This is an optimization exercise on Yosys and OpenROAD, whose aim is small area, not a production implementation. At most, simulation tests tie the RTL to the original design; equivalence was not proved. Not every run is shown, and edits may drop behaviour that the tests do not exercise. The RTL of runs 5 and 6 was laid out without a check of its function.

--- flow/design.v: outline only ---
// module conv: 11220 lines
// module FA: 4 lines
// module BE: 7 lines
// module BE0: 4 lines
// module OR: 3 lines
// module XR: 3 lines
// module XN: 3 lines
// module HA: 4 lines
module conv (
	input clk,
	input reset,
	input [215:0] kernel,
	input [383:0] inpData,
	output reg [95:0] outData,
	output reg finalCompute
);
  // ...
==> flow/run.sh <==
#!/bin/bash
# synth_recipe.tcl (not shown) runs the flow's synth.tcl, then flattens the netlist and writes it again
# the make line also repeats each setting of config.mk as NAME=value (left out here)
make -C /OpenROAD-flow-scripts/flow DESIGN_CONFIG=/design/flow/config.mk WORK_HOME=/design/flow/orfs CLKGATE_MAP_FILE= SYNTH_SCRIPT=/design/flow/synth_recipe.tcl finish
==> flow/config.mk <==
export PLATFORM = sky130hd
export DESIGN_NAME = conv
export DESIGN_NICKNAME = conv
export VERILOG_FILES = /design/flow/design.v
export SDC_FILE = /design/flow/constraint.sdc
export NUM_CORES = 8
export LEC_CHECK = 0
export CAP_MARGIN = 20
export CORE_MARGIN = 2
export CORE_UTILIZATION = 35
export CTS_CLUSTER_DIAMETER = 50
export CTS_CLUSTER_SIZE = 8
export SLEW_MARGIN = 30
export SYNTH_HIERARCHICAL = 1
==> flow/constraint.sdc <==
create_clock -name core_clock -period 25.0 [get_ports {clk}]
set_input_delay 5.0000 -clock core_clock [delete_from_list [all_inputs] [get_ports {clk}]]
set_output_delay 5.0000 -clock core_clock [all_outputs]
set_load 0.01 [all_outputs]
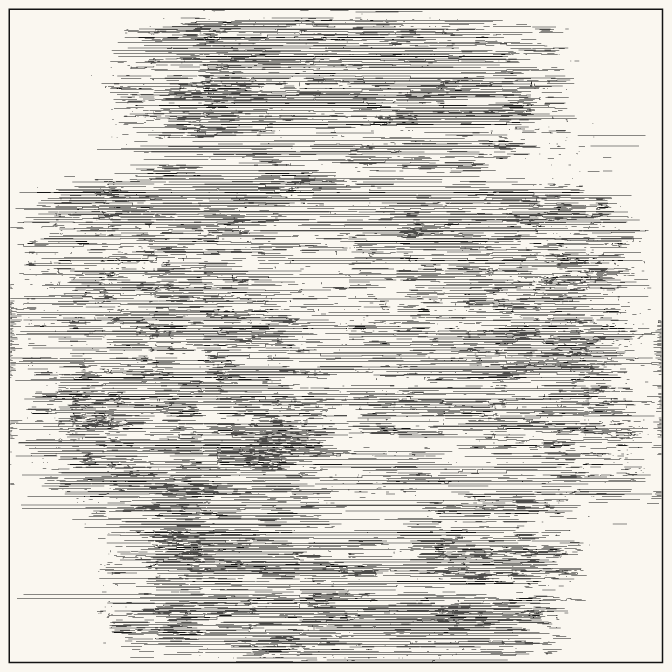
(run_1/met3.png)
Scale: 1 px per um.
The wires run mostly horizontal. The layer holds 16% of the routed length. The layer carries 166 mm of wire.

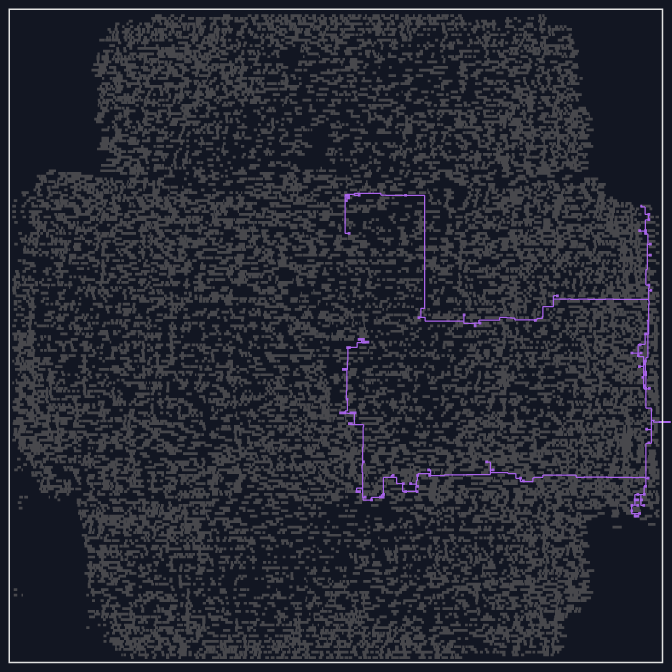
(run_1/port_nets.png)
Scale: 1 px per um.
Key: purple = `reset` [bits 1, direction input, end cells 82, buffers 2, wire 1720 um]

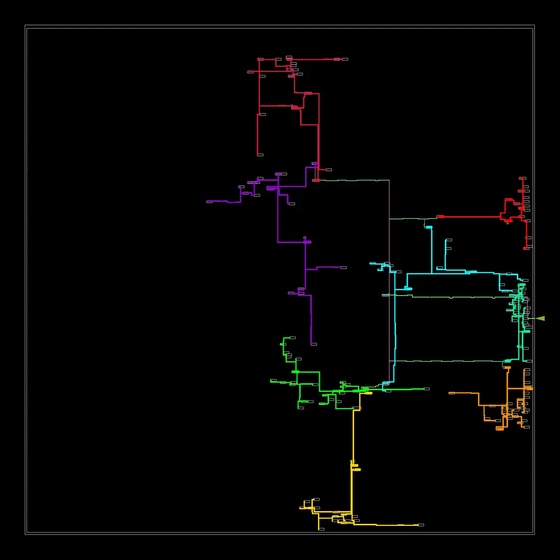
(run_1/cts_layout.png)
FFs & Latches: 162
CTS Sinks: 162
Num CTS Buffers: 25
Root Buffer Master: clkbuf_16

==> summary.md, run 1 <==
| Metric | Value |
|---|---|
| Outcome | no timing/DRC/antenna violations |
| Peak Freq | about 43 MHz |
| Worst-path clk slew | ~0.080 ns |
| GRT Util Overall | 0.493 |
| Routed vias | between 100k and 150k |
| Area of the multi-input gates | ~140000 um^2 |
| Initial Utilization | 0.352 |
| # IOs | roughly 700 |
| Post-synthesis compound-gate area fraction | 0.149 |
| Clock Tree Buf Depth | 3 |
| Die Y | around 650 um |
| Clock Skews | roughly 0.047 ns |
| Routed len/inst | 55.7 um |
| WP depth | between 40 and 50 |
| Post-synthesis cell area | approximately 150000 um^2 |
| Most used cells in the layout excluding fill and tap cells | fa_1 (3876), a22oi_1 (2916), xor2_1 (2916) |
| Detailed placement HPWL | between 900 and 1000 mm |
| Final hold vios | 0 |
| Worst slew margin | 0.198 |
| Slowest cell on crit path | fa_1 |
| Hold-fix buffers, CTS | 0 |
| Worst Hold Class | reg -> reg |
| Startpoint Class | input pin |
| Req. time, crit path | 25.49 ns |
| Syn-to-layout area delta | 12.5% |
| Final period util | 0.931 |
| Area contributors post-synth | fa_1 (54%), xor2_1 (17%), a22oi_1 (15%), buf_2 (2.2%), dfxtp_1 (2.2%) |
| Setup violators final | 0 |
| Die Wd | about 650 um |
| Most common cell after layout, fill and taps aside | fa_1 |
| Post-route minimum period | about 23 ns |
| Number of port buffers | between 600 and 700 |
| Largest family of logic cells by synthesized area | adder cells |
| H-tree depth | 4 |
| Max-slew violation count | 0 |
| Global-route wire length before repair | roughly 1300 mm |
| Synth Area in Simple Gates | 0.0419 |
| Synth Area in XOR/XNOR | 0.191 |
| Ys Warns | 7 |
| Syn Inst Count | roughly 13000 |
| Critical path peak fanout | 20 |
| Yosys top cell by area | fa_1 |
| CTS tree | done |
| Antenna viol nets, final | 0 |
| RSZ-0062 raised after global routing | no |
| Mux contribution to synthesized area | 0 |
| Sequential share of the synthesized area | 0.0221 |
| Setup Total Neg Slack | 0 ns |
| Cell class contributing the biggest share of worst-path delay | adder cells |
| CP dominant cell by count | fa_1 |
| Unique masters post-synth | 17 |
| Cells on Worst Hold Path | 1 |
| Worst skew pair latency | slightly above 0.6 ns |
| Kind of critical path | in -> reg |
| Vias in the first global route | about 130k |
| Post-CTS Setup Bufs | 0 |
| CP Capture Type | flip-flop |
| Grt ovf | 0 |
| Initial antenna violation count | 69 |
| Worst-Margin Slew | roughly 1.2 ns |
| Row count | 237 |
| Hold_ws | 0.388 ns |
| TritonRoute pass-1 iters | 11 |
| Placeable Area | ~420000 um^2 |
| Post-synthesis adder-cell area fraction | 0.560 |
| Sequential cell area | ~3200 um^2 |
| Filler cells | between 40000 and 50000 |
| Worst R2R Setup Slack | about 23 ns |
| Worst r2r path cells | 2 |
| Total die area | 425000 um^2 |
| WL final | 1060 mm |
| Yosys reg bits | 162 |
| Gpl congestion | between 1 and 1.5 |
| Top cell type's share of synthesized area | 0.542 |
| Maxcap violations | 0 |
| Nets | about 18000 |
| Starting DRC count in detailed routing | approximately 24000 |
| Critical Path AT | between 20 and 25 ns |
| Pin count of the biggest net entering global routing | 50 |
| WP buf/inv | 1 |
| Delay of the slowest critical-path stage | approximately 0.9 ns |
| Share of cells above drive strength 1 | 0.0838 |
| Drt drc | 0 |
| DR vias/cell | ~6.7 |
| Synth Area per Inst | 11.6 um^2 |
| CTS resizes | 0 |
==> run 1: stage by stage <==
stage                     setup WS (ns)  utilization  area, um^2  cells
after CTS                          2.12        0.395      165000  19000
after global routing               1.66        0.396      165000  19000
after global placement             1.60        0.393      164000  18900
after detailed placement           1.47        0.393      164000  18900
after floorplan                    3.46            -      147000  12700
final                              1.72        0.396      165000  19000
==> run 1: metal layers <==
layer | routed length (um) | part of all wire | vias up | global-route usage
met5 | 851 | 0.00080 | - | 0.00849
met4 | 122000 | 0.12 | 40 | 0.438
met3 | 166000 | 0.16 | 3000 | 0.256
met2 | 396000 | 0.37 | 12000 | 0.636
met1 | 376000 | 0.35 | 66800 | 0.588
li1 | - | - | 44900 | -
==> run 1: cell families (layout without fill, tap and decap cells) <==
| family | Yosys count | in the layout |
|---|---|---|
| buffers and inverters | 1140 | 1952 |
| AND/OR/NAND/NOR | 1018 | 1018 |
| XOR/XNOR | 3209 | 3209 |
| other | 1 | 102 |
| adder cells (fa/ha/maj) | 4189 | 4189 |
| flip-flops | 162 | 162 |
| AO/OA/AOI/OAI | 2916 | 2916 |
==> run 1: cell type report <==
type	instances	share of cell area
multi-input cells	11400	0.846
clock buffers	27	0.00395
inverters	459	0.0104
repair buffers	1460	0.0764
well taps	5497	0.0416
flip-flops and latches	162	0.0197
clock inverters	6	0.000515
diodes	70	0.00106
==> run 1: Yosys cell counts, drive strengths merged <==
cell / number
inv: 459
nor2: 126
nor3b: 80
fa: 3977
clkbuf: 8
nor2b: 163
xnor2: 293
ha: 212
or2: 199
a22oi: 2916
dfxtp: 162
conb: 1
nand2b: 126
buf: 673
xor2: 2916
and2: 324
==> run_1/clock_map.png <==
Scale: 1 px per um.
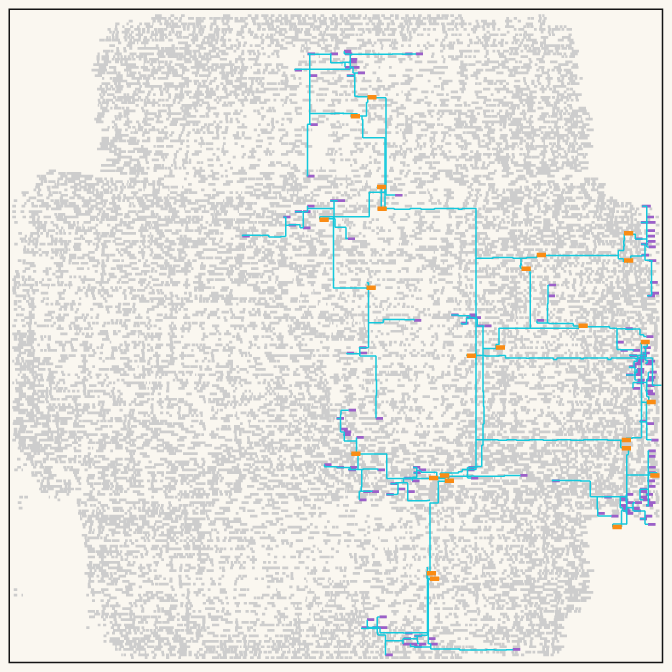

==> run 1 -> run 2 <==
--- a/flow/config.mk
+++ b/flow/config.mk
@@ -5,10 +5,10 @@
 export SDC_FILE = /design/flow/constraint.sdc
 export NUM_CORES = 8
 export LEC_CHECK = 0
-export CAP_MARGIN = 20
+export CAP_MARGIN = 5
 export CORE_MARGIN = 2
 export CORE_UTILIZATION = 35
 export CTS_CLUSTER_DIAMETER = 50
 export CTS_CLUSTER_SIZE = 8
-export SLEW_MARGIN = 30
+export SLEW_MARGIN = 5
 export SYNTH_HIERARCHICAL = 1
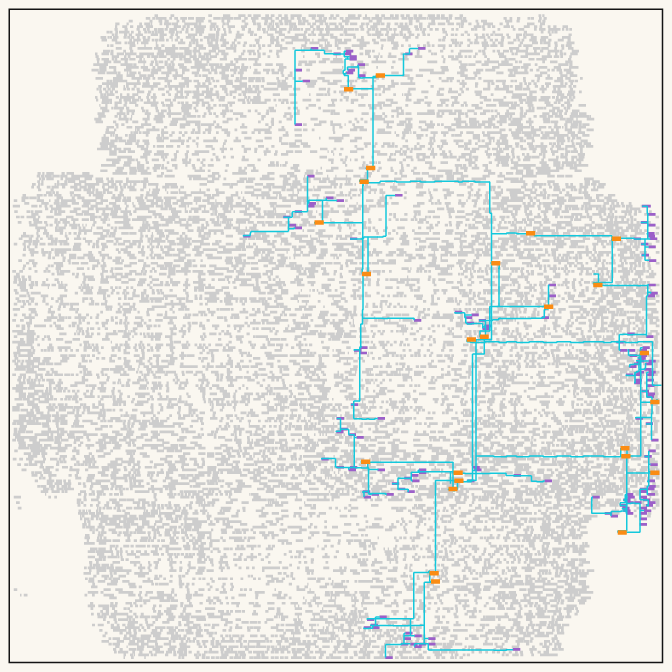
(run_2/clock_map.png)
Scale: 1 px per um.
Key: cyan = clock wires [length 4890 um]; orange = cells driving clock nets [count 25]; purple = flip-flops [count 162]
There are 26 routed clock nets.

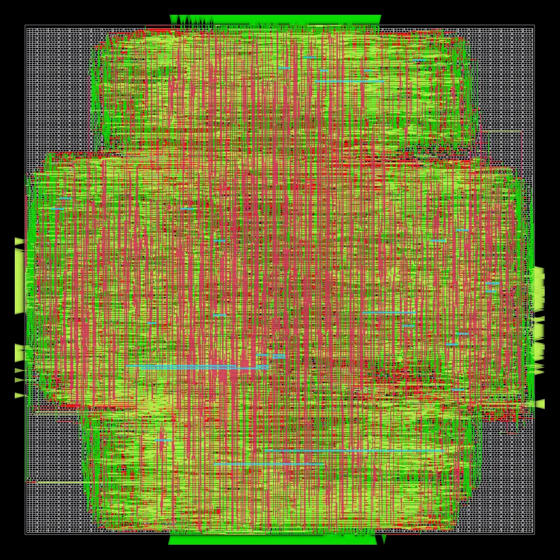
(run_2/final_routing.png)
routed vias: 127000
metal3 WL: 168 mm
routed len/inst: 55.8 um
met2 routed WL: 396 mm
M1 WL: 375 mm

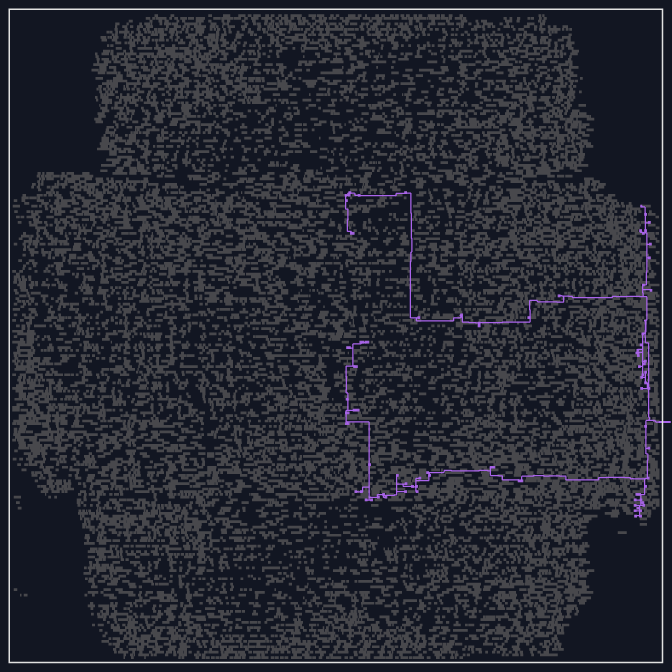
(run_2/port_nets.png)
Scale: 1 px per um.
Key: purple = `reset` [bits 1, direction input, end cells 82, buffers 2, wire 1720 um]

==> run 2 against run 1 <==
Effect of this change: global-route usage is essentially flat; largest cell class unchanged; core utilization shrank 0.053 points; clock skew shrank 0.0075 ns; via count grew 0.56%; sequential share of layout area is essentially flat; the layout now fails its checks (max-capacitance violations, max-slew violations).
==> summary.md, run 2 <==
| Metric | Value |
|---|---|
| Final period util | 0.932 (+0.00116) |
| Die Y | 652 um (unchanged) |
| Global-route wire length before repair | 1340 mm (about the same) |
| Antenna viol nets, final | 0 (unchanged) |
| Hold-fix buffers, CTS | 0 (unchanged) |
| Sequential cell area | 3250 um^2 (unchanged) |
| Most frequent cell after synthesis | fa_1 |
| RSZ-0062 raised after global routing | no |
| Reasons for failing layout checks | max-capacitance violations, max-slew violations |
| # IOs | 699 (unchanged) |
| Yosys reg bits | 162 (unchanged) |
| Area contributors post-synth | fa_1 (54%), xor2_1 (17%), a22oi_1 (15%), buf_2 (2.2%), dfxtp_1 (2.2%) |
| Unique masters post-synth | 17 (unchanged) |
| Most used cells in the layout excluding fill and tap cells | fa_1 (3900), a22oi_1 (2916), xor2_1 (2916) |
| Post-CTS Setup Bufs | 0 (unchanged) |
| Setup violators final | 0 (unchanged) |
| CTS tree | done |
| Max-slew violation count | 12 (+12) |
| Slowest cell on crit path | fa_1 |
| Setup Total Neg Slack | 0 ns (unchanged) |
| Worst slew margin | -0.0303 (-0.228) |
| Starting DRC count in detailed routing | 23800 (-0.33%) |
| Final hold vios | 0 (unchanged) |
| CTS resizes | 0 (unchanged) |
| Syn Inst Count | 12600 (unchanged) |
| Worst Hold Class | reg -> reg |
| Detailed placement HPWL | 901 mm (about the same) |
| Maxcap violations | 3 (+3) |
| DR vias/cell | 6.69 (+0.51%) |
| Worst r2r path cells | 2 (unchanged) |
| Worst R2R Setup Slack | 22.46 ns (-0.33 ns) |
| Initial Utilization | 0.352 (unchanged) |
| Worst skew pair latency | 0.62 ns (about the same) |
| WL final | 1060 mm (+0.22%) |
| Final WS setup | 1.69 ns (-0.0290 ns) |
| Clock Tree Buf Depth | 3 (unchanged) |
| Total die area | 425000 um^2 (unchanged) |
| CP dominant cell by count | fa_1 |
| CTS Sinks | 162 (unchanged) |
| Grt ovf | 0 (unchanged) |
| Gpl congestion | 1.21 (unchanged) |
| Top cell type's share of synthesized area | 0.542 (unchanged) |
| Post-synth top cells | fa_1 (3977), a22oi_1 (2916), xor2_1 (2916) |
| Yosys top cell by area | fa_1 |
| Clock Skews | 0.0394 ns (-0.00747 ns) |
| Nets | 18300 (-0.0055%) |
| Delay of the slowest critical-path stage | 0.90 ns (+0.02 ns) |
| CP Capture Type | flip-flop |
| Cells on Worst Hold Path | 1 (unchanged) |
| Post-synthesis cell area | 147000 um^2 (unchanged) |
| Worst-Margin Slew | 1.54 ns (+0.344 ns) |
| Most common cell after layout, fill and taps aside | fa_1 |
| Outcome | failed layout checks |
| Post-synth EDFFs | 0 (unchanged) |
| Root Buffer Master | clkbuf_16 |
| Placeable Area | 417000 um^2 (unchanged) |
| Share of cells above drive strength 1 | 0.0810 (-0.00281) |
| Req. time, crit path | 25.49 ns (about the same) |
| GRT Util Overall | 0.493 (about the same) |
| Critical path peak fanout | 20 (unchanged) |
| Num CTS Buffers | 25 (unchanged) |
| Syn-to-layout area delta | 12.4% |
| Die Wd | 652 um (unchanged) |
| Worst-path clk slew | 0.08 ns (about the same) |
| Area of the multi-input gates | 140000 um^2 (-0.19%) |
| Final core utilization | 0.395 (-0.000534) |
| Ys Warns | 7 (unchanged) |
| Number of port buffers | 698 (unchanged) |
| H-tree depth | 4 (unchanged) |
| TritonRoute pass-1 iters | 9 (-2) |
| Ys async rst share | 0 (unchanged) |
| Synth Area per Inst | 11.6 um^2 (unchanged) |
| Dpl ws | 1.44 ns (-0.0296 ns) |
| Row count | 237 (unchanged) |
| Pin count of the biggest net entering global routing | 50 (unchanged) |
| Critical Path AT | 23.80 ns (+0.03 ns) |
| Vias in the first global route | 128000 (+0.18%) |
| Kind of critical path | in -> reg |
| Post-route minimum period | 23.31 ns (+0.0290 ns) |
| Peak Freq | 42.9 MHz (-0.12%) |
| Top_reg_cell synth | dfxtp_1 |
| Filler cells | 40900 (+0.10%) |
| Startpoint Class | input pin |
| Initial antenna violation count | 90 (+30%) |
| Drt drc | 0 (unchanged) |
| Sequential share of the synthesized area | 0.0221 (unchanged) |
[run 2: layer usage]
| layer | GRT usage | share of wire | wire, um | vias up |
|---|---|---|---|---|
| met5 | 0.00487 | 0.0011 | 1140 | - |
| met4 | 0.449 | 0.12 | 123000 | 60 |
| met3 | 0.263 | 0.16 | 168000 | 3230 |
| met2 | 0.632 | 0.37 | 396000 | 12300 |
| met1 | 0.584 | 0.35 | 375000 | 66900 |
| li1 | - | - | - | 44900 |
[run 2: critical path: cells and delay by family]
family | cells | cell delay (ns)
xor gates and xnor gates | 1 | 0.17
and+or+nand+nor | 1 | 0.64
adders and majority gates | 37 | 16.91
AOI/OAI and AO/OA | 1 | 0.22
buffers and inverters | 1 | 0.85
[run 2: kinds of logic after synthesis]
kind of cell	synth area share
flip-flops	0.0221
XOR/XNOR	0.191
other	0.0000255
AND/OR/NAND/NOR	0.0419
adder cells (fa/ha/maj)	0.560
AO/OA/AOI/OAI	0.149
buffers and inverters	0.0352
[run 2: cell type report]
type	count	area share
diodes	81	0.00123
clock buffers	27	0.00396
clock inverters	6	0.000538
inverters	459	0.0104
multi-input cells	11400	0.846
flip-flops and latches	162	0.0197
well taps	5497	0.0417
repair buffers	1459	0.0766
[run 2: stage by stage]
stage,instance area [um^2],hold WS (ns),std cells
6_report,165000,0.386,19100
5_1_grt,165000,0.391,19000
4_1_cts,165000,0.388,19000
3_5_place_dp,164000,0.377,18900
3_3_place_gp,164000,0.375,18900
2_1_floorplan,147000,0.372,12700
==> run_2/met3.png <==
Scale: 1 px per um.
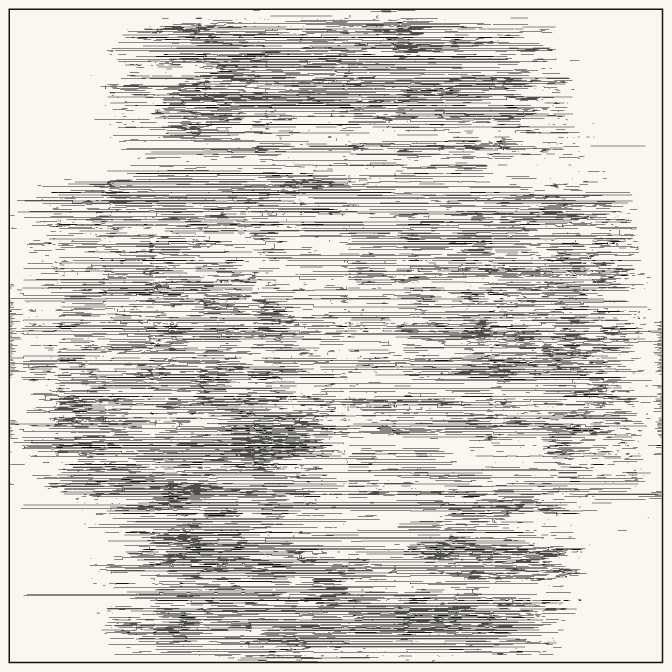

--- run 3: outline of the changes from run 2 ---
flow/design.v: 11249 -> 11246 lines; modules unchanged: 5
  conv: edited, 11220 -> 11220 lines
  BE: edited, 7 -> 5 lines
  BE0: edited, 4 -> 3 lines
==> module BE0 as of run 3 <==
module BE0 (input b1, input b0, output two);
assign two = b1 & ~b0;
endmodule
==> module BE as of run 3 <==
module BE (input b1, input b0, input bm, output one, output two, output neg);
assign one = b0 ^ bm;
assign two = ~(one | ~(b1 ^ b0));
assign neg = b1 & ~(b0 & bm);
endmodule
==> flow/flow/run.sh (new file) <==
#!/bin/bash
# Own layout flow: the standard flow (standard.sh) with two settings changed:
# - buffer_ports puts the smallest buffer cell (sky130_fd_sc_hd__buf_1) on every input and
#   output port instead of the one the resizer picks (clkdlybuf4s50_1); every port still gets
#   its own buffer, and repair_design sizes them up where a load needs it.
# - clock tree synthesis runs without dummy loads (the inverters it adds to balance leaf
#   loads), which only lengthen the leaf nets' slews, with buffers at least every 100 um.
set -euo pipefail
cd "$(dirname "$0")/.."
cat >> config.mk <<'CFG'

export BUFFER_PORTS_ARGS = -buffer_cell sky130_fd_sc_hd__buf_1
export CTS_ARGS = -sink_clustering_enable -repair_clock_nets -dont_use_dummy_load -distance_between_buffers 100
CFG
bash standard.sh > standard_flow.log 2>&1
==> flow/standard.sh (new file) <==
#!/bin/bash
# synth_recipe.tcl (not shown) runs the flow's synth.tcl, then flattens the netlist and writes it again
# the make line also repeats each setting of config.mk as NAME=value (left out here)
make -C /OpenROAD-flow-scripts/flow DESIGN_CONFIG=/design/flow/config.mk WORK_HOME=/design/flow/orfs CLKGATE_MAP_FILE= SYNTH_SCRIPT=/design/flow/synth_recipe.tcl "${@:-finish}"
--- a/flow/config.mk
+++ b/flow/config.mk
@@ -6,9 +6,12 @@
 export NUM_CORES = 8
 export LEC_CHECK = 0
-export CAP_MARGIN = 5
+export CAP_MARGIN = 20
 export CORE_MARGIN = 2
-export CORE_UTILIZATION = 35
+export CORE_UTILIZATION = 42
 export CTS_CLUSTER_DIAMETER = 50
 export CTS_CLUSTER_SIZE = 8
-export SLEW_MARGIN = 5
+export SLEW_MARGIN = 30
 export SYNTH_HIERARCHICAL = 1
+
+export BUFFER_PORTS_ARGS = -buffer_cell sky130_fd_sc_hd__buf_1
+export CTS_ARGS = -sink_clustering_enable -repair_clock_nets -dont_use_dummy_load -distance_between_buffers 100
removed: flow/run.sh
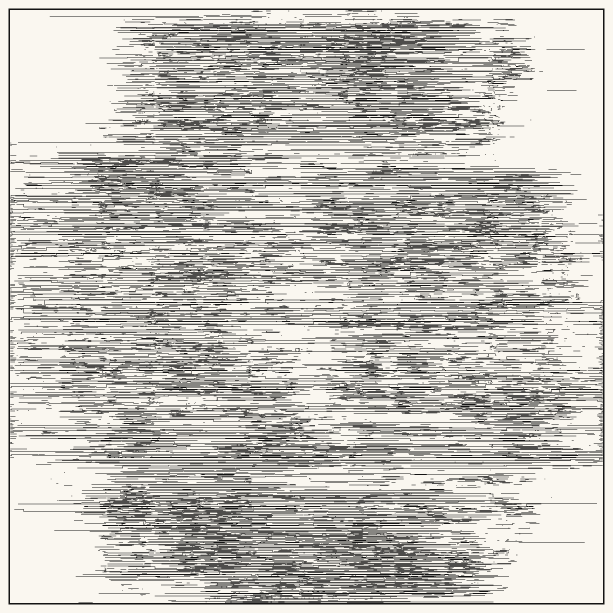
(run_3/met3.png)
Scale: 1 px per um.
3527 nets have wire on it. The layer carries 174 mm of wire.
M3 GR Usage: 0.337
WL final: 926 mm
routed vias: 126000

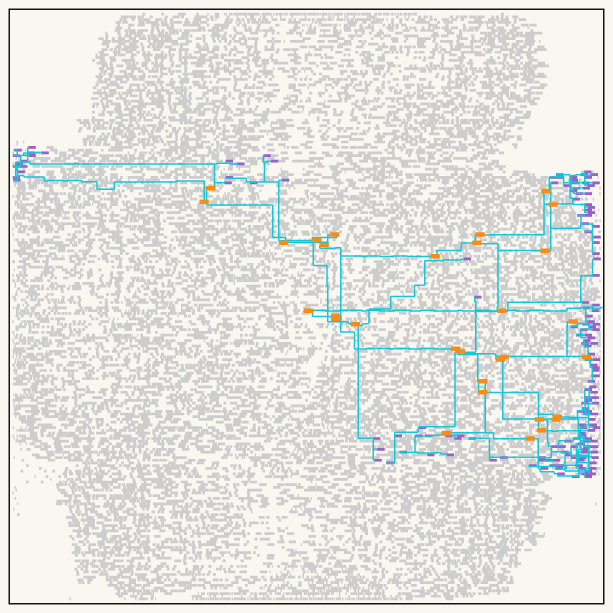
(run_3/clock_map.png)
Scale: 1 px per um.
Key: cyan = clock wires [length 5120 um]; orange = cells driving clock nets [count 31]; purple = flip-flops [count 162]
There are 32 routed clock nets.
worst skew pair latency: 0.75 ns

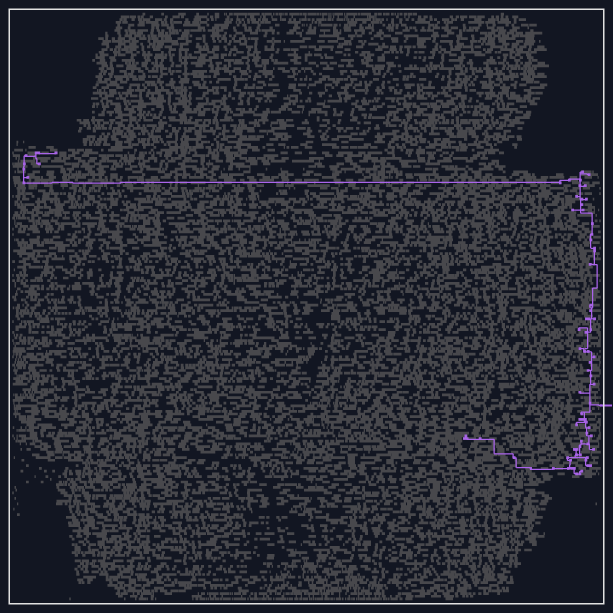
(run_3/port_nets.png)
Scale: 1 px per um.
number of port buffers: 698
# IOs: 699

==> run 3 against run 2 <==
Effect of this change: the run now finishes clean; worst setup slack improved by 0.38 ns; first-iteration DRC count increased by 0.79%; core utilization increased by 6.3 points; critical path depth increased by 1; flip-flop and latch count is the same; routed wire length down 13%; sequential share of layout area increased by 0.079 points; global-route usage is 2.9 points higher; critical endpoint unchanged.
==> summary.md, run 3 <==
| Metric | Value |
|---|---|
| Post-route minimum period | 22.93 ns (-0.381 ns) |
| Hold_ws | 0.379 ns (-0.00677 ns) |
| WP depth | 42 (+2.4%) |
| Unique masters post-synth | 18 (+1) |
| Synth Area per Inst | 11.7 um^2 (+0.54%) |
| TritonRoute pass-1 iters | 9 (unchanged) |
| Final core utilization | 0.458 (+0.0631) |
| Root Buffer Master | clkbuf_16 |
| CTS Sinks | 162 (unchanged) |
| Share of cells above drive strength 1 | 0.0764 (-0.00463) |
| CP Capture Type | flip-flop |
| Syn-to-layout area delta | 8.75% |
| Vias in the first global route | 126000 (-2.2%) |
| Syn Inst Count | 12500 (-1.3%) |
| Worst r2r path cells | 2 (unchanged) |
| Critical Path AT | 23.56 ns (-0.24 ns) |
| Cell class contributing the biggest share of worst-path delay | adder cells |
| Critical path peak fanout | 22 (+10%) |
| Delay of the slowest critical-path stage | 0.75 ns (-0.15 ns) |
| Global-route wire length before repair | 1190 mm (-11%) |
| Total die area | 352000 um^2 (-17%) |
| Clock Tree Buf Depth | 5 (+2) |
| Starting DRC count in detailed routing | 24000 (+0.79%) |
| Worst-Margin Slew | 1.26 ns (-0.287 ns) |
| Req. time, crit path | 25.63 ns (+0.14 ns) |
| Most used cells in the layout excluding fill and tap cells | fa_1 (3918), a22oi_1 (2916), xor2_1 (2916) |
| Setup violators final | 0 (unchanged) |
| Final period util | 0.917 (-0.0152) |
| Kind of critical path | in -> reg |
| Antenna viol nets, final | 0 (unchanged) |
| Worst R2R Setup Slack | 23.24 ns (+0.78 ns) |
| Detailed placement HPWL | 790 mm (-12%) |
| Filler cells | 32400 (-21%) |
| Top_reg_cell synth | dfxtp_1 |
| Row count | 216 (-8.9%) |
| Most frequent cell after synthesis | fa_1 |
| CTS resizes | 0 (unchanged) |
| Worst Hold Class | reg -> reg |
| Grt ovf | 0 (unchanged) |
| CP dominant cell by count | fa_1 |
| Initial Utilization | 0.422 (+0.0697) |
| Yosys reg bits | 162 (unchanged) |
| CTS tree | done |
| GRT Util Overall | 0.522 (+0.0289) |
| Drt drc | 0 (unchanged) |
| Worst-path clk slew | 0.10 ns (+0.02 ns) |
| Sequential share of the synthesized area | 0.0223 (+0.000167) |
| Gpl congestion | 1.21 (+0.24%) |
| Placeable Area | 346000 um^2 (-17%) |
| Die Y | 593 um (-9.0%) |
| Setup Total Neg Slack | 0 ns (unchanged) |
| Post-synthesis cell area | 146000 um^2 (-0.75%) |
| Initial antenna violation count | 114 (+27%) |
| Peak Freq | 43.6 MHz (+1.7%) |
| Routed len/inst | 51.8 um (-7.2%) |
| Post-synth top cells | fa_1 (3977), a22oi_1 (2916), xor2_1 (2916) |
| Dpl ws | 1.71 ns (+0.271 ns) |
| Cells on Worst Hold Path | 1 (unchanged) |
| Most common cell after layout, fill and taps aside | fa_1 |
| Ys async rst share | 0 (unchanged) |
| Post-CTS Setup Bufs | 0 (unchanged) |
| Outcome | no timing/DRC/antenna violations |
| Startpoint Class | input pin |
| Ys Warns | 7 (unchanged) |
| Nets | 18000 (-1.4%) |
| Yosys top cell by area | fa_1 |
| Post-synth EDFFs | 0 (unchanged) |
| RSZ-0062 raised after global routing | no |
| Max-slew violation count | 0 (-12) |
| Final hold vios | 0 (unchanged) |
| DR vias/cell | 7.03 (+5.1%) |
| Maxcap violations | 0 (-3) |
| Worst slew margin | 0.161 (+0.192) |
| WP buf/inv | 3 (+2) |
| H-tree depth | 4 (unchanged) |
| Num CTS Buffers | 31 (+24%) |
| Clock Skews | 0.0665 ns (+0.0271 ns) |
| Slowest cell on crit path | fa_1 |
| Top cell type's share of synthesized area | 0.546 (+0.00411) |
| Die Wd | 593 um (-9.0%) |
| Pin count of the biggest net entering global routing | 77 (+54%) |
| Hold-fix buffers, CTS | 0 (unchanged) |
| Final WS setup | 2.07 ns (+0.381 ns) |
| Area contributors post-synth | fa_1 (55%), xor2_1 (18%), a22oi_1 (15%), dfxtp_1 (2.2%), ha_1 (1.8%) |
[run 3: cell count changes after synthesis]
cell and delta:
o21a_1 +324, or2_1 -36, nor2b_1 -36, nand2b_1 -126, and2_1 -324, buf_2 -613, clkbuf_1 +613, nor2b_4 +36
[run 3: cell type report]
cell class                 instances  area (um^2)  area share
sequential                       162         3240      0.0205
clock buffer                      31          776     0.00489
antenna                           87          218     0.00137
inverter                         459         1720      0.0109
tap                             4578         5730      0.0361
timing repair buffer            1366         7740      0.0488
multi-input combinational      11200       139000       0.877
[run 3: stage by stage]
| stage | instance area [um^2] | instances |
|---|---|---|
| 4_1_cts | 158000 | 17800 |
| 3_3_place_gp | 157000 | 17800 |
| 6_report | 158000 | 17900 |
| 2_1_floorplan | 146000 | 12500 |
| 3_5_place_dp | 157000 | 17800 |
| 5_1_grt | 158000 | 17800 |
[run 3: per-layer routing]
| layer | vias up | track usage | wire length, um |
|---|---|---|---|
| met5 | - | 0.0364 | 2680 |
| met4 | 96 | 0.439 | 101000 |
| met3 | 2883 | 0.337 | 174000 |
| met2 | 12600 | 0.643 | 332000 |
| met1 | 65600 | 0.616 | 317000 |
| li1 | 44500 | - | - |
[run 3: cell families after synthesis]
logic type | after synthesis | synth area share
buf+inv | 1140 | 0.0302
other cells | 1 | 0.0000257
compound gates | 3240 | 0.167
flops | 162 | 0.0223
fa+ha+maj | 4189 | 0.565
xor+xnor | 3209 | 0.193
simple gates | 532 | 0.0232
==> run_3/cts_layout.png <==
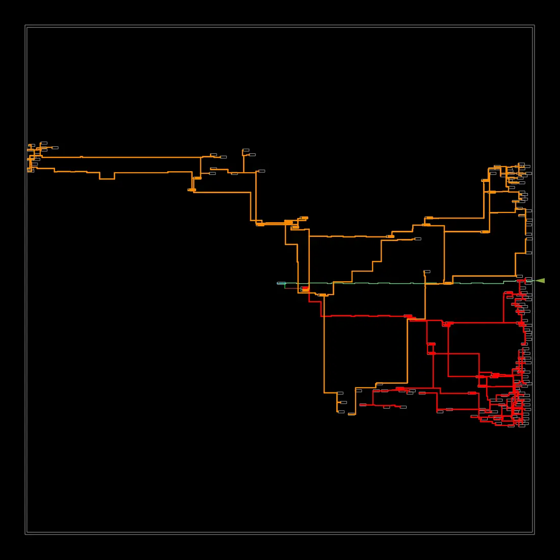

==> run 3 -> run 4 <==
--- a/flow/config.mk
+++ b/flow/config.mk
@@ -7,7 +7,7 @@
 export LEC_CHECK = 0
 export CAP_MARGIN = 20
 export CORE_MARGIN = 2
-export CORE_UTILIZATION = 42
+export CORE_UTILIZATION = 35
 export CTS_CLUSTER_DIAMETER = 50
 export CTS_CLUSTER_SIZE = 8
 export SLEW_MARGIN = 30
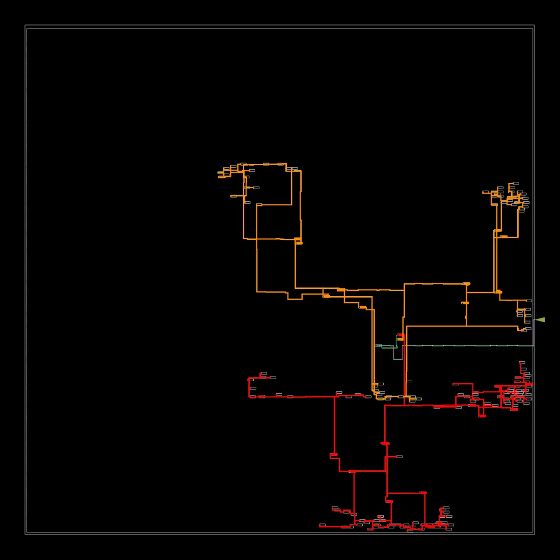
(run_4/cts_layout.png)
Num CTS Buffers: 23
H-tree depth: 4

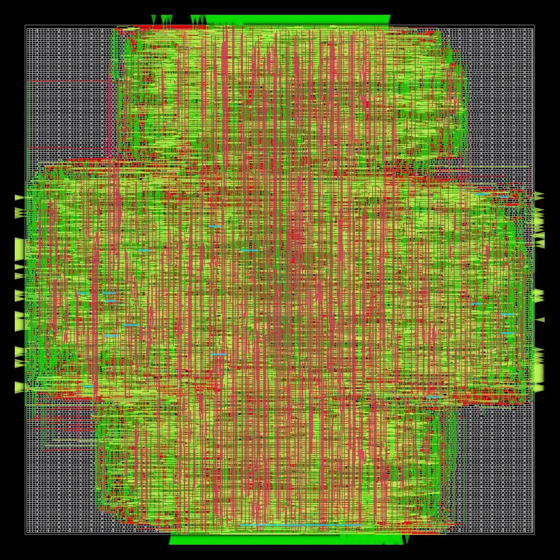
(run_4/final_routing.png)
Highest Signal Layer: met5
M1 WL: 354 mm

==> run 4 against run 3 <==
Effect of this change: still clean on timing, DRC and antenna; first-iteration DRC count decreased by 8.3%; global-route usage decreased by 6.9 points; register-to-register slack got worse by 0.86 ns; flip-flop and latch count unchanged; synthesized area unchanged; sequential share of layout area about the same; final area increased by 1.0%; via count decreased by 1.2%.
==> summary.md, run 4 <==
| Metric | Value |
|---|---|
| Vias in the first global route | 125000 (-0.52%) |
| DR vias/cell | 6.58 (-6.4%) |
| CP dominant cell by count | fa_1 |
| Final hold vios | 0 (unchanged) |
| Req. time, crit path | 25.55 ns (-0.08 ns) |
| GRT Util Overall | 0.453 (-0.0692) |
| CTS tree | done |
| Final WS setup | 2.03 ns (-0.0403 ns) |
| Pin count of the biggest net entering global routing | 50 (-35%) |
| Grt ovf | 0 (unchanged) |
| Post-synth EDFFs | 0 (unchanged) |
| Die Wd | 649 um (+9.5%) |
| Hold-fix buffers, CTS | 0 (unchanged) |
| CTS resizes | 0 (unchanged) |
| Top cell type's share of synthesized area | 0.546 (unchanged) |
| Max-slew violation count | 0 (unchanged) |
| Post-synthesis cell area | 146000 um^2 (unchanged) |
| Area contributors post-synth | fa_1 (55%), xor2_1 (18%), a22oi_1 (15%), dfxtp_1 (2.2%), ha_1 (1.8%) |
| CTS Sinks | 162 (unchanged) |
| Cells on Worst Hold Path | 1 (unchanged) |
| Share of cells above drive strength 1 | 0.0816 (+0.00524) |
| Initial Utilization | 0.352 (-0.0696) |
| Slowest cell on crit path | nor2_1 |
| Routed vias | 124000 (-1.2%) |
| Most common cell after layout, fill and taps aside | fa_1 |
| Critical Path AT | 23.52 ns (-0.04 ns) |
| Worst slew margin | 0.178 (+0.0170) |
| TritonRoute pass-1 iters | 9 (unchanged) |
| Detailed placement HPWL | 827 mm (+4.7%) |
| # IOs | 699 (unchanged) |
| Peak Freq | 43.5 MHz (-0.18%) |
| Routed len/inst | 51.5 um (-0.56%) |
| Row count | 236 (+9.3%) |
| Post-route minimum period | 22.97 ns (+0.0403 ns) |
| WL final | 972 mm (+4.9%) |
| Post-synth top cells | fa_1 (3977), a22oi_1 (2916), xor2_1 (2916) |
| Ys Warns | 7 (unchanged) |
| Gpl congestion | 1.17 (-3.5%) |
| Yosys top cell by area | fa_1 |
| Most frequent cell after synthesis | fa_1 |
| Synth Area per Inst | 11.7 um^2 (unchanged) |
| Worst-Margin Slew | 1.23 ns (-0.0237 ns) |
| Starting DRC count in detailed routing | 22000 (-8.3%) |
| Top_reg_cell synth | dfxtp_1 |
| Post-Layout Cell Count | 18900 (+5.5%) |
| Worst R2R Setup Slack | 22.38 ns (-0.86 ns) |
| Total die area | 422000 um^2 (+20%) |
| Area of the multi-input gates | 139000 um^2 (about the same) |
| Yosys reg bits | 162 (unchanged) |
| Worst-path clk slew | 0.10 ns (about the same) |
| Delay of the slowest critical-path stage | 0.71 ns (-0.04 ns) |
| Setup Total Neg Slack | 0 ns (unchanged) |
| Placed insts | 18700 (+5.5%) |
| Syn Inst Count | 12500 (unchanged) |
| Worst skew pair latency | 0.65 ns (-0.10 ns) |
| Dpl ws | 1.70 ns (-0.0124 ns) |
| Number of port buffers | 698 (unchanged) |
| Ys async rst share | 0 (unchanged) |
| Final period util | 0.919 (+0.00161) |
| Root Buffer Master | clkbuf_16 |
| CP Capture Type | flip-flop |
| Most used cells in the layout excluding fill and tap cells | fa_1 (3917), a22oi_1 (2916), xor2_1 (2916) |
| Critical path peak fanout | 21 (-4.5%) |
| Initial antenna violation count | 114 (unchanged) |
| Maxcap violations | 0 (unchanged) |
| Post-CTS Setup Bufs | 0 (unchanged) |
| Clock Tree Buf Depth | 4 (-1) |
| Drt drc | 0 (unchanged) |
| Worst Hold Class | reg -> reg |
| Placeable Area | 414000 um^2 (+20%) |
| Die Y | 649 um (+9.5%) |
| Antenna viol nets, final | 0 (unchanged) |
| Sequential share of the synthesized area | 0.0223 (unchanged) |
| Startpoint Class | input pin |
| Nets | 18100 (+0.39%) |
| Filler cells | 40700 (+26%) |
| Global-route wire length before repair | 1240 mm (+4.4%) |
| Unique masters post-synth | 18 (unchanged) |
| Hold_ws | 0.361 ns (-0.0175 ns) |
| Sequential cell area | 3250 um^2 (about the same) |
| Worst r2r path cells | 2 (unchanged) |
| Clock Skews | 0.0675 ns (+0.000936 ns) |
| Outcome | no timing/DRC/antenna violations |
| Kind of critical path | in -> reg |
| Setup violators final | 0 (unchanged) |
| RSZ-0062 raised after global routing | no |
| Syn-to-layout area delta | 9.88% |
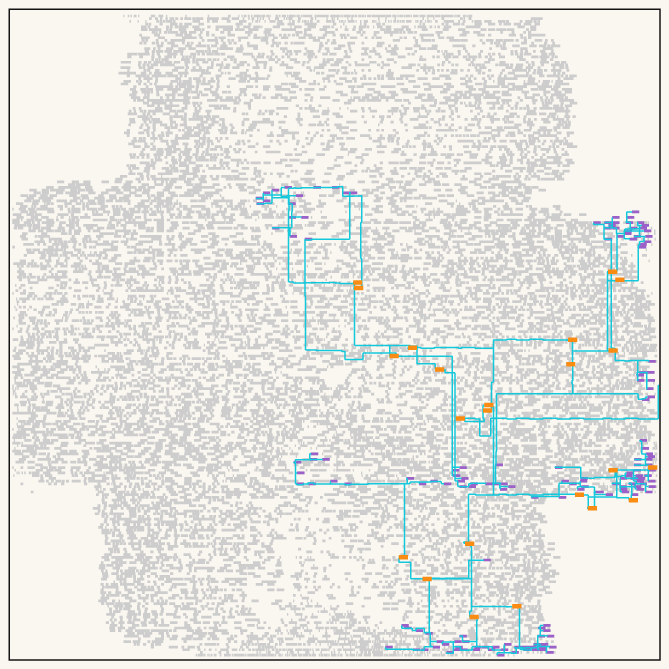
(run_4/clock_map.png)
Scale: 1 px per um.
Key: purple = flip-flops [count 162]; cyan = clock wires [length 4830 um]; orange = cells driving clock nets [count 23]
There are 24 routed clock nets.

run 4: cell type report:
cell class	instances	share of cell area
clock buffers	23	0.00359
well taps	5474	0.0428
diodes	111	0.00173
repair buffers	1444	0.0517
flip-flops and latches	162	0.0203
inverters	459	0.0108
multi-input cells	11200	0.869
run 4: worst max-delay path: cells and delay by family:
| family | cells | cell delay, ns |
|---|---|---|
| compound gates | 1 | 0.16 |
| fa+ha+maj | 36 | 16.38 |
| simple gates | 1 | 0.71 |
| buf+inv | 2 | 0.71 |
| xor+xnor | 2 | 0.52 |
run 4: logic make-up after synthesis:
family / count (synthesis) / synth area share
buf+inv: 1140 / 0.0302
fa+ha+maj: 4189 / 0.565
other cells: 1 / 0.0000257
flops: 162 / 0.0223
compound gates: 3240 / 0.167
xor+xnor: 3209 / 0.193
simple gates: 532 / 0.0232
run 4: routing by layer:
layer	track usage	up-vias	routed length, um
met5	0.00260	-	373
met4	0.397	34	106000
met3	0.204	2385	145000
met2	0.585	11300	366000
met1	0.563	65800	354000
li1	-	44700	-
run 4: stage by stage:
stage                      util  instance area, um^2
after detailed placement  0.385               159000
after global routing      0.387               160000
after CTS                 0.386               160000
after floorplan               -               146000
final                     0.387               160000
after global placement    0.384               159000
==> run_4/met3.png <==
Scale: 1 px per um.
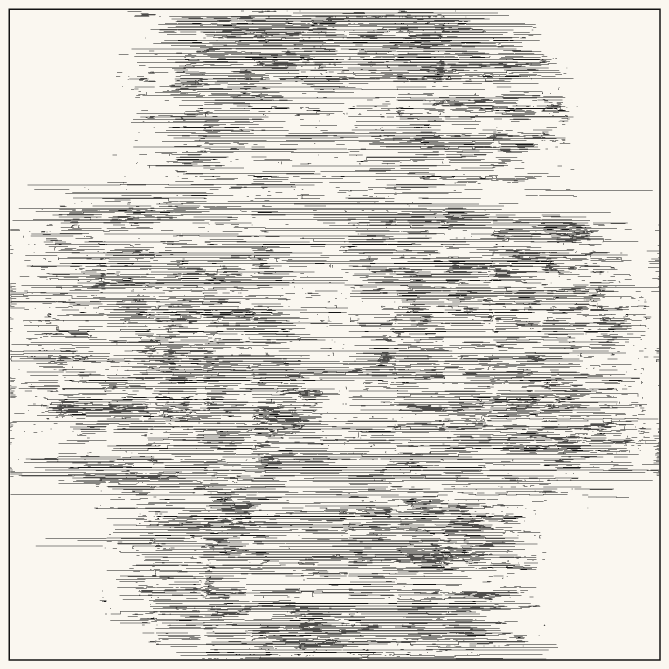

--- run 5 (changed files replaced; the others as in run 4) ---
removed: flow/flow/run.sh
removed: flow/standard.sh
==> flow/design.v <==
`timescale 1ns / 1ps
module conv #(
	parameter KERNEL_SIZE = 3,
	INPUT_TILE_SIZE = 4,
	INPUT_DATA_WIDTH = 8,
	KERNEL_DATA_WIDTH = 8,
	CHANNELS = 3
)(
	input clk,
	input reset,
	input signed [(KERNEL_SIZE * KERNEL_SIZE * KERNEL_DATA_WIDTH * CHANNELS) - 1 : 0] kernel,
	input signed [((INPUT_TILE_SIZE) * (INPUT_TILE_SIZE) * (INPUT_DATA_WIDTH) *(CHANNELS)) - 1 : 0] inpData,
	output reg signed[ (INPUT_TILE_SIZE - KERNEL_SIZE + 1) * (INPUT_TILE_SIZE - KERNEL_SIZE + 1) * (INPUT_DATA_WIDTH + KERNEL_DATA_WIDTH + 8) - 1 : 0] outData,
	output reg finalCompute
);
localparam OUTPUT_TILE_SIZE = INPUT_TILE_SIZE - KERNEL_SIZE + 1;
localparam OUTPUT_BIT_WIDTH = INPUT_DATA_WIDTH + KERNEL_DATA_WIDTH + 8;
reg signed [INPUT_DATA_WIDTH - 1 : 0] input_tile [0 : CHANNELS -1][0 : INPUT_TILE_SIZE - 1][0 : INPUT_TILE_SIZE - 1];
reg signed [KERNEL_DATA_WIDTH - 1 : 0] kernel_tile [0 : CHANNELS - 1][0 : KERNEL_SIZE - 1][0 : KERNEL_SIZE - 1];
reg signed [OUTPUT_BIT_WIDTH - 1 : 0] conv_result [0 : OUTPUT_TILE_SIZE - 1][0 : OUTPUT_TILE_SIZE - 1];
integer c, i, j, m, n;
integer input_index;
integer out_index;
integer kernel_index;
reg signed [(KERNEL_SIZE * KERNEL_SIZE * KERNEL_DATA_WIDTH * CHANNELS) - 1 : 0] kernel_r;
reg signed [((INPUT_TILE_SIZE) * (INPUT_TILE_SIZE) * (INPUT_DATA_WIDTH) *(CHANNELS)) - 1 : 0] inpData_r;
reg operands_valid;  
always @(posedge clk)
begin
	kernel_r <= kernel;
	inpData_r <= inpData;
	operands_valid <= !reset;
end
always @(posedge clk)
begin
	if (reset) begin
		finalCompute <= 0;
		outData <= 0;
	end
	else begin
		input_index = 0;
		for(c = 0; c < CHANNELS; c = c + 1)begin
			for(i=0; i<INPUT_TILE_SIZE; i=i+1)begin
				for(j=0; j<INPUT_TILE_SIZE; j=j+1)begin
					input_tile[c][i][j] = inpData_r[input_index +: INPUT_DATA_WIDTH];
					input_index = input_index + INPUT_DATA_WIDTH;
				end
			end
		end
		kernel_index = 0;
		for(c=0; c<CHANNELS; c=c+1)begin
			for(i=0; i<KERNEL_SIZE; i=i+1)begin
				for(j=0; j<KERNEL_SIZE; j=j+1)begin
					kernel_tile[c][i][j] = kernel_r[kernel_index +: KERNEL_DATA_WIDTH];
					kernel_index = kernel_index + KERNEL_DATA_WIDTH;
				end
			end
		end
		for(i=0; i<OUTPUT_TILE_SIZE; i=i+1)begin
			for(j=0; j<OUTPUT_TILE_SIZE; j=j+1)begin
				conv_result[i][j] = 0;
				for(c=0 ; c<CHANNELS; c=c+1)begin
					for(m=0; m<KERNEL_SIZE; m=m+1)begin
						for(n=0; n<KERNEL_SIZE; n=n+1)begin
							conv_result[i][j] = conv_result[i][j] + input_tile[c][i+m][j+n] * kernel_tile[c][m][n];
						end
					end
				end
			end
		end
		out_index = 0;
		for(i=0; i<OUTPUT_TILE_SIZE; i=i+1)begin
			for(j=0; j<OUTPUT_TILE_SIZE; j=j+1)begin
				outData[out_index +: OUTPUT_BIT_WIDTH] = conv_result[i][j];
				out_index = out_index + OUTPUT_BIT_WIDTH;
			end
		end
		if (!operands_valid)
			outData = 0;
		finalCompute <= operands_valid;
	end
end
endmodule
==> flow/run.sh <==
#!/bin/bash
# synth_recipe.tcl (not shown) runs the flow's synth.tcl, then flattens the netlist and writes it again
# the make line also repeats each setting of config.mk as NAME=value (left out here)
make -C /OpenROAD-flow-scripts/flow DESIGN_CONFIG=/design/flow/config.mk WORK_HOME=/design/flow/orfs CLKGATE_MAP_FILE= SYNTH_SCRIPT=/design/flow/synth_recipe.tcl finish
==> flow/config.mk <==
export PLATFORM = sky130hd
export DESIGN_NAME = conv
export DESIGN_NICKNAME = conv
export VERILOG_FILES = /design/flow/design.v
export SDC_FILE = /design/flow/constraint.sdc
export NUM_CORES = 8
export LEC_CHECK = 0
export CAP_MARGIN = 20
export CORE_MARGIN = 2
export CORE_UTILIZATION = 45
export SLEW_MARGIN = 30
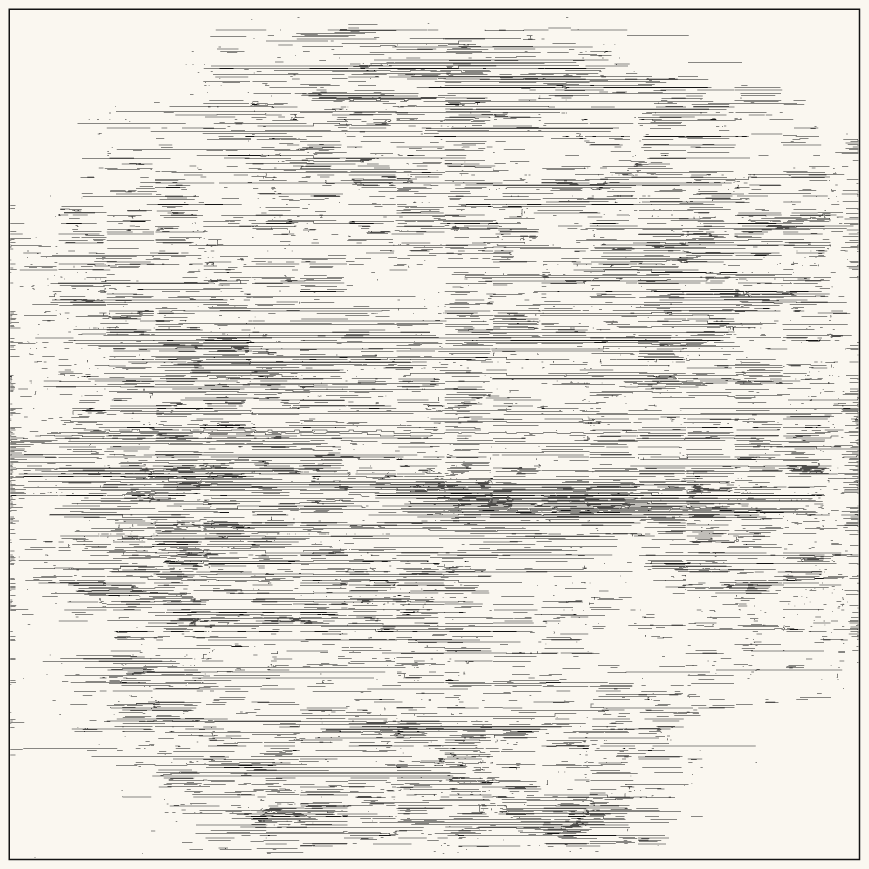
(run_5/met3.png)
Scale: 1 px per um.
M3 GR Usage: 0.120
routed vias: 221000
WL final: 1410 mm

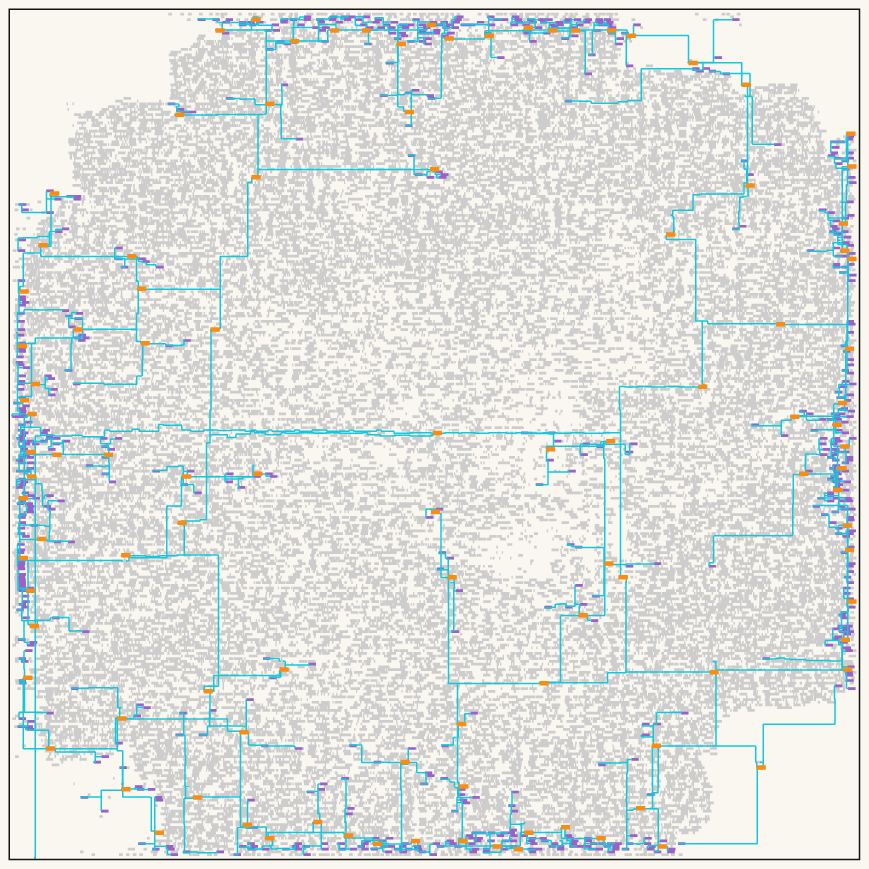
(run_5/clock_map.png)
Scale: 1 px per um.
Key: purple = flip-flops [count 698]; orange = cells driving clock nets [count 106]; cyan = clock wires [length 18200 um]
There are 107 routed clock nets. Position of the flops: widely spread.

==> run 5 against run 4 <==
Effect of this change: still clean on timing, DRC and antenna; critical path depth fell by 9; critical endpoint is now outData[22]; global-route usage fell by 5.2 points; sequential share of layout area rose by 2.1 points; flip-flop and latch count rose by 536; worst hold slack improved by 0.35 ns; cell count rose by 120%; synthesized area rose by 120%; die area rose by 71%.
==> summary.md, run 5 <==
| Metric | Value |
|---|---|
| Die Wd | 849 um (+31%) |
| Worst slew margin | 0.261 (+0.0824) |
| Area after DPL | 339000 um^2 (+110%) |
| Critical path peak fanout | 28 (+33%) |
| Worst Hold Class | reg -> reg |
| Post-synth top cells | inv_1 (10500), fa_1 (9930), and2_1 (3309) |
| CP dominant cell by count | fa_1 |
| CTS Sinks | 698 (+330%) |
| Worst r2r path cells | 33 (+31) |
| Filler cells | 67300 (+65%) |
| Ys async rst share | 0 (unchanged) |
| Largest family of logic cells by synthesized area | adder cells |
| Drt drc | 0 (unchanged) |
| Ys Warns | 4 (-3) |
| Post-synthesis cell area | 321000 um^2 (+120%) |
| Starting DRC count in detailed routing | 24300 (+10%) |
| Post-synthesis adder-cell area fraction | 0.697 (+0.133) |
| CTS resizes | 0 (unchanged) |
| Most frequent cell after synthesis | inv_1 |
| Critical Path AT | 12.82 ns (-10.70 ns) |
| Outcome | no timing/DRC/antenna violations |
| Global-route wire length before repair | 1950 mm (+56%) |
| CTS tree | done |
| Top cell type's share of synthesized area | 0.619 (+0.0729) |
| Dpl ws | 13.36 ns (+11.67 ns) |
| Post-synthesis compound-gate area fraction | 0.00486 (-0.162) |
| Share of cells above drive strength 1 | 0.0214 (-0.0603) |
| GRT Util Overall | 0.401 (-0.0524) |
| Setup violators final | 0 (unchanged) |
| Syn Inst Count | 31700 (+150%) |
| Setup Total Neg Slack | 0 ns (unchanged) |
| RSZ-0062 raised after global routing | no |
| Detailed placement HPWL | 1220 mm (+47%) |
| Row count | 310 (+31%) |
| H-tree depth | 3 (-1) |
| Most common cell after layout, fill and taps aside | inv_1 |
| Placeable Area | 712000 um^2 (+72%) |
| Synth Area per Inst | 10.1 um^2 (-13%) |
| CP Capture Type | flip-flop |
| Vias in the first global route | 239000 (+91%) |
| Grt ovf | 0 (unchanged) |
| Final WS setup | 13.04 ns (+11.01 ns) |
| Clock Tree Buf Depth | 4 (unchanged) |
| Gpl congestion | 1.12 (-4.5%) |
| Antenna viol nets, final | 0 (unchanged) |
| Post-CTS Setup Bufs | 0 (unchanged) |
| Worst-Margin Slew | 1.11 ns (-0.125 ns) |
| Req. time, crit path | 25.86 ns (+0.31 ns) |
| Kind of critical path | reg -> reg |
| # IOs | 699 (unchanged) |
| Die Y | 849 um (+31%) |
| Final hold vios | 0 (unchanged) |
| Max-slew violation count | 0 (unchanged) |
| Yosys top cell by area | fa_1 |
| Worst-path clk slew | 0.06 ns (-0.04 ns) |
| Clock Skews | 0.137 ns (+0.0697 ns) |
| Worst skew pair latency | 1.05 ns (+0.40 ns) |
| DR vias/cell | 5.31 (-19%) |
| Post-synth EDFFs | 0 (unchanged) |
| Yosys reg bits | 698 (+330%) |
| Peak Freq | 83.6 MHz (+92%) |
| Pin count of the biggest net entering global routing | 43 (-14%) |
| Area contributors post-synth | fa_1 (62%), inv_1 (12%), ha_1 (7.8%), and2_1 (6.4%), dfxtp_1 (4.4%) |
| Initial antenna violation count | 184 (+61%) |
| Routed len/inst | 34.0 um (-34%) |
| Nets | 44300 (+150%) |
| Cell area after layout | 343000 um^2 (+110%) |
| Hold-fix buffers, CTS | 0 (unchanged) |
| Sequential share of the synthesized area | 0.0435 (+0.0213) |
| Worst R2R Setup Slack | 13.04 ns (-9.34 ns) |
| Most used cells in the layout excluding fill and tap cells | inv_1 (10500), fa_1 (9929), and2_1 (3309) |
| Root Buffer Master | clkbuf_16 |
| Top_reg_cell synth | dfxtp_1 |
| Syn-to-layout area delta | 6.81% |
| Maxcap violations | 0 (unchanged) |
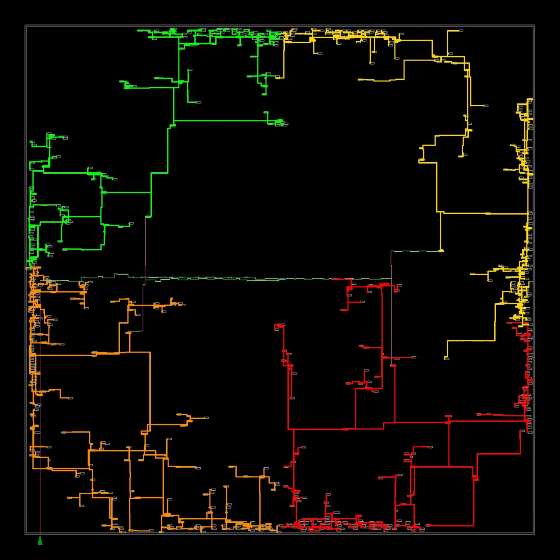
(run_5/cts_layout.png)
FFs & Latches: 698
Num CTS Buffers: 106

-- run 5: metrics by stage --
| step | util | hold WS, ns | cells |
|---|---|---|---|
| finish | 0.482 | 0.708 | 41600 |
| global placement | 0.476 | 0.702 | 41200 |
| CTS | 0.481 | 0.710 | 41400 |
| global route | 0.481 | 0.700 | 41500 |
| detailed placement | 0.476 | 0.696 | 41200 |
| floorplan | - | 0.703 | 31700 |
-- run 5: area by class of cell --
class / instances / area (um^2) / area share
diodes: 169 / 423 / 0.00123
clock buffers: 123 / 2810 / 0.00818
clock inverters: 69 / 906 / 0.00264
inverters: 10500 / 39500 / 0.115
multi-input cells: 19400 / 263000 / 0.768
flip-flops and latches: 698 / 14000 / 0.0410
well taps: 9516 / 11900 / 0.0347
repair buffers: 1097 / 9980 / 0.0291
-- run 5: cell families after synthesis --
family                   after synthesis
AND/OR/NAND/NOR                     7092
AO/OA/AOI/OAI                        233
flip-flops                           698
adder cells (fa/ha/maj)            11900
buffers and inverters              11700
XOR/XNOR                             102
multiplexers                           4
-- run 5: worst max-delay path: cells and delay by family, from the launching register on --
family | cells | cell delay (ns)
simple gates | 2 | 1.06
fa+ha+maj | 14 | 7.37
flops | 1 | 0.48
buf+inv | 11 | 1.40
compound gates | 6 | 1.41
-- run 5: routing by layer --
layer  GRT usage  share of wire  vias up
li1            -              -    86500
met1       0.514           0.37   119000
met2       0.586           0.42    12400
met3       0.120           0.11     2662
met4       0.272          0.091       84
met5     0.00502        0.00071        -
==> run_5/port_nets.png <==
Scale: 1 px per um.
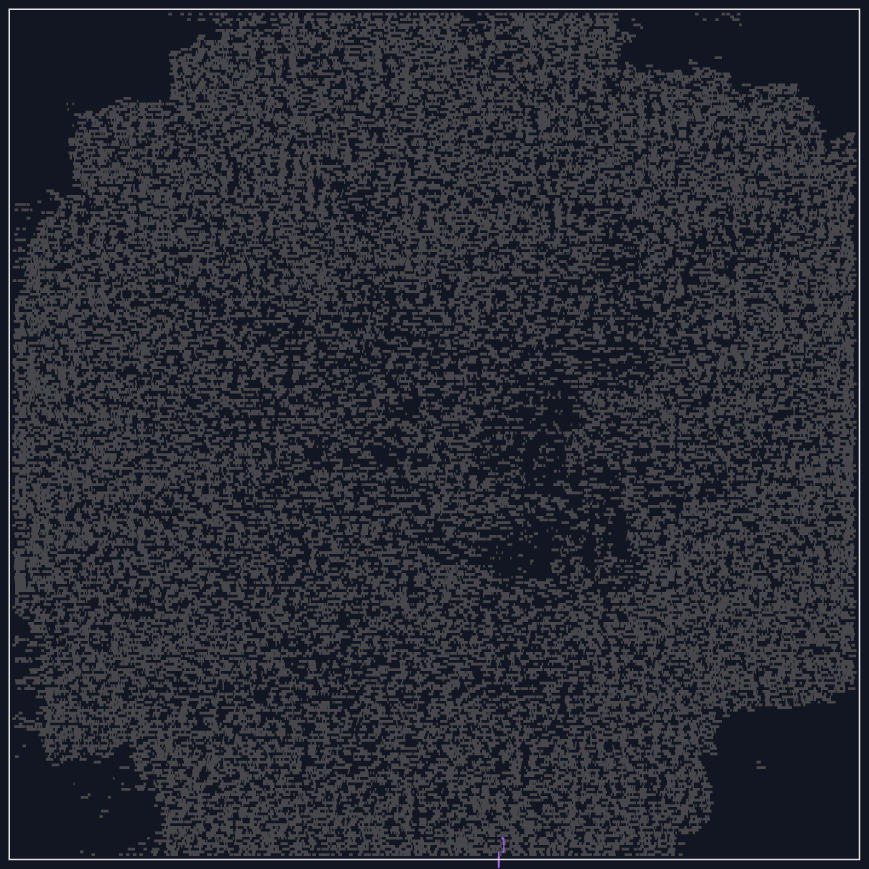

## Run 6: large edit since run 5, in outline
flow/design.v: 83 -> 11245 lines; modules unchanged: 0
  conv: edited, 82 -> 11219 lines
  FA: new, 4 lines
  BE: new, 7 lines
  BE0: new, 4 lines
  XR: new, 3 lines
  XN: new, 3 lines
  HA: new, 4 lines
==> module FA as of run 6 <==
module FA (input a, input b, input ci, output s, output co);
assign s = a ^ b ^ ci;
assign co = (a & b) | (a & ci) | (b & ci);
endmodule
==> module HA as of run 6 <==
module HA (input a, input b, output s, output co);
assign s = a ^ b;
assign co = a & b;
endmodule
==> module XR as of run 6 <==
module XR (input a, input b, output y);
assign y = a ^ b;
endmodule
==> module XN as of run 6 <==
module XN (input a, input b, output y);
assign y = ~(a ^ b);
endmodule
==> module BE0 as of run 6 <==
module BE0 (input b1, input b0, output two, output nz);
assign two = b1 & ~b0;
assign nz = b1 | b0;
endmodule
==> module BE as of run 6 <==
module BE (input b1, input b0, input bm, output one, output two, output neg, output nz);
wire x = b1 ^ b0;
assign one = b0 ^ bm;
assign two = x & ~one;
assign neg = b1 & ~(b0 & bm);
assign nz = one | two;
endmodule
--- a/flow/config.mk
+++ b/flow/config.mk
@@ -8,4 +8,7 @@
 export CAP_MARGIN = 20
 export CORE_MARGIN = 2
-export CORE_UTILIZATION = 45
+export CORE_UTILIZATION = 35
+export CTS_CLUSTER_DIAMETER = 50
+export CTS_CLUSTER_SIZE = 8
 export SLEW_MARGIN = 30
+export SYNTH_HIERARCHICAL = 1
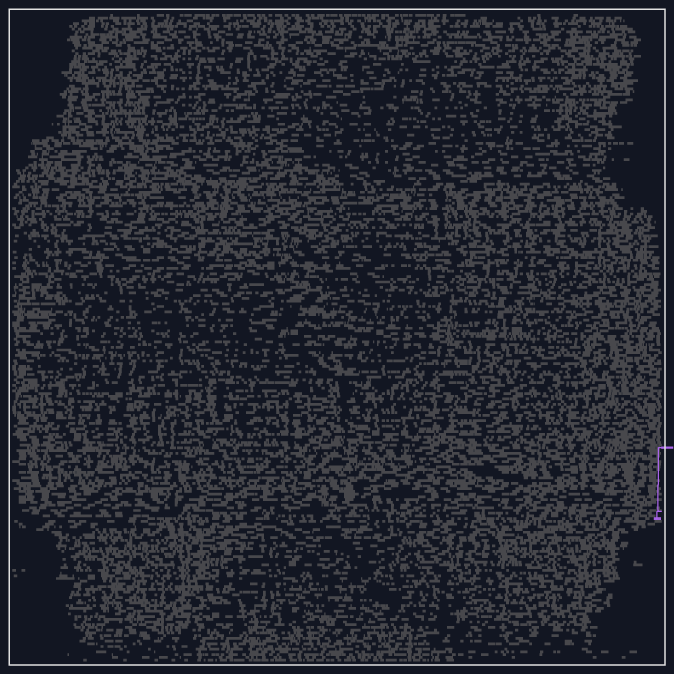
(run_6/port_nets.png)
Scale: 1 px per um.

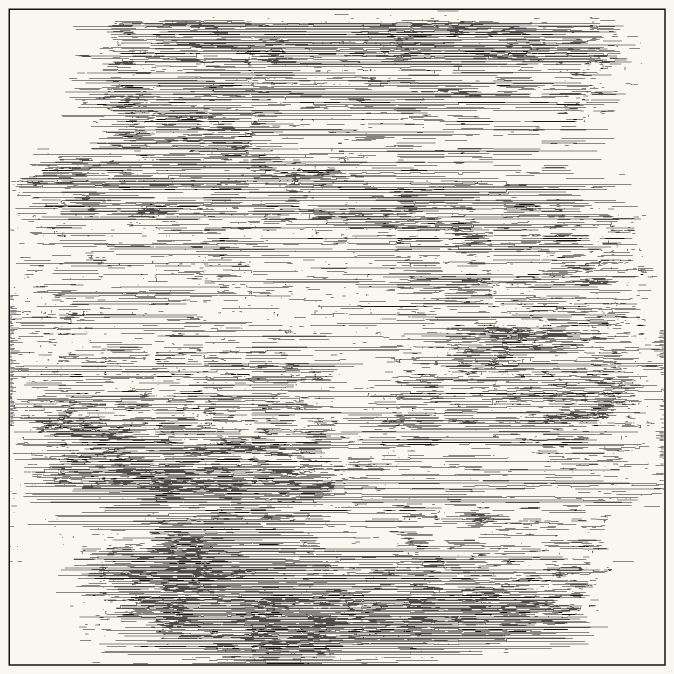
(run_6/met3.png)
Scale: 1 px per um.
3255 nets have wire on it. The longest straight run is 438 um. The layer carries 169 mm of wire.

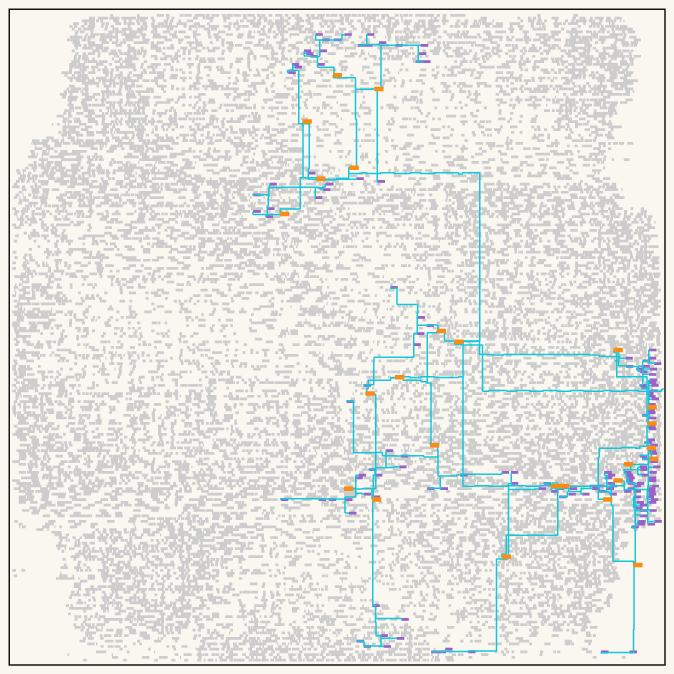
(run_6/clock_map.png)
Scale: 1 px per um.
Key: cyan = clock wires [length 5220 um]; orange = cells driving clock nets [count 25]; purple = flip-flops [count 162]
There are 26 routed clock nets.
Clock Skews: 0.0477 ns
worst skew pair latency: 0.66 ns

==> run 6 against run 5 <==
Effect of this change: still clean; first-iteration DRC count is 6.9% lower; global-route usage is 11 points higher; flip-flop and latch count is 536 lower; synthesized area is 54% lower; routed wire length is 22% lower; largest cell class unchanged; highest routed layer unchanged.
==> summary.md, run 6 <==
| Metric | Value |
|---|---|
| Worst Hold Class | reg -> reg |
| Unique masters post-synth | 22 |
| Nets | 18600 (-58%) |
| Cells on Worst Hold Path | 1 |
| TritonRoute pass-1 iters | 9 |
| Synth Area per Inst | 11.6 um^2 (+15%) |
| Grt ovf | 0 (unchanged) |
| CTS tree | done |
| Mux contribution to synthesized area | 0 |
| Req. time, crit path | 25.53 ns (-0.33 ns) |
| Syn Inst Count | 12800 (-60%) |
| RSZ-0062 raised after global routing | no |
| Worst-path clk slew | 0.09 ns (+0.03 ns) |
| Most used cells in the layout excluding fill and tap cells | fa_1 (3864), xor2_1 (2917), a22oi_1 (2794) |
| Syn-to-layout area delta | 12.3% |
| Slowest cell on crit path | fa_1 |
| Gpl congestion | 1.20 (+7.1%) |
| Clock Tree Buf Depth | 3 (-1) |
| Initial antenna violation count | 116 (-37%) |
| WL final | 1100 mm (-22%) |
| Cell class contributing the biggest share of worst-path delay | adder cells |
| Top cell type's share of synthesized area | 0.538 (-0.0811) |
| WP buf/inv | 3 (-8) |
| Area contributors post-synth | fa_1 (54%), xor2_1 (17%), a22oi_1 (14%), ha_1 (3.1%), dfxtp_1 (2.2%) |
| Max-slew violation count | 0 (unchanged) |
| Post-route minimum period | between 20 and 25 ns |
| DR vias/cell | 6.61 (+24%) |
| Pin count of the biggest net entering global routing | 34 (-21%) |
| Startpoint Class | input pin |
| Critical path peak fanout | 20 (-29%) |
| Global-route wire length before repair | 1380 mm (-29%) |
| Worst R2R Setup Slack | 22.59 ns (+9.55 ns) |
| Hold-fix buffers, CTS | 0 (unchanged) |
| Ys async rst share | 0 (unchanged) |
| Most common cell after layout, fill and taps aside | fa_1 |
| Post-synthesis cell area | 148000 um^2 (-54%) |
| Filler cells | 41400 (-39%) |
| Drt drc | 0 (unchanged) |
| Detailed placement HPWL | 954 mm (-22%) |
| Post-synthesis compound-gate area fraction | 0.149 (+0.144) |
| Placeable Area | 420000 um^2 (-41%) |
| Setup violators final | 0 (unchanged) |
| Worst slew margin | 0.171 (-0.0896) |
| Largest family of logic cells by synthesized area | adder cells |
| Post-synth EDFFs | 0 (unchanged) |
| Share of cells above drive strength 1 | 0.0894 (+0.0681) |
| Top_reg_cell synth | dfxtp_1 |
| Number of port buffers | around 700 |
| Yosys reg bits | 162 (-77%) |
| Post-CTS Setup Bufs | 0 (unchanged) |
| # IOs | 699 (unchanged) |
| WP depth | 43 (+30%) |
| Peak Freq | 42.7 MHz (-49%) |
| Sequential share of the synthesized area | 0.0219 (-0.0216) |
| H-tree depth | 4 (+1) |
| Kind of critical path | in -> reg |
| Synth Area in Simple Gates | 0.0365 |
| Vias in the first global route | 128000 (-46%) |
| Post-synthesis adder-cell area fraction | 0.569 (-0.128) |
| Worst r2r path cells | 4 (-88%) |
| Worst-Margin Slew | 1.24 ns (+0.134 ns) |
| Ys Warns | 7 (+3) |
| Num CTS Buffers | 25 (-76%) |
| Total die area | 428000 um^2 |
| Critical Path AT | 23.95 ns (+11.13 ns) |
| Routed len/inst | 56.9 um (+67%) |
| CTS resizes | 0 (unchanged) |
| CP dominant cell by count | fa_1 |
| Delay of the slowest critical-path stage | between 0.8 and 0.9 ns |
| Outcome | no timing/DRC/antenna violations |
| Most frequent cell after synthesis | fa_1 |
| Initial Utilization | 0.352 |
| Post-synth top cells | fa_1 (3977), xor2_1 (2920), a22oi_1 (2794) |
| Routed vias | 128000 (-42%) |
| CP Capture Type | flip-flop |
| Die Y | 654 um (-23%) |
| Synth Area in XOR/XNOR | 0.180 |
| Antenna viol nets, final | 0 (unchanged) |
| Yosys top cell by area | fa_1 |
| Final hold vios | 0 (unchanged) |
| Setup Total Neg Slack | 0 ns (unchanged) |
| Final period util | 0.937 |
| CTS Sinks | 162 (-77%) |
| Root Buffer Master | clkbuf_16 |
| Row count | 238 (-23%) |
| GRT Util Overall | 0.509 (+0.109) |
| Maxcap violations | 0 (unchanged) |
| Final core utilization | 0.395 (-0.0868) |
| Die Wd | 654 um (-23%) |
| Starting DRC count in detailed routing | 22600 (-6.9%) |
-- run 6: changes by cell type after synthesis, sizes merged, moves of 2770 or more --
cell   previous run  this run
inv           10529       770
fa             9930      3977
and2           3309       308
xor2             40      2920
a22oi             1      2794
nand2          2788        18
-- run 6: metrics by stage --
stage / cells / setup slack (ns) / cell area [um^2] / hold slack, ns
detailed placement: 19200 / 1.21 / 165000 / 0.423
global route: 19300 / 1.44 / 166000 / 0.436
floorplan: 12800 / 3.30 / 148000 / 0.368
finish: 19400 / 1.59 / 166000 / 0.422
global placement: 19200 / 1.27 / 165000 / 0.420
CTS: 19300 / 1.89 / 166000 / 0.411
-- run 6: logic make-up (layout without fill, tap and decap cells) --
group	Yosys count	count (layout)
DFF	162	162
buffers and inverters	1434	2279
and+or+nand+nor	857	857
other	1	138
adders and majority gates	4344	4344
xor gates and xnor gates	3046	3046
AOI/OAI and AO/OA	2916	2916
-- run 6: area by class of cell --
class | instances | area [um^2] | area share
repair buffers | 1476 | 12700 | 0.0762
clock inverters | 5 | 103 | 0.000618
inverters | 770 | 2890 | 0.0174
multi-input cells | 11200 | 139000 | 0.838
flip-flops and latches | 162 | 3240 | 0.0195
clock buffers | 28 | 647 | 0.00389
diodes | 114 | 285 | 0.00172
well taps | 5640 | 7060 | 0.0425
-- run 6: routing by layer --
layer	GRT usage	routed length, um
met3	0.274	169000
met1	0.621	407000
met4	0.422	116000
met2	0.647	410000
met5	0.0186	1340

==> notes/layouts.md <==
Pictures saved along the way, in no particular order.

Wires after detailed routing.
panel A
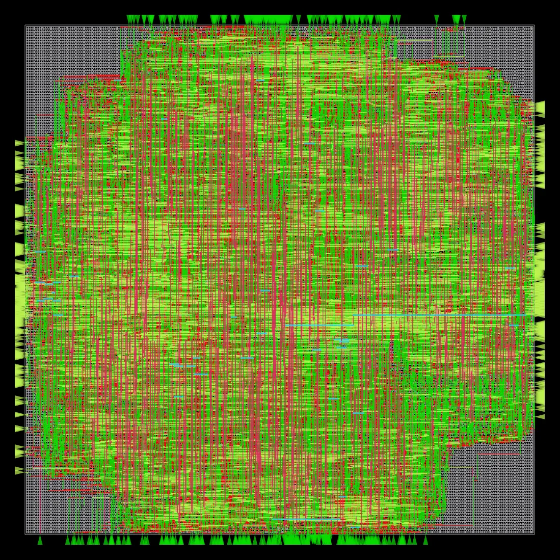
panel B
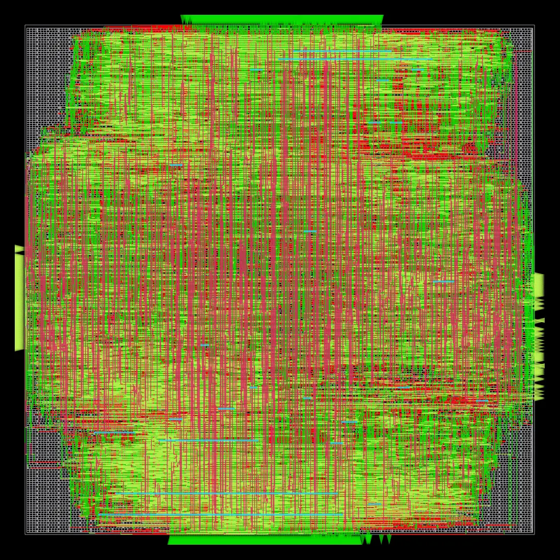
panel C
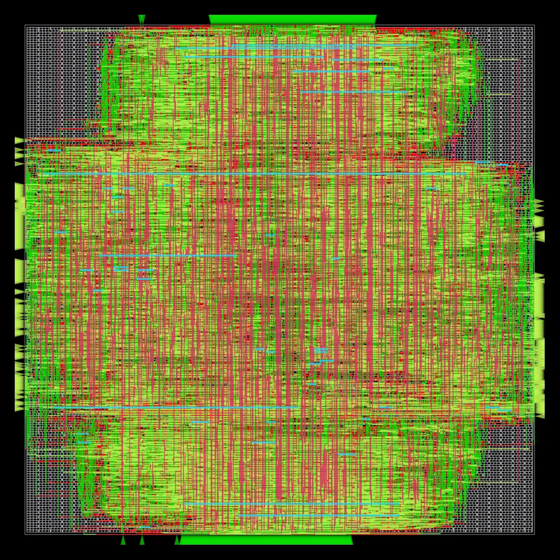
panel D
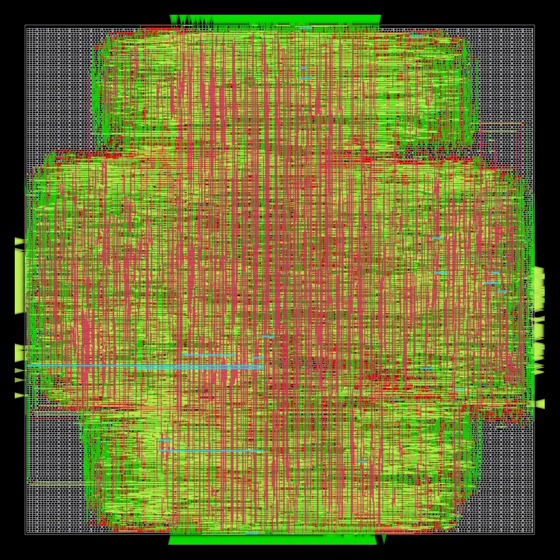
panel B -> run 6
panel A -> run 5
panel D -> run 1
panel C -> run 3
The one with the lowest track usage is panel A.
The one with the most wire is panel A.

==> separate check: timing with driven ports <==
How much do the figures lean on ideal ports? The routed layouts below were timed once more, with nothing changed but the port constraints.
Step 1: set_driving_cell puts a clkbuf_16 on clk and a buf_2 on each other input, an assumption about the parent block.
Step 2 moves the port delays by t, midway between the first and last clock arrival at a register: inputs arrive t later, outputs are due t later. That takes back most of the time a late clock gives input paths.
a / b / c = no drivers / after step 1 / after step 2; a / b = the first two.
| run | shift t [ns] | slack for setup (ns) | worst slew at a driven data input, ns |
|---|---|---|---|
| run 1 | 0.662 | 1.721 / 1.764 / 1.102 | 0.25 |
| run 2 | 0.675 | 1.692 / 1.743 / 1.068 | 0.28 |
| run 3 | 0.803 | 2.073 / 2.107 / 1.304 | 0.38 |
| run 4 | 0.694 | 2.033 / 2.082 / 1.388 | 0.41 |
| run 5 | 1.147 | 13.042 / 13.042 / 13.042 | 0.13 |
| run 6 | 0.712 | 1.586 / 1.635 / 0.923 | 0.31 |
For run 3, which loses most, drivers alone change the setup slack by +0.034 ns; drivers and shift together by -0.769 ns.
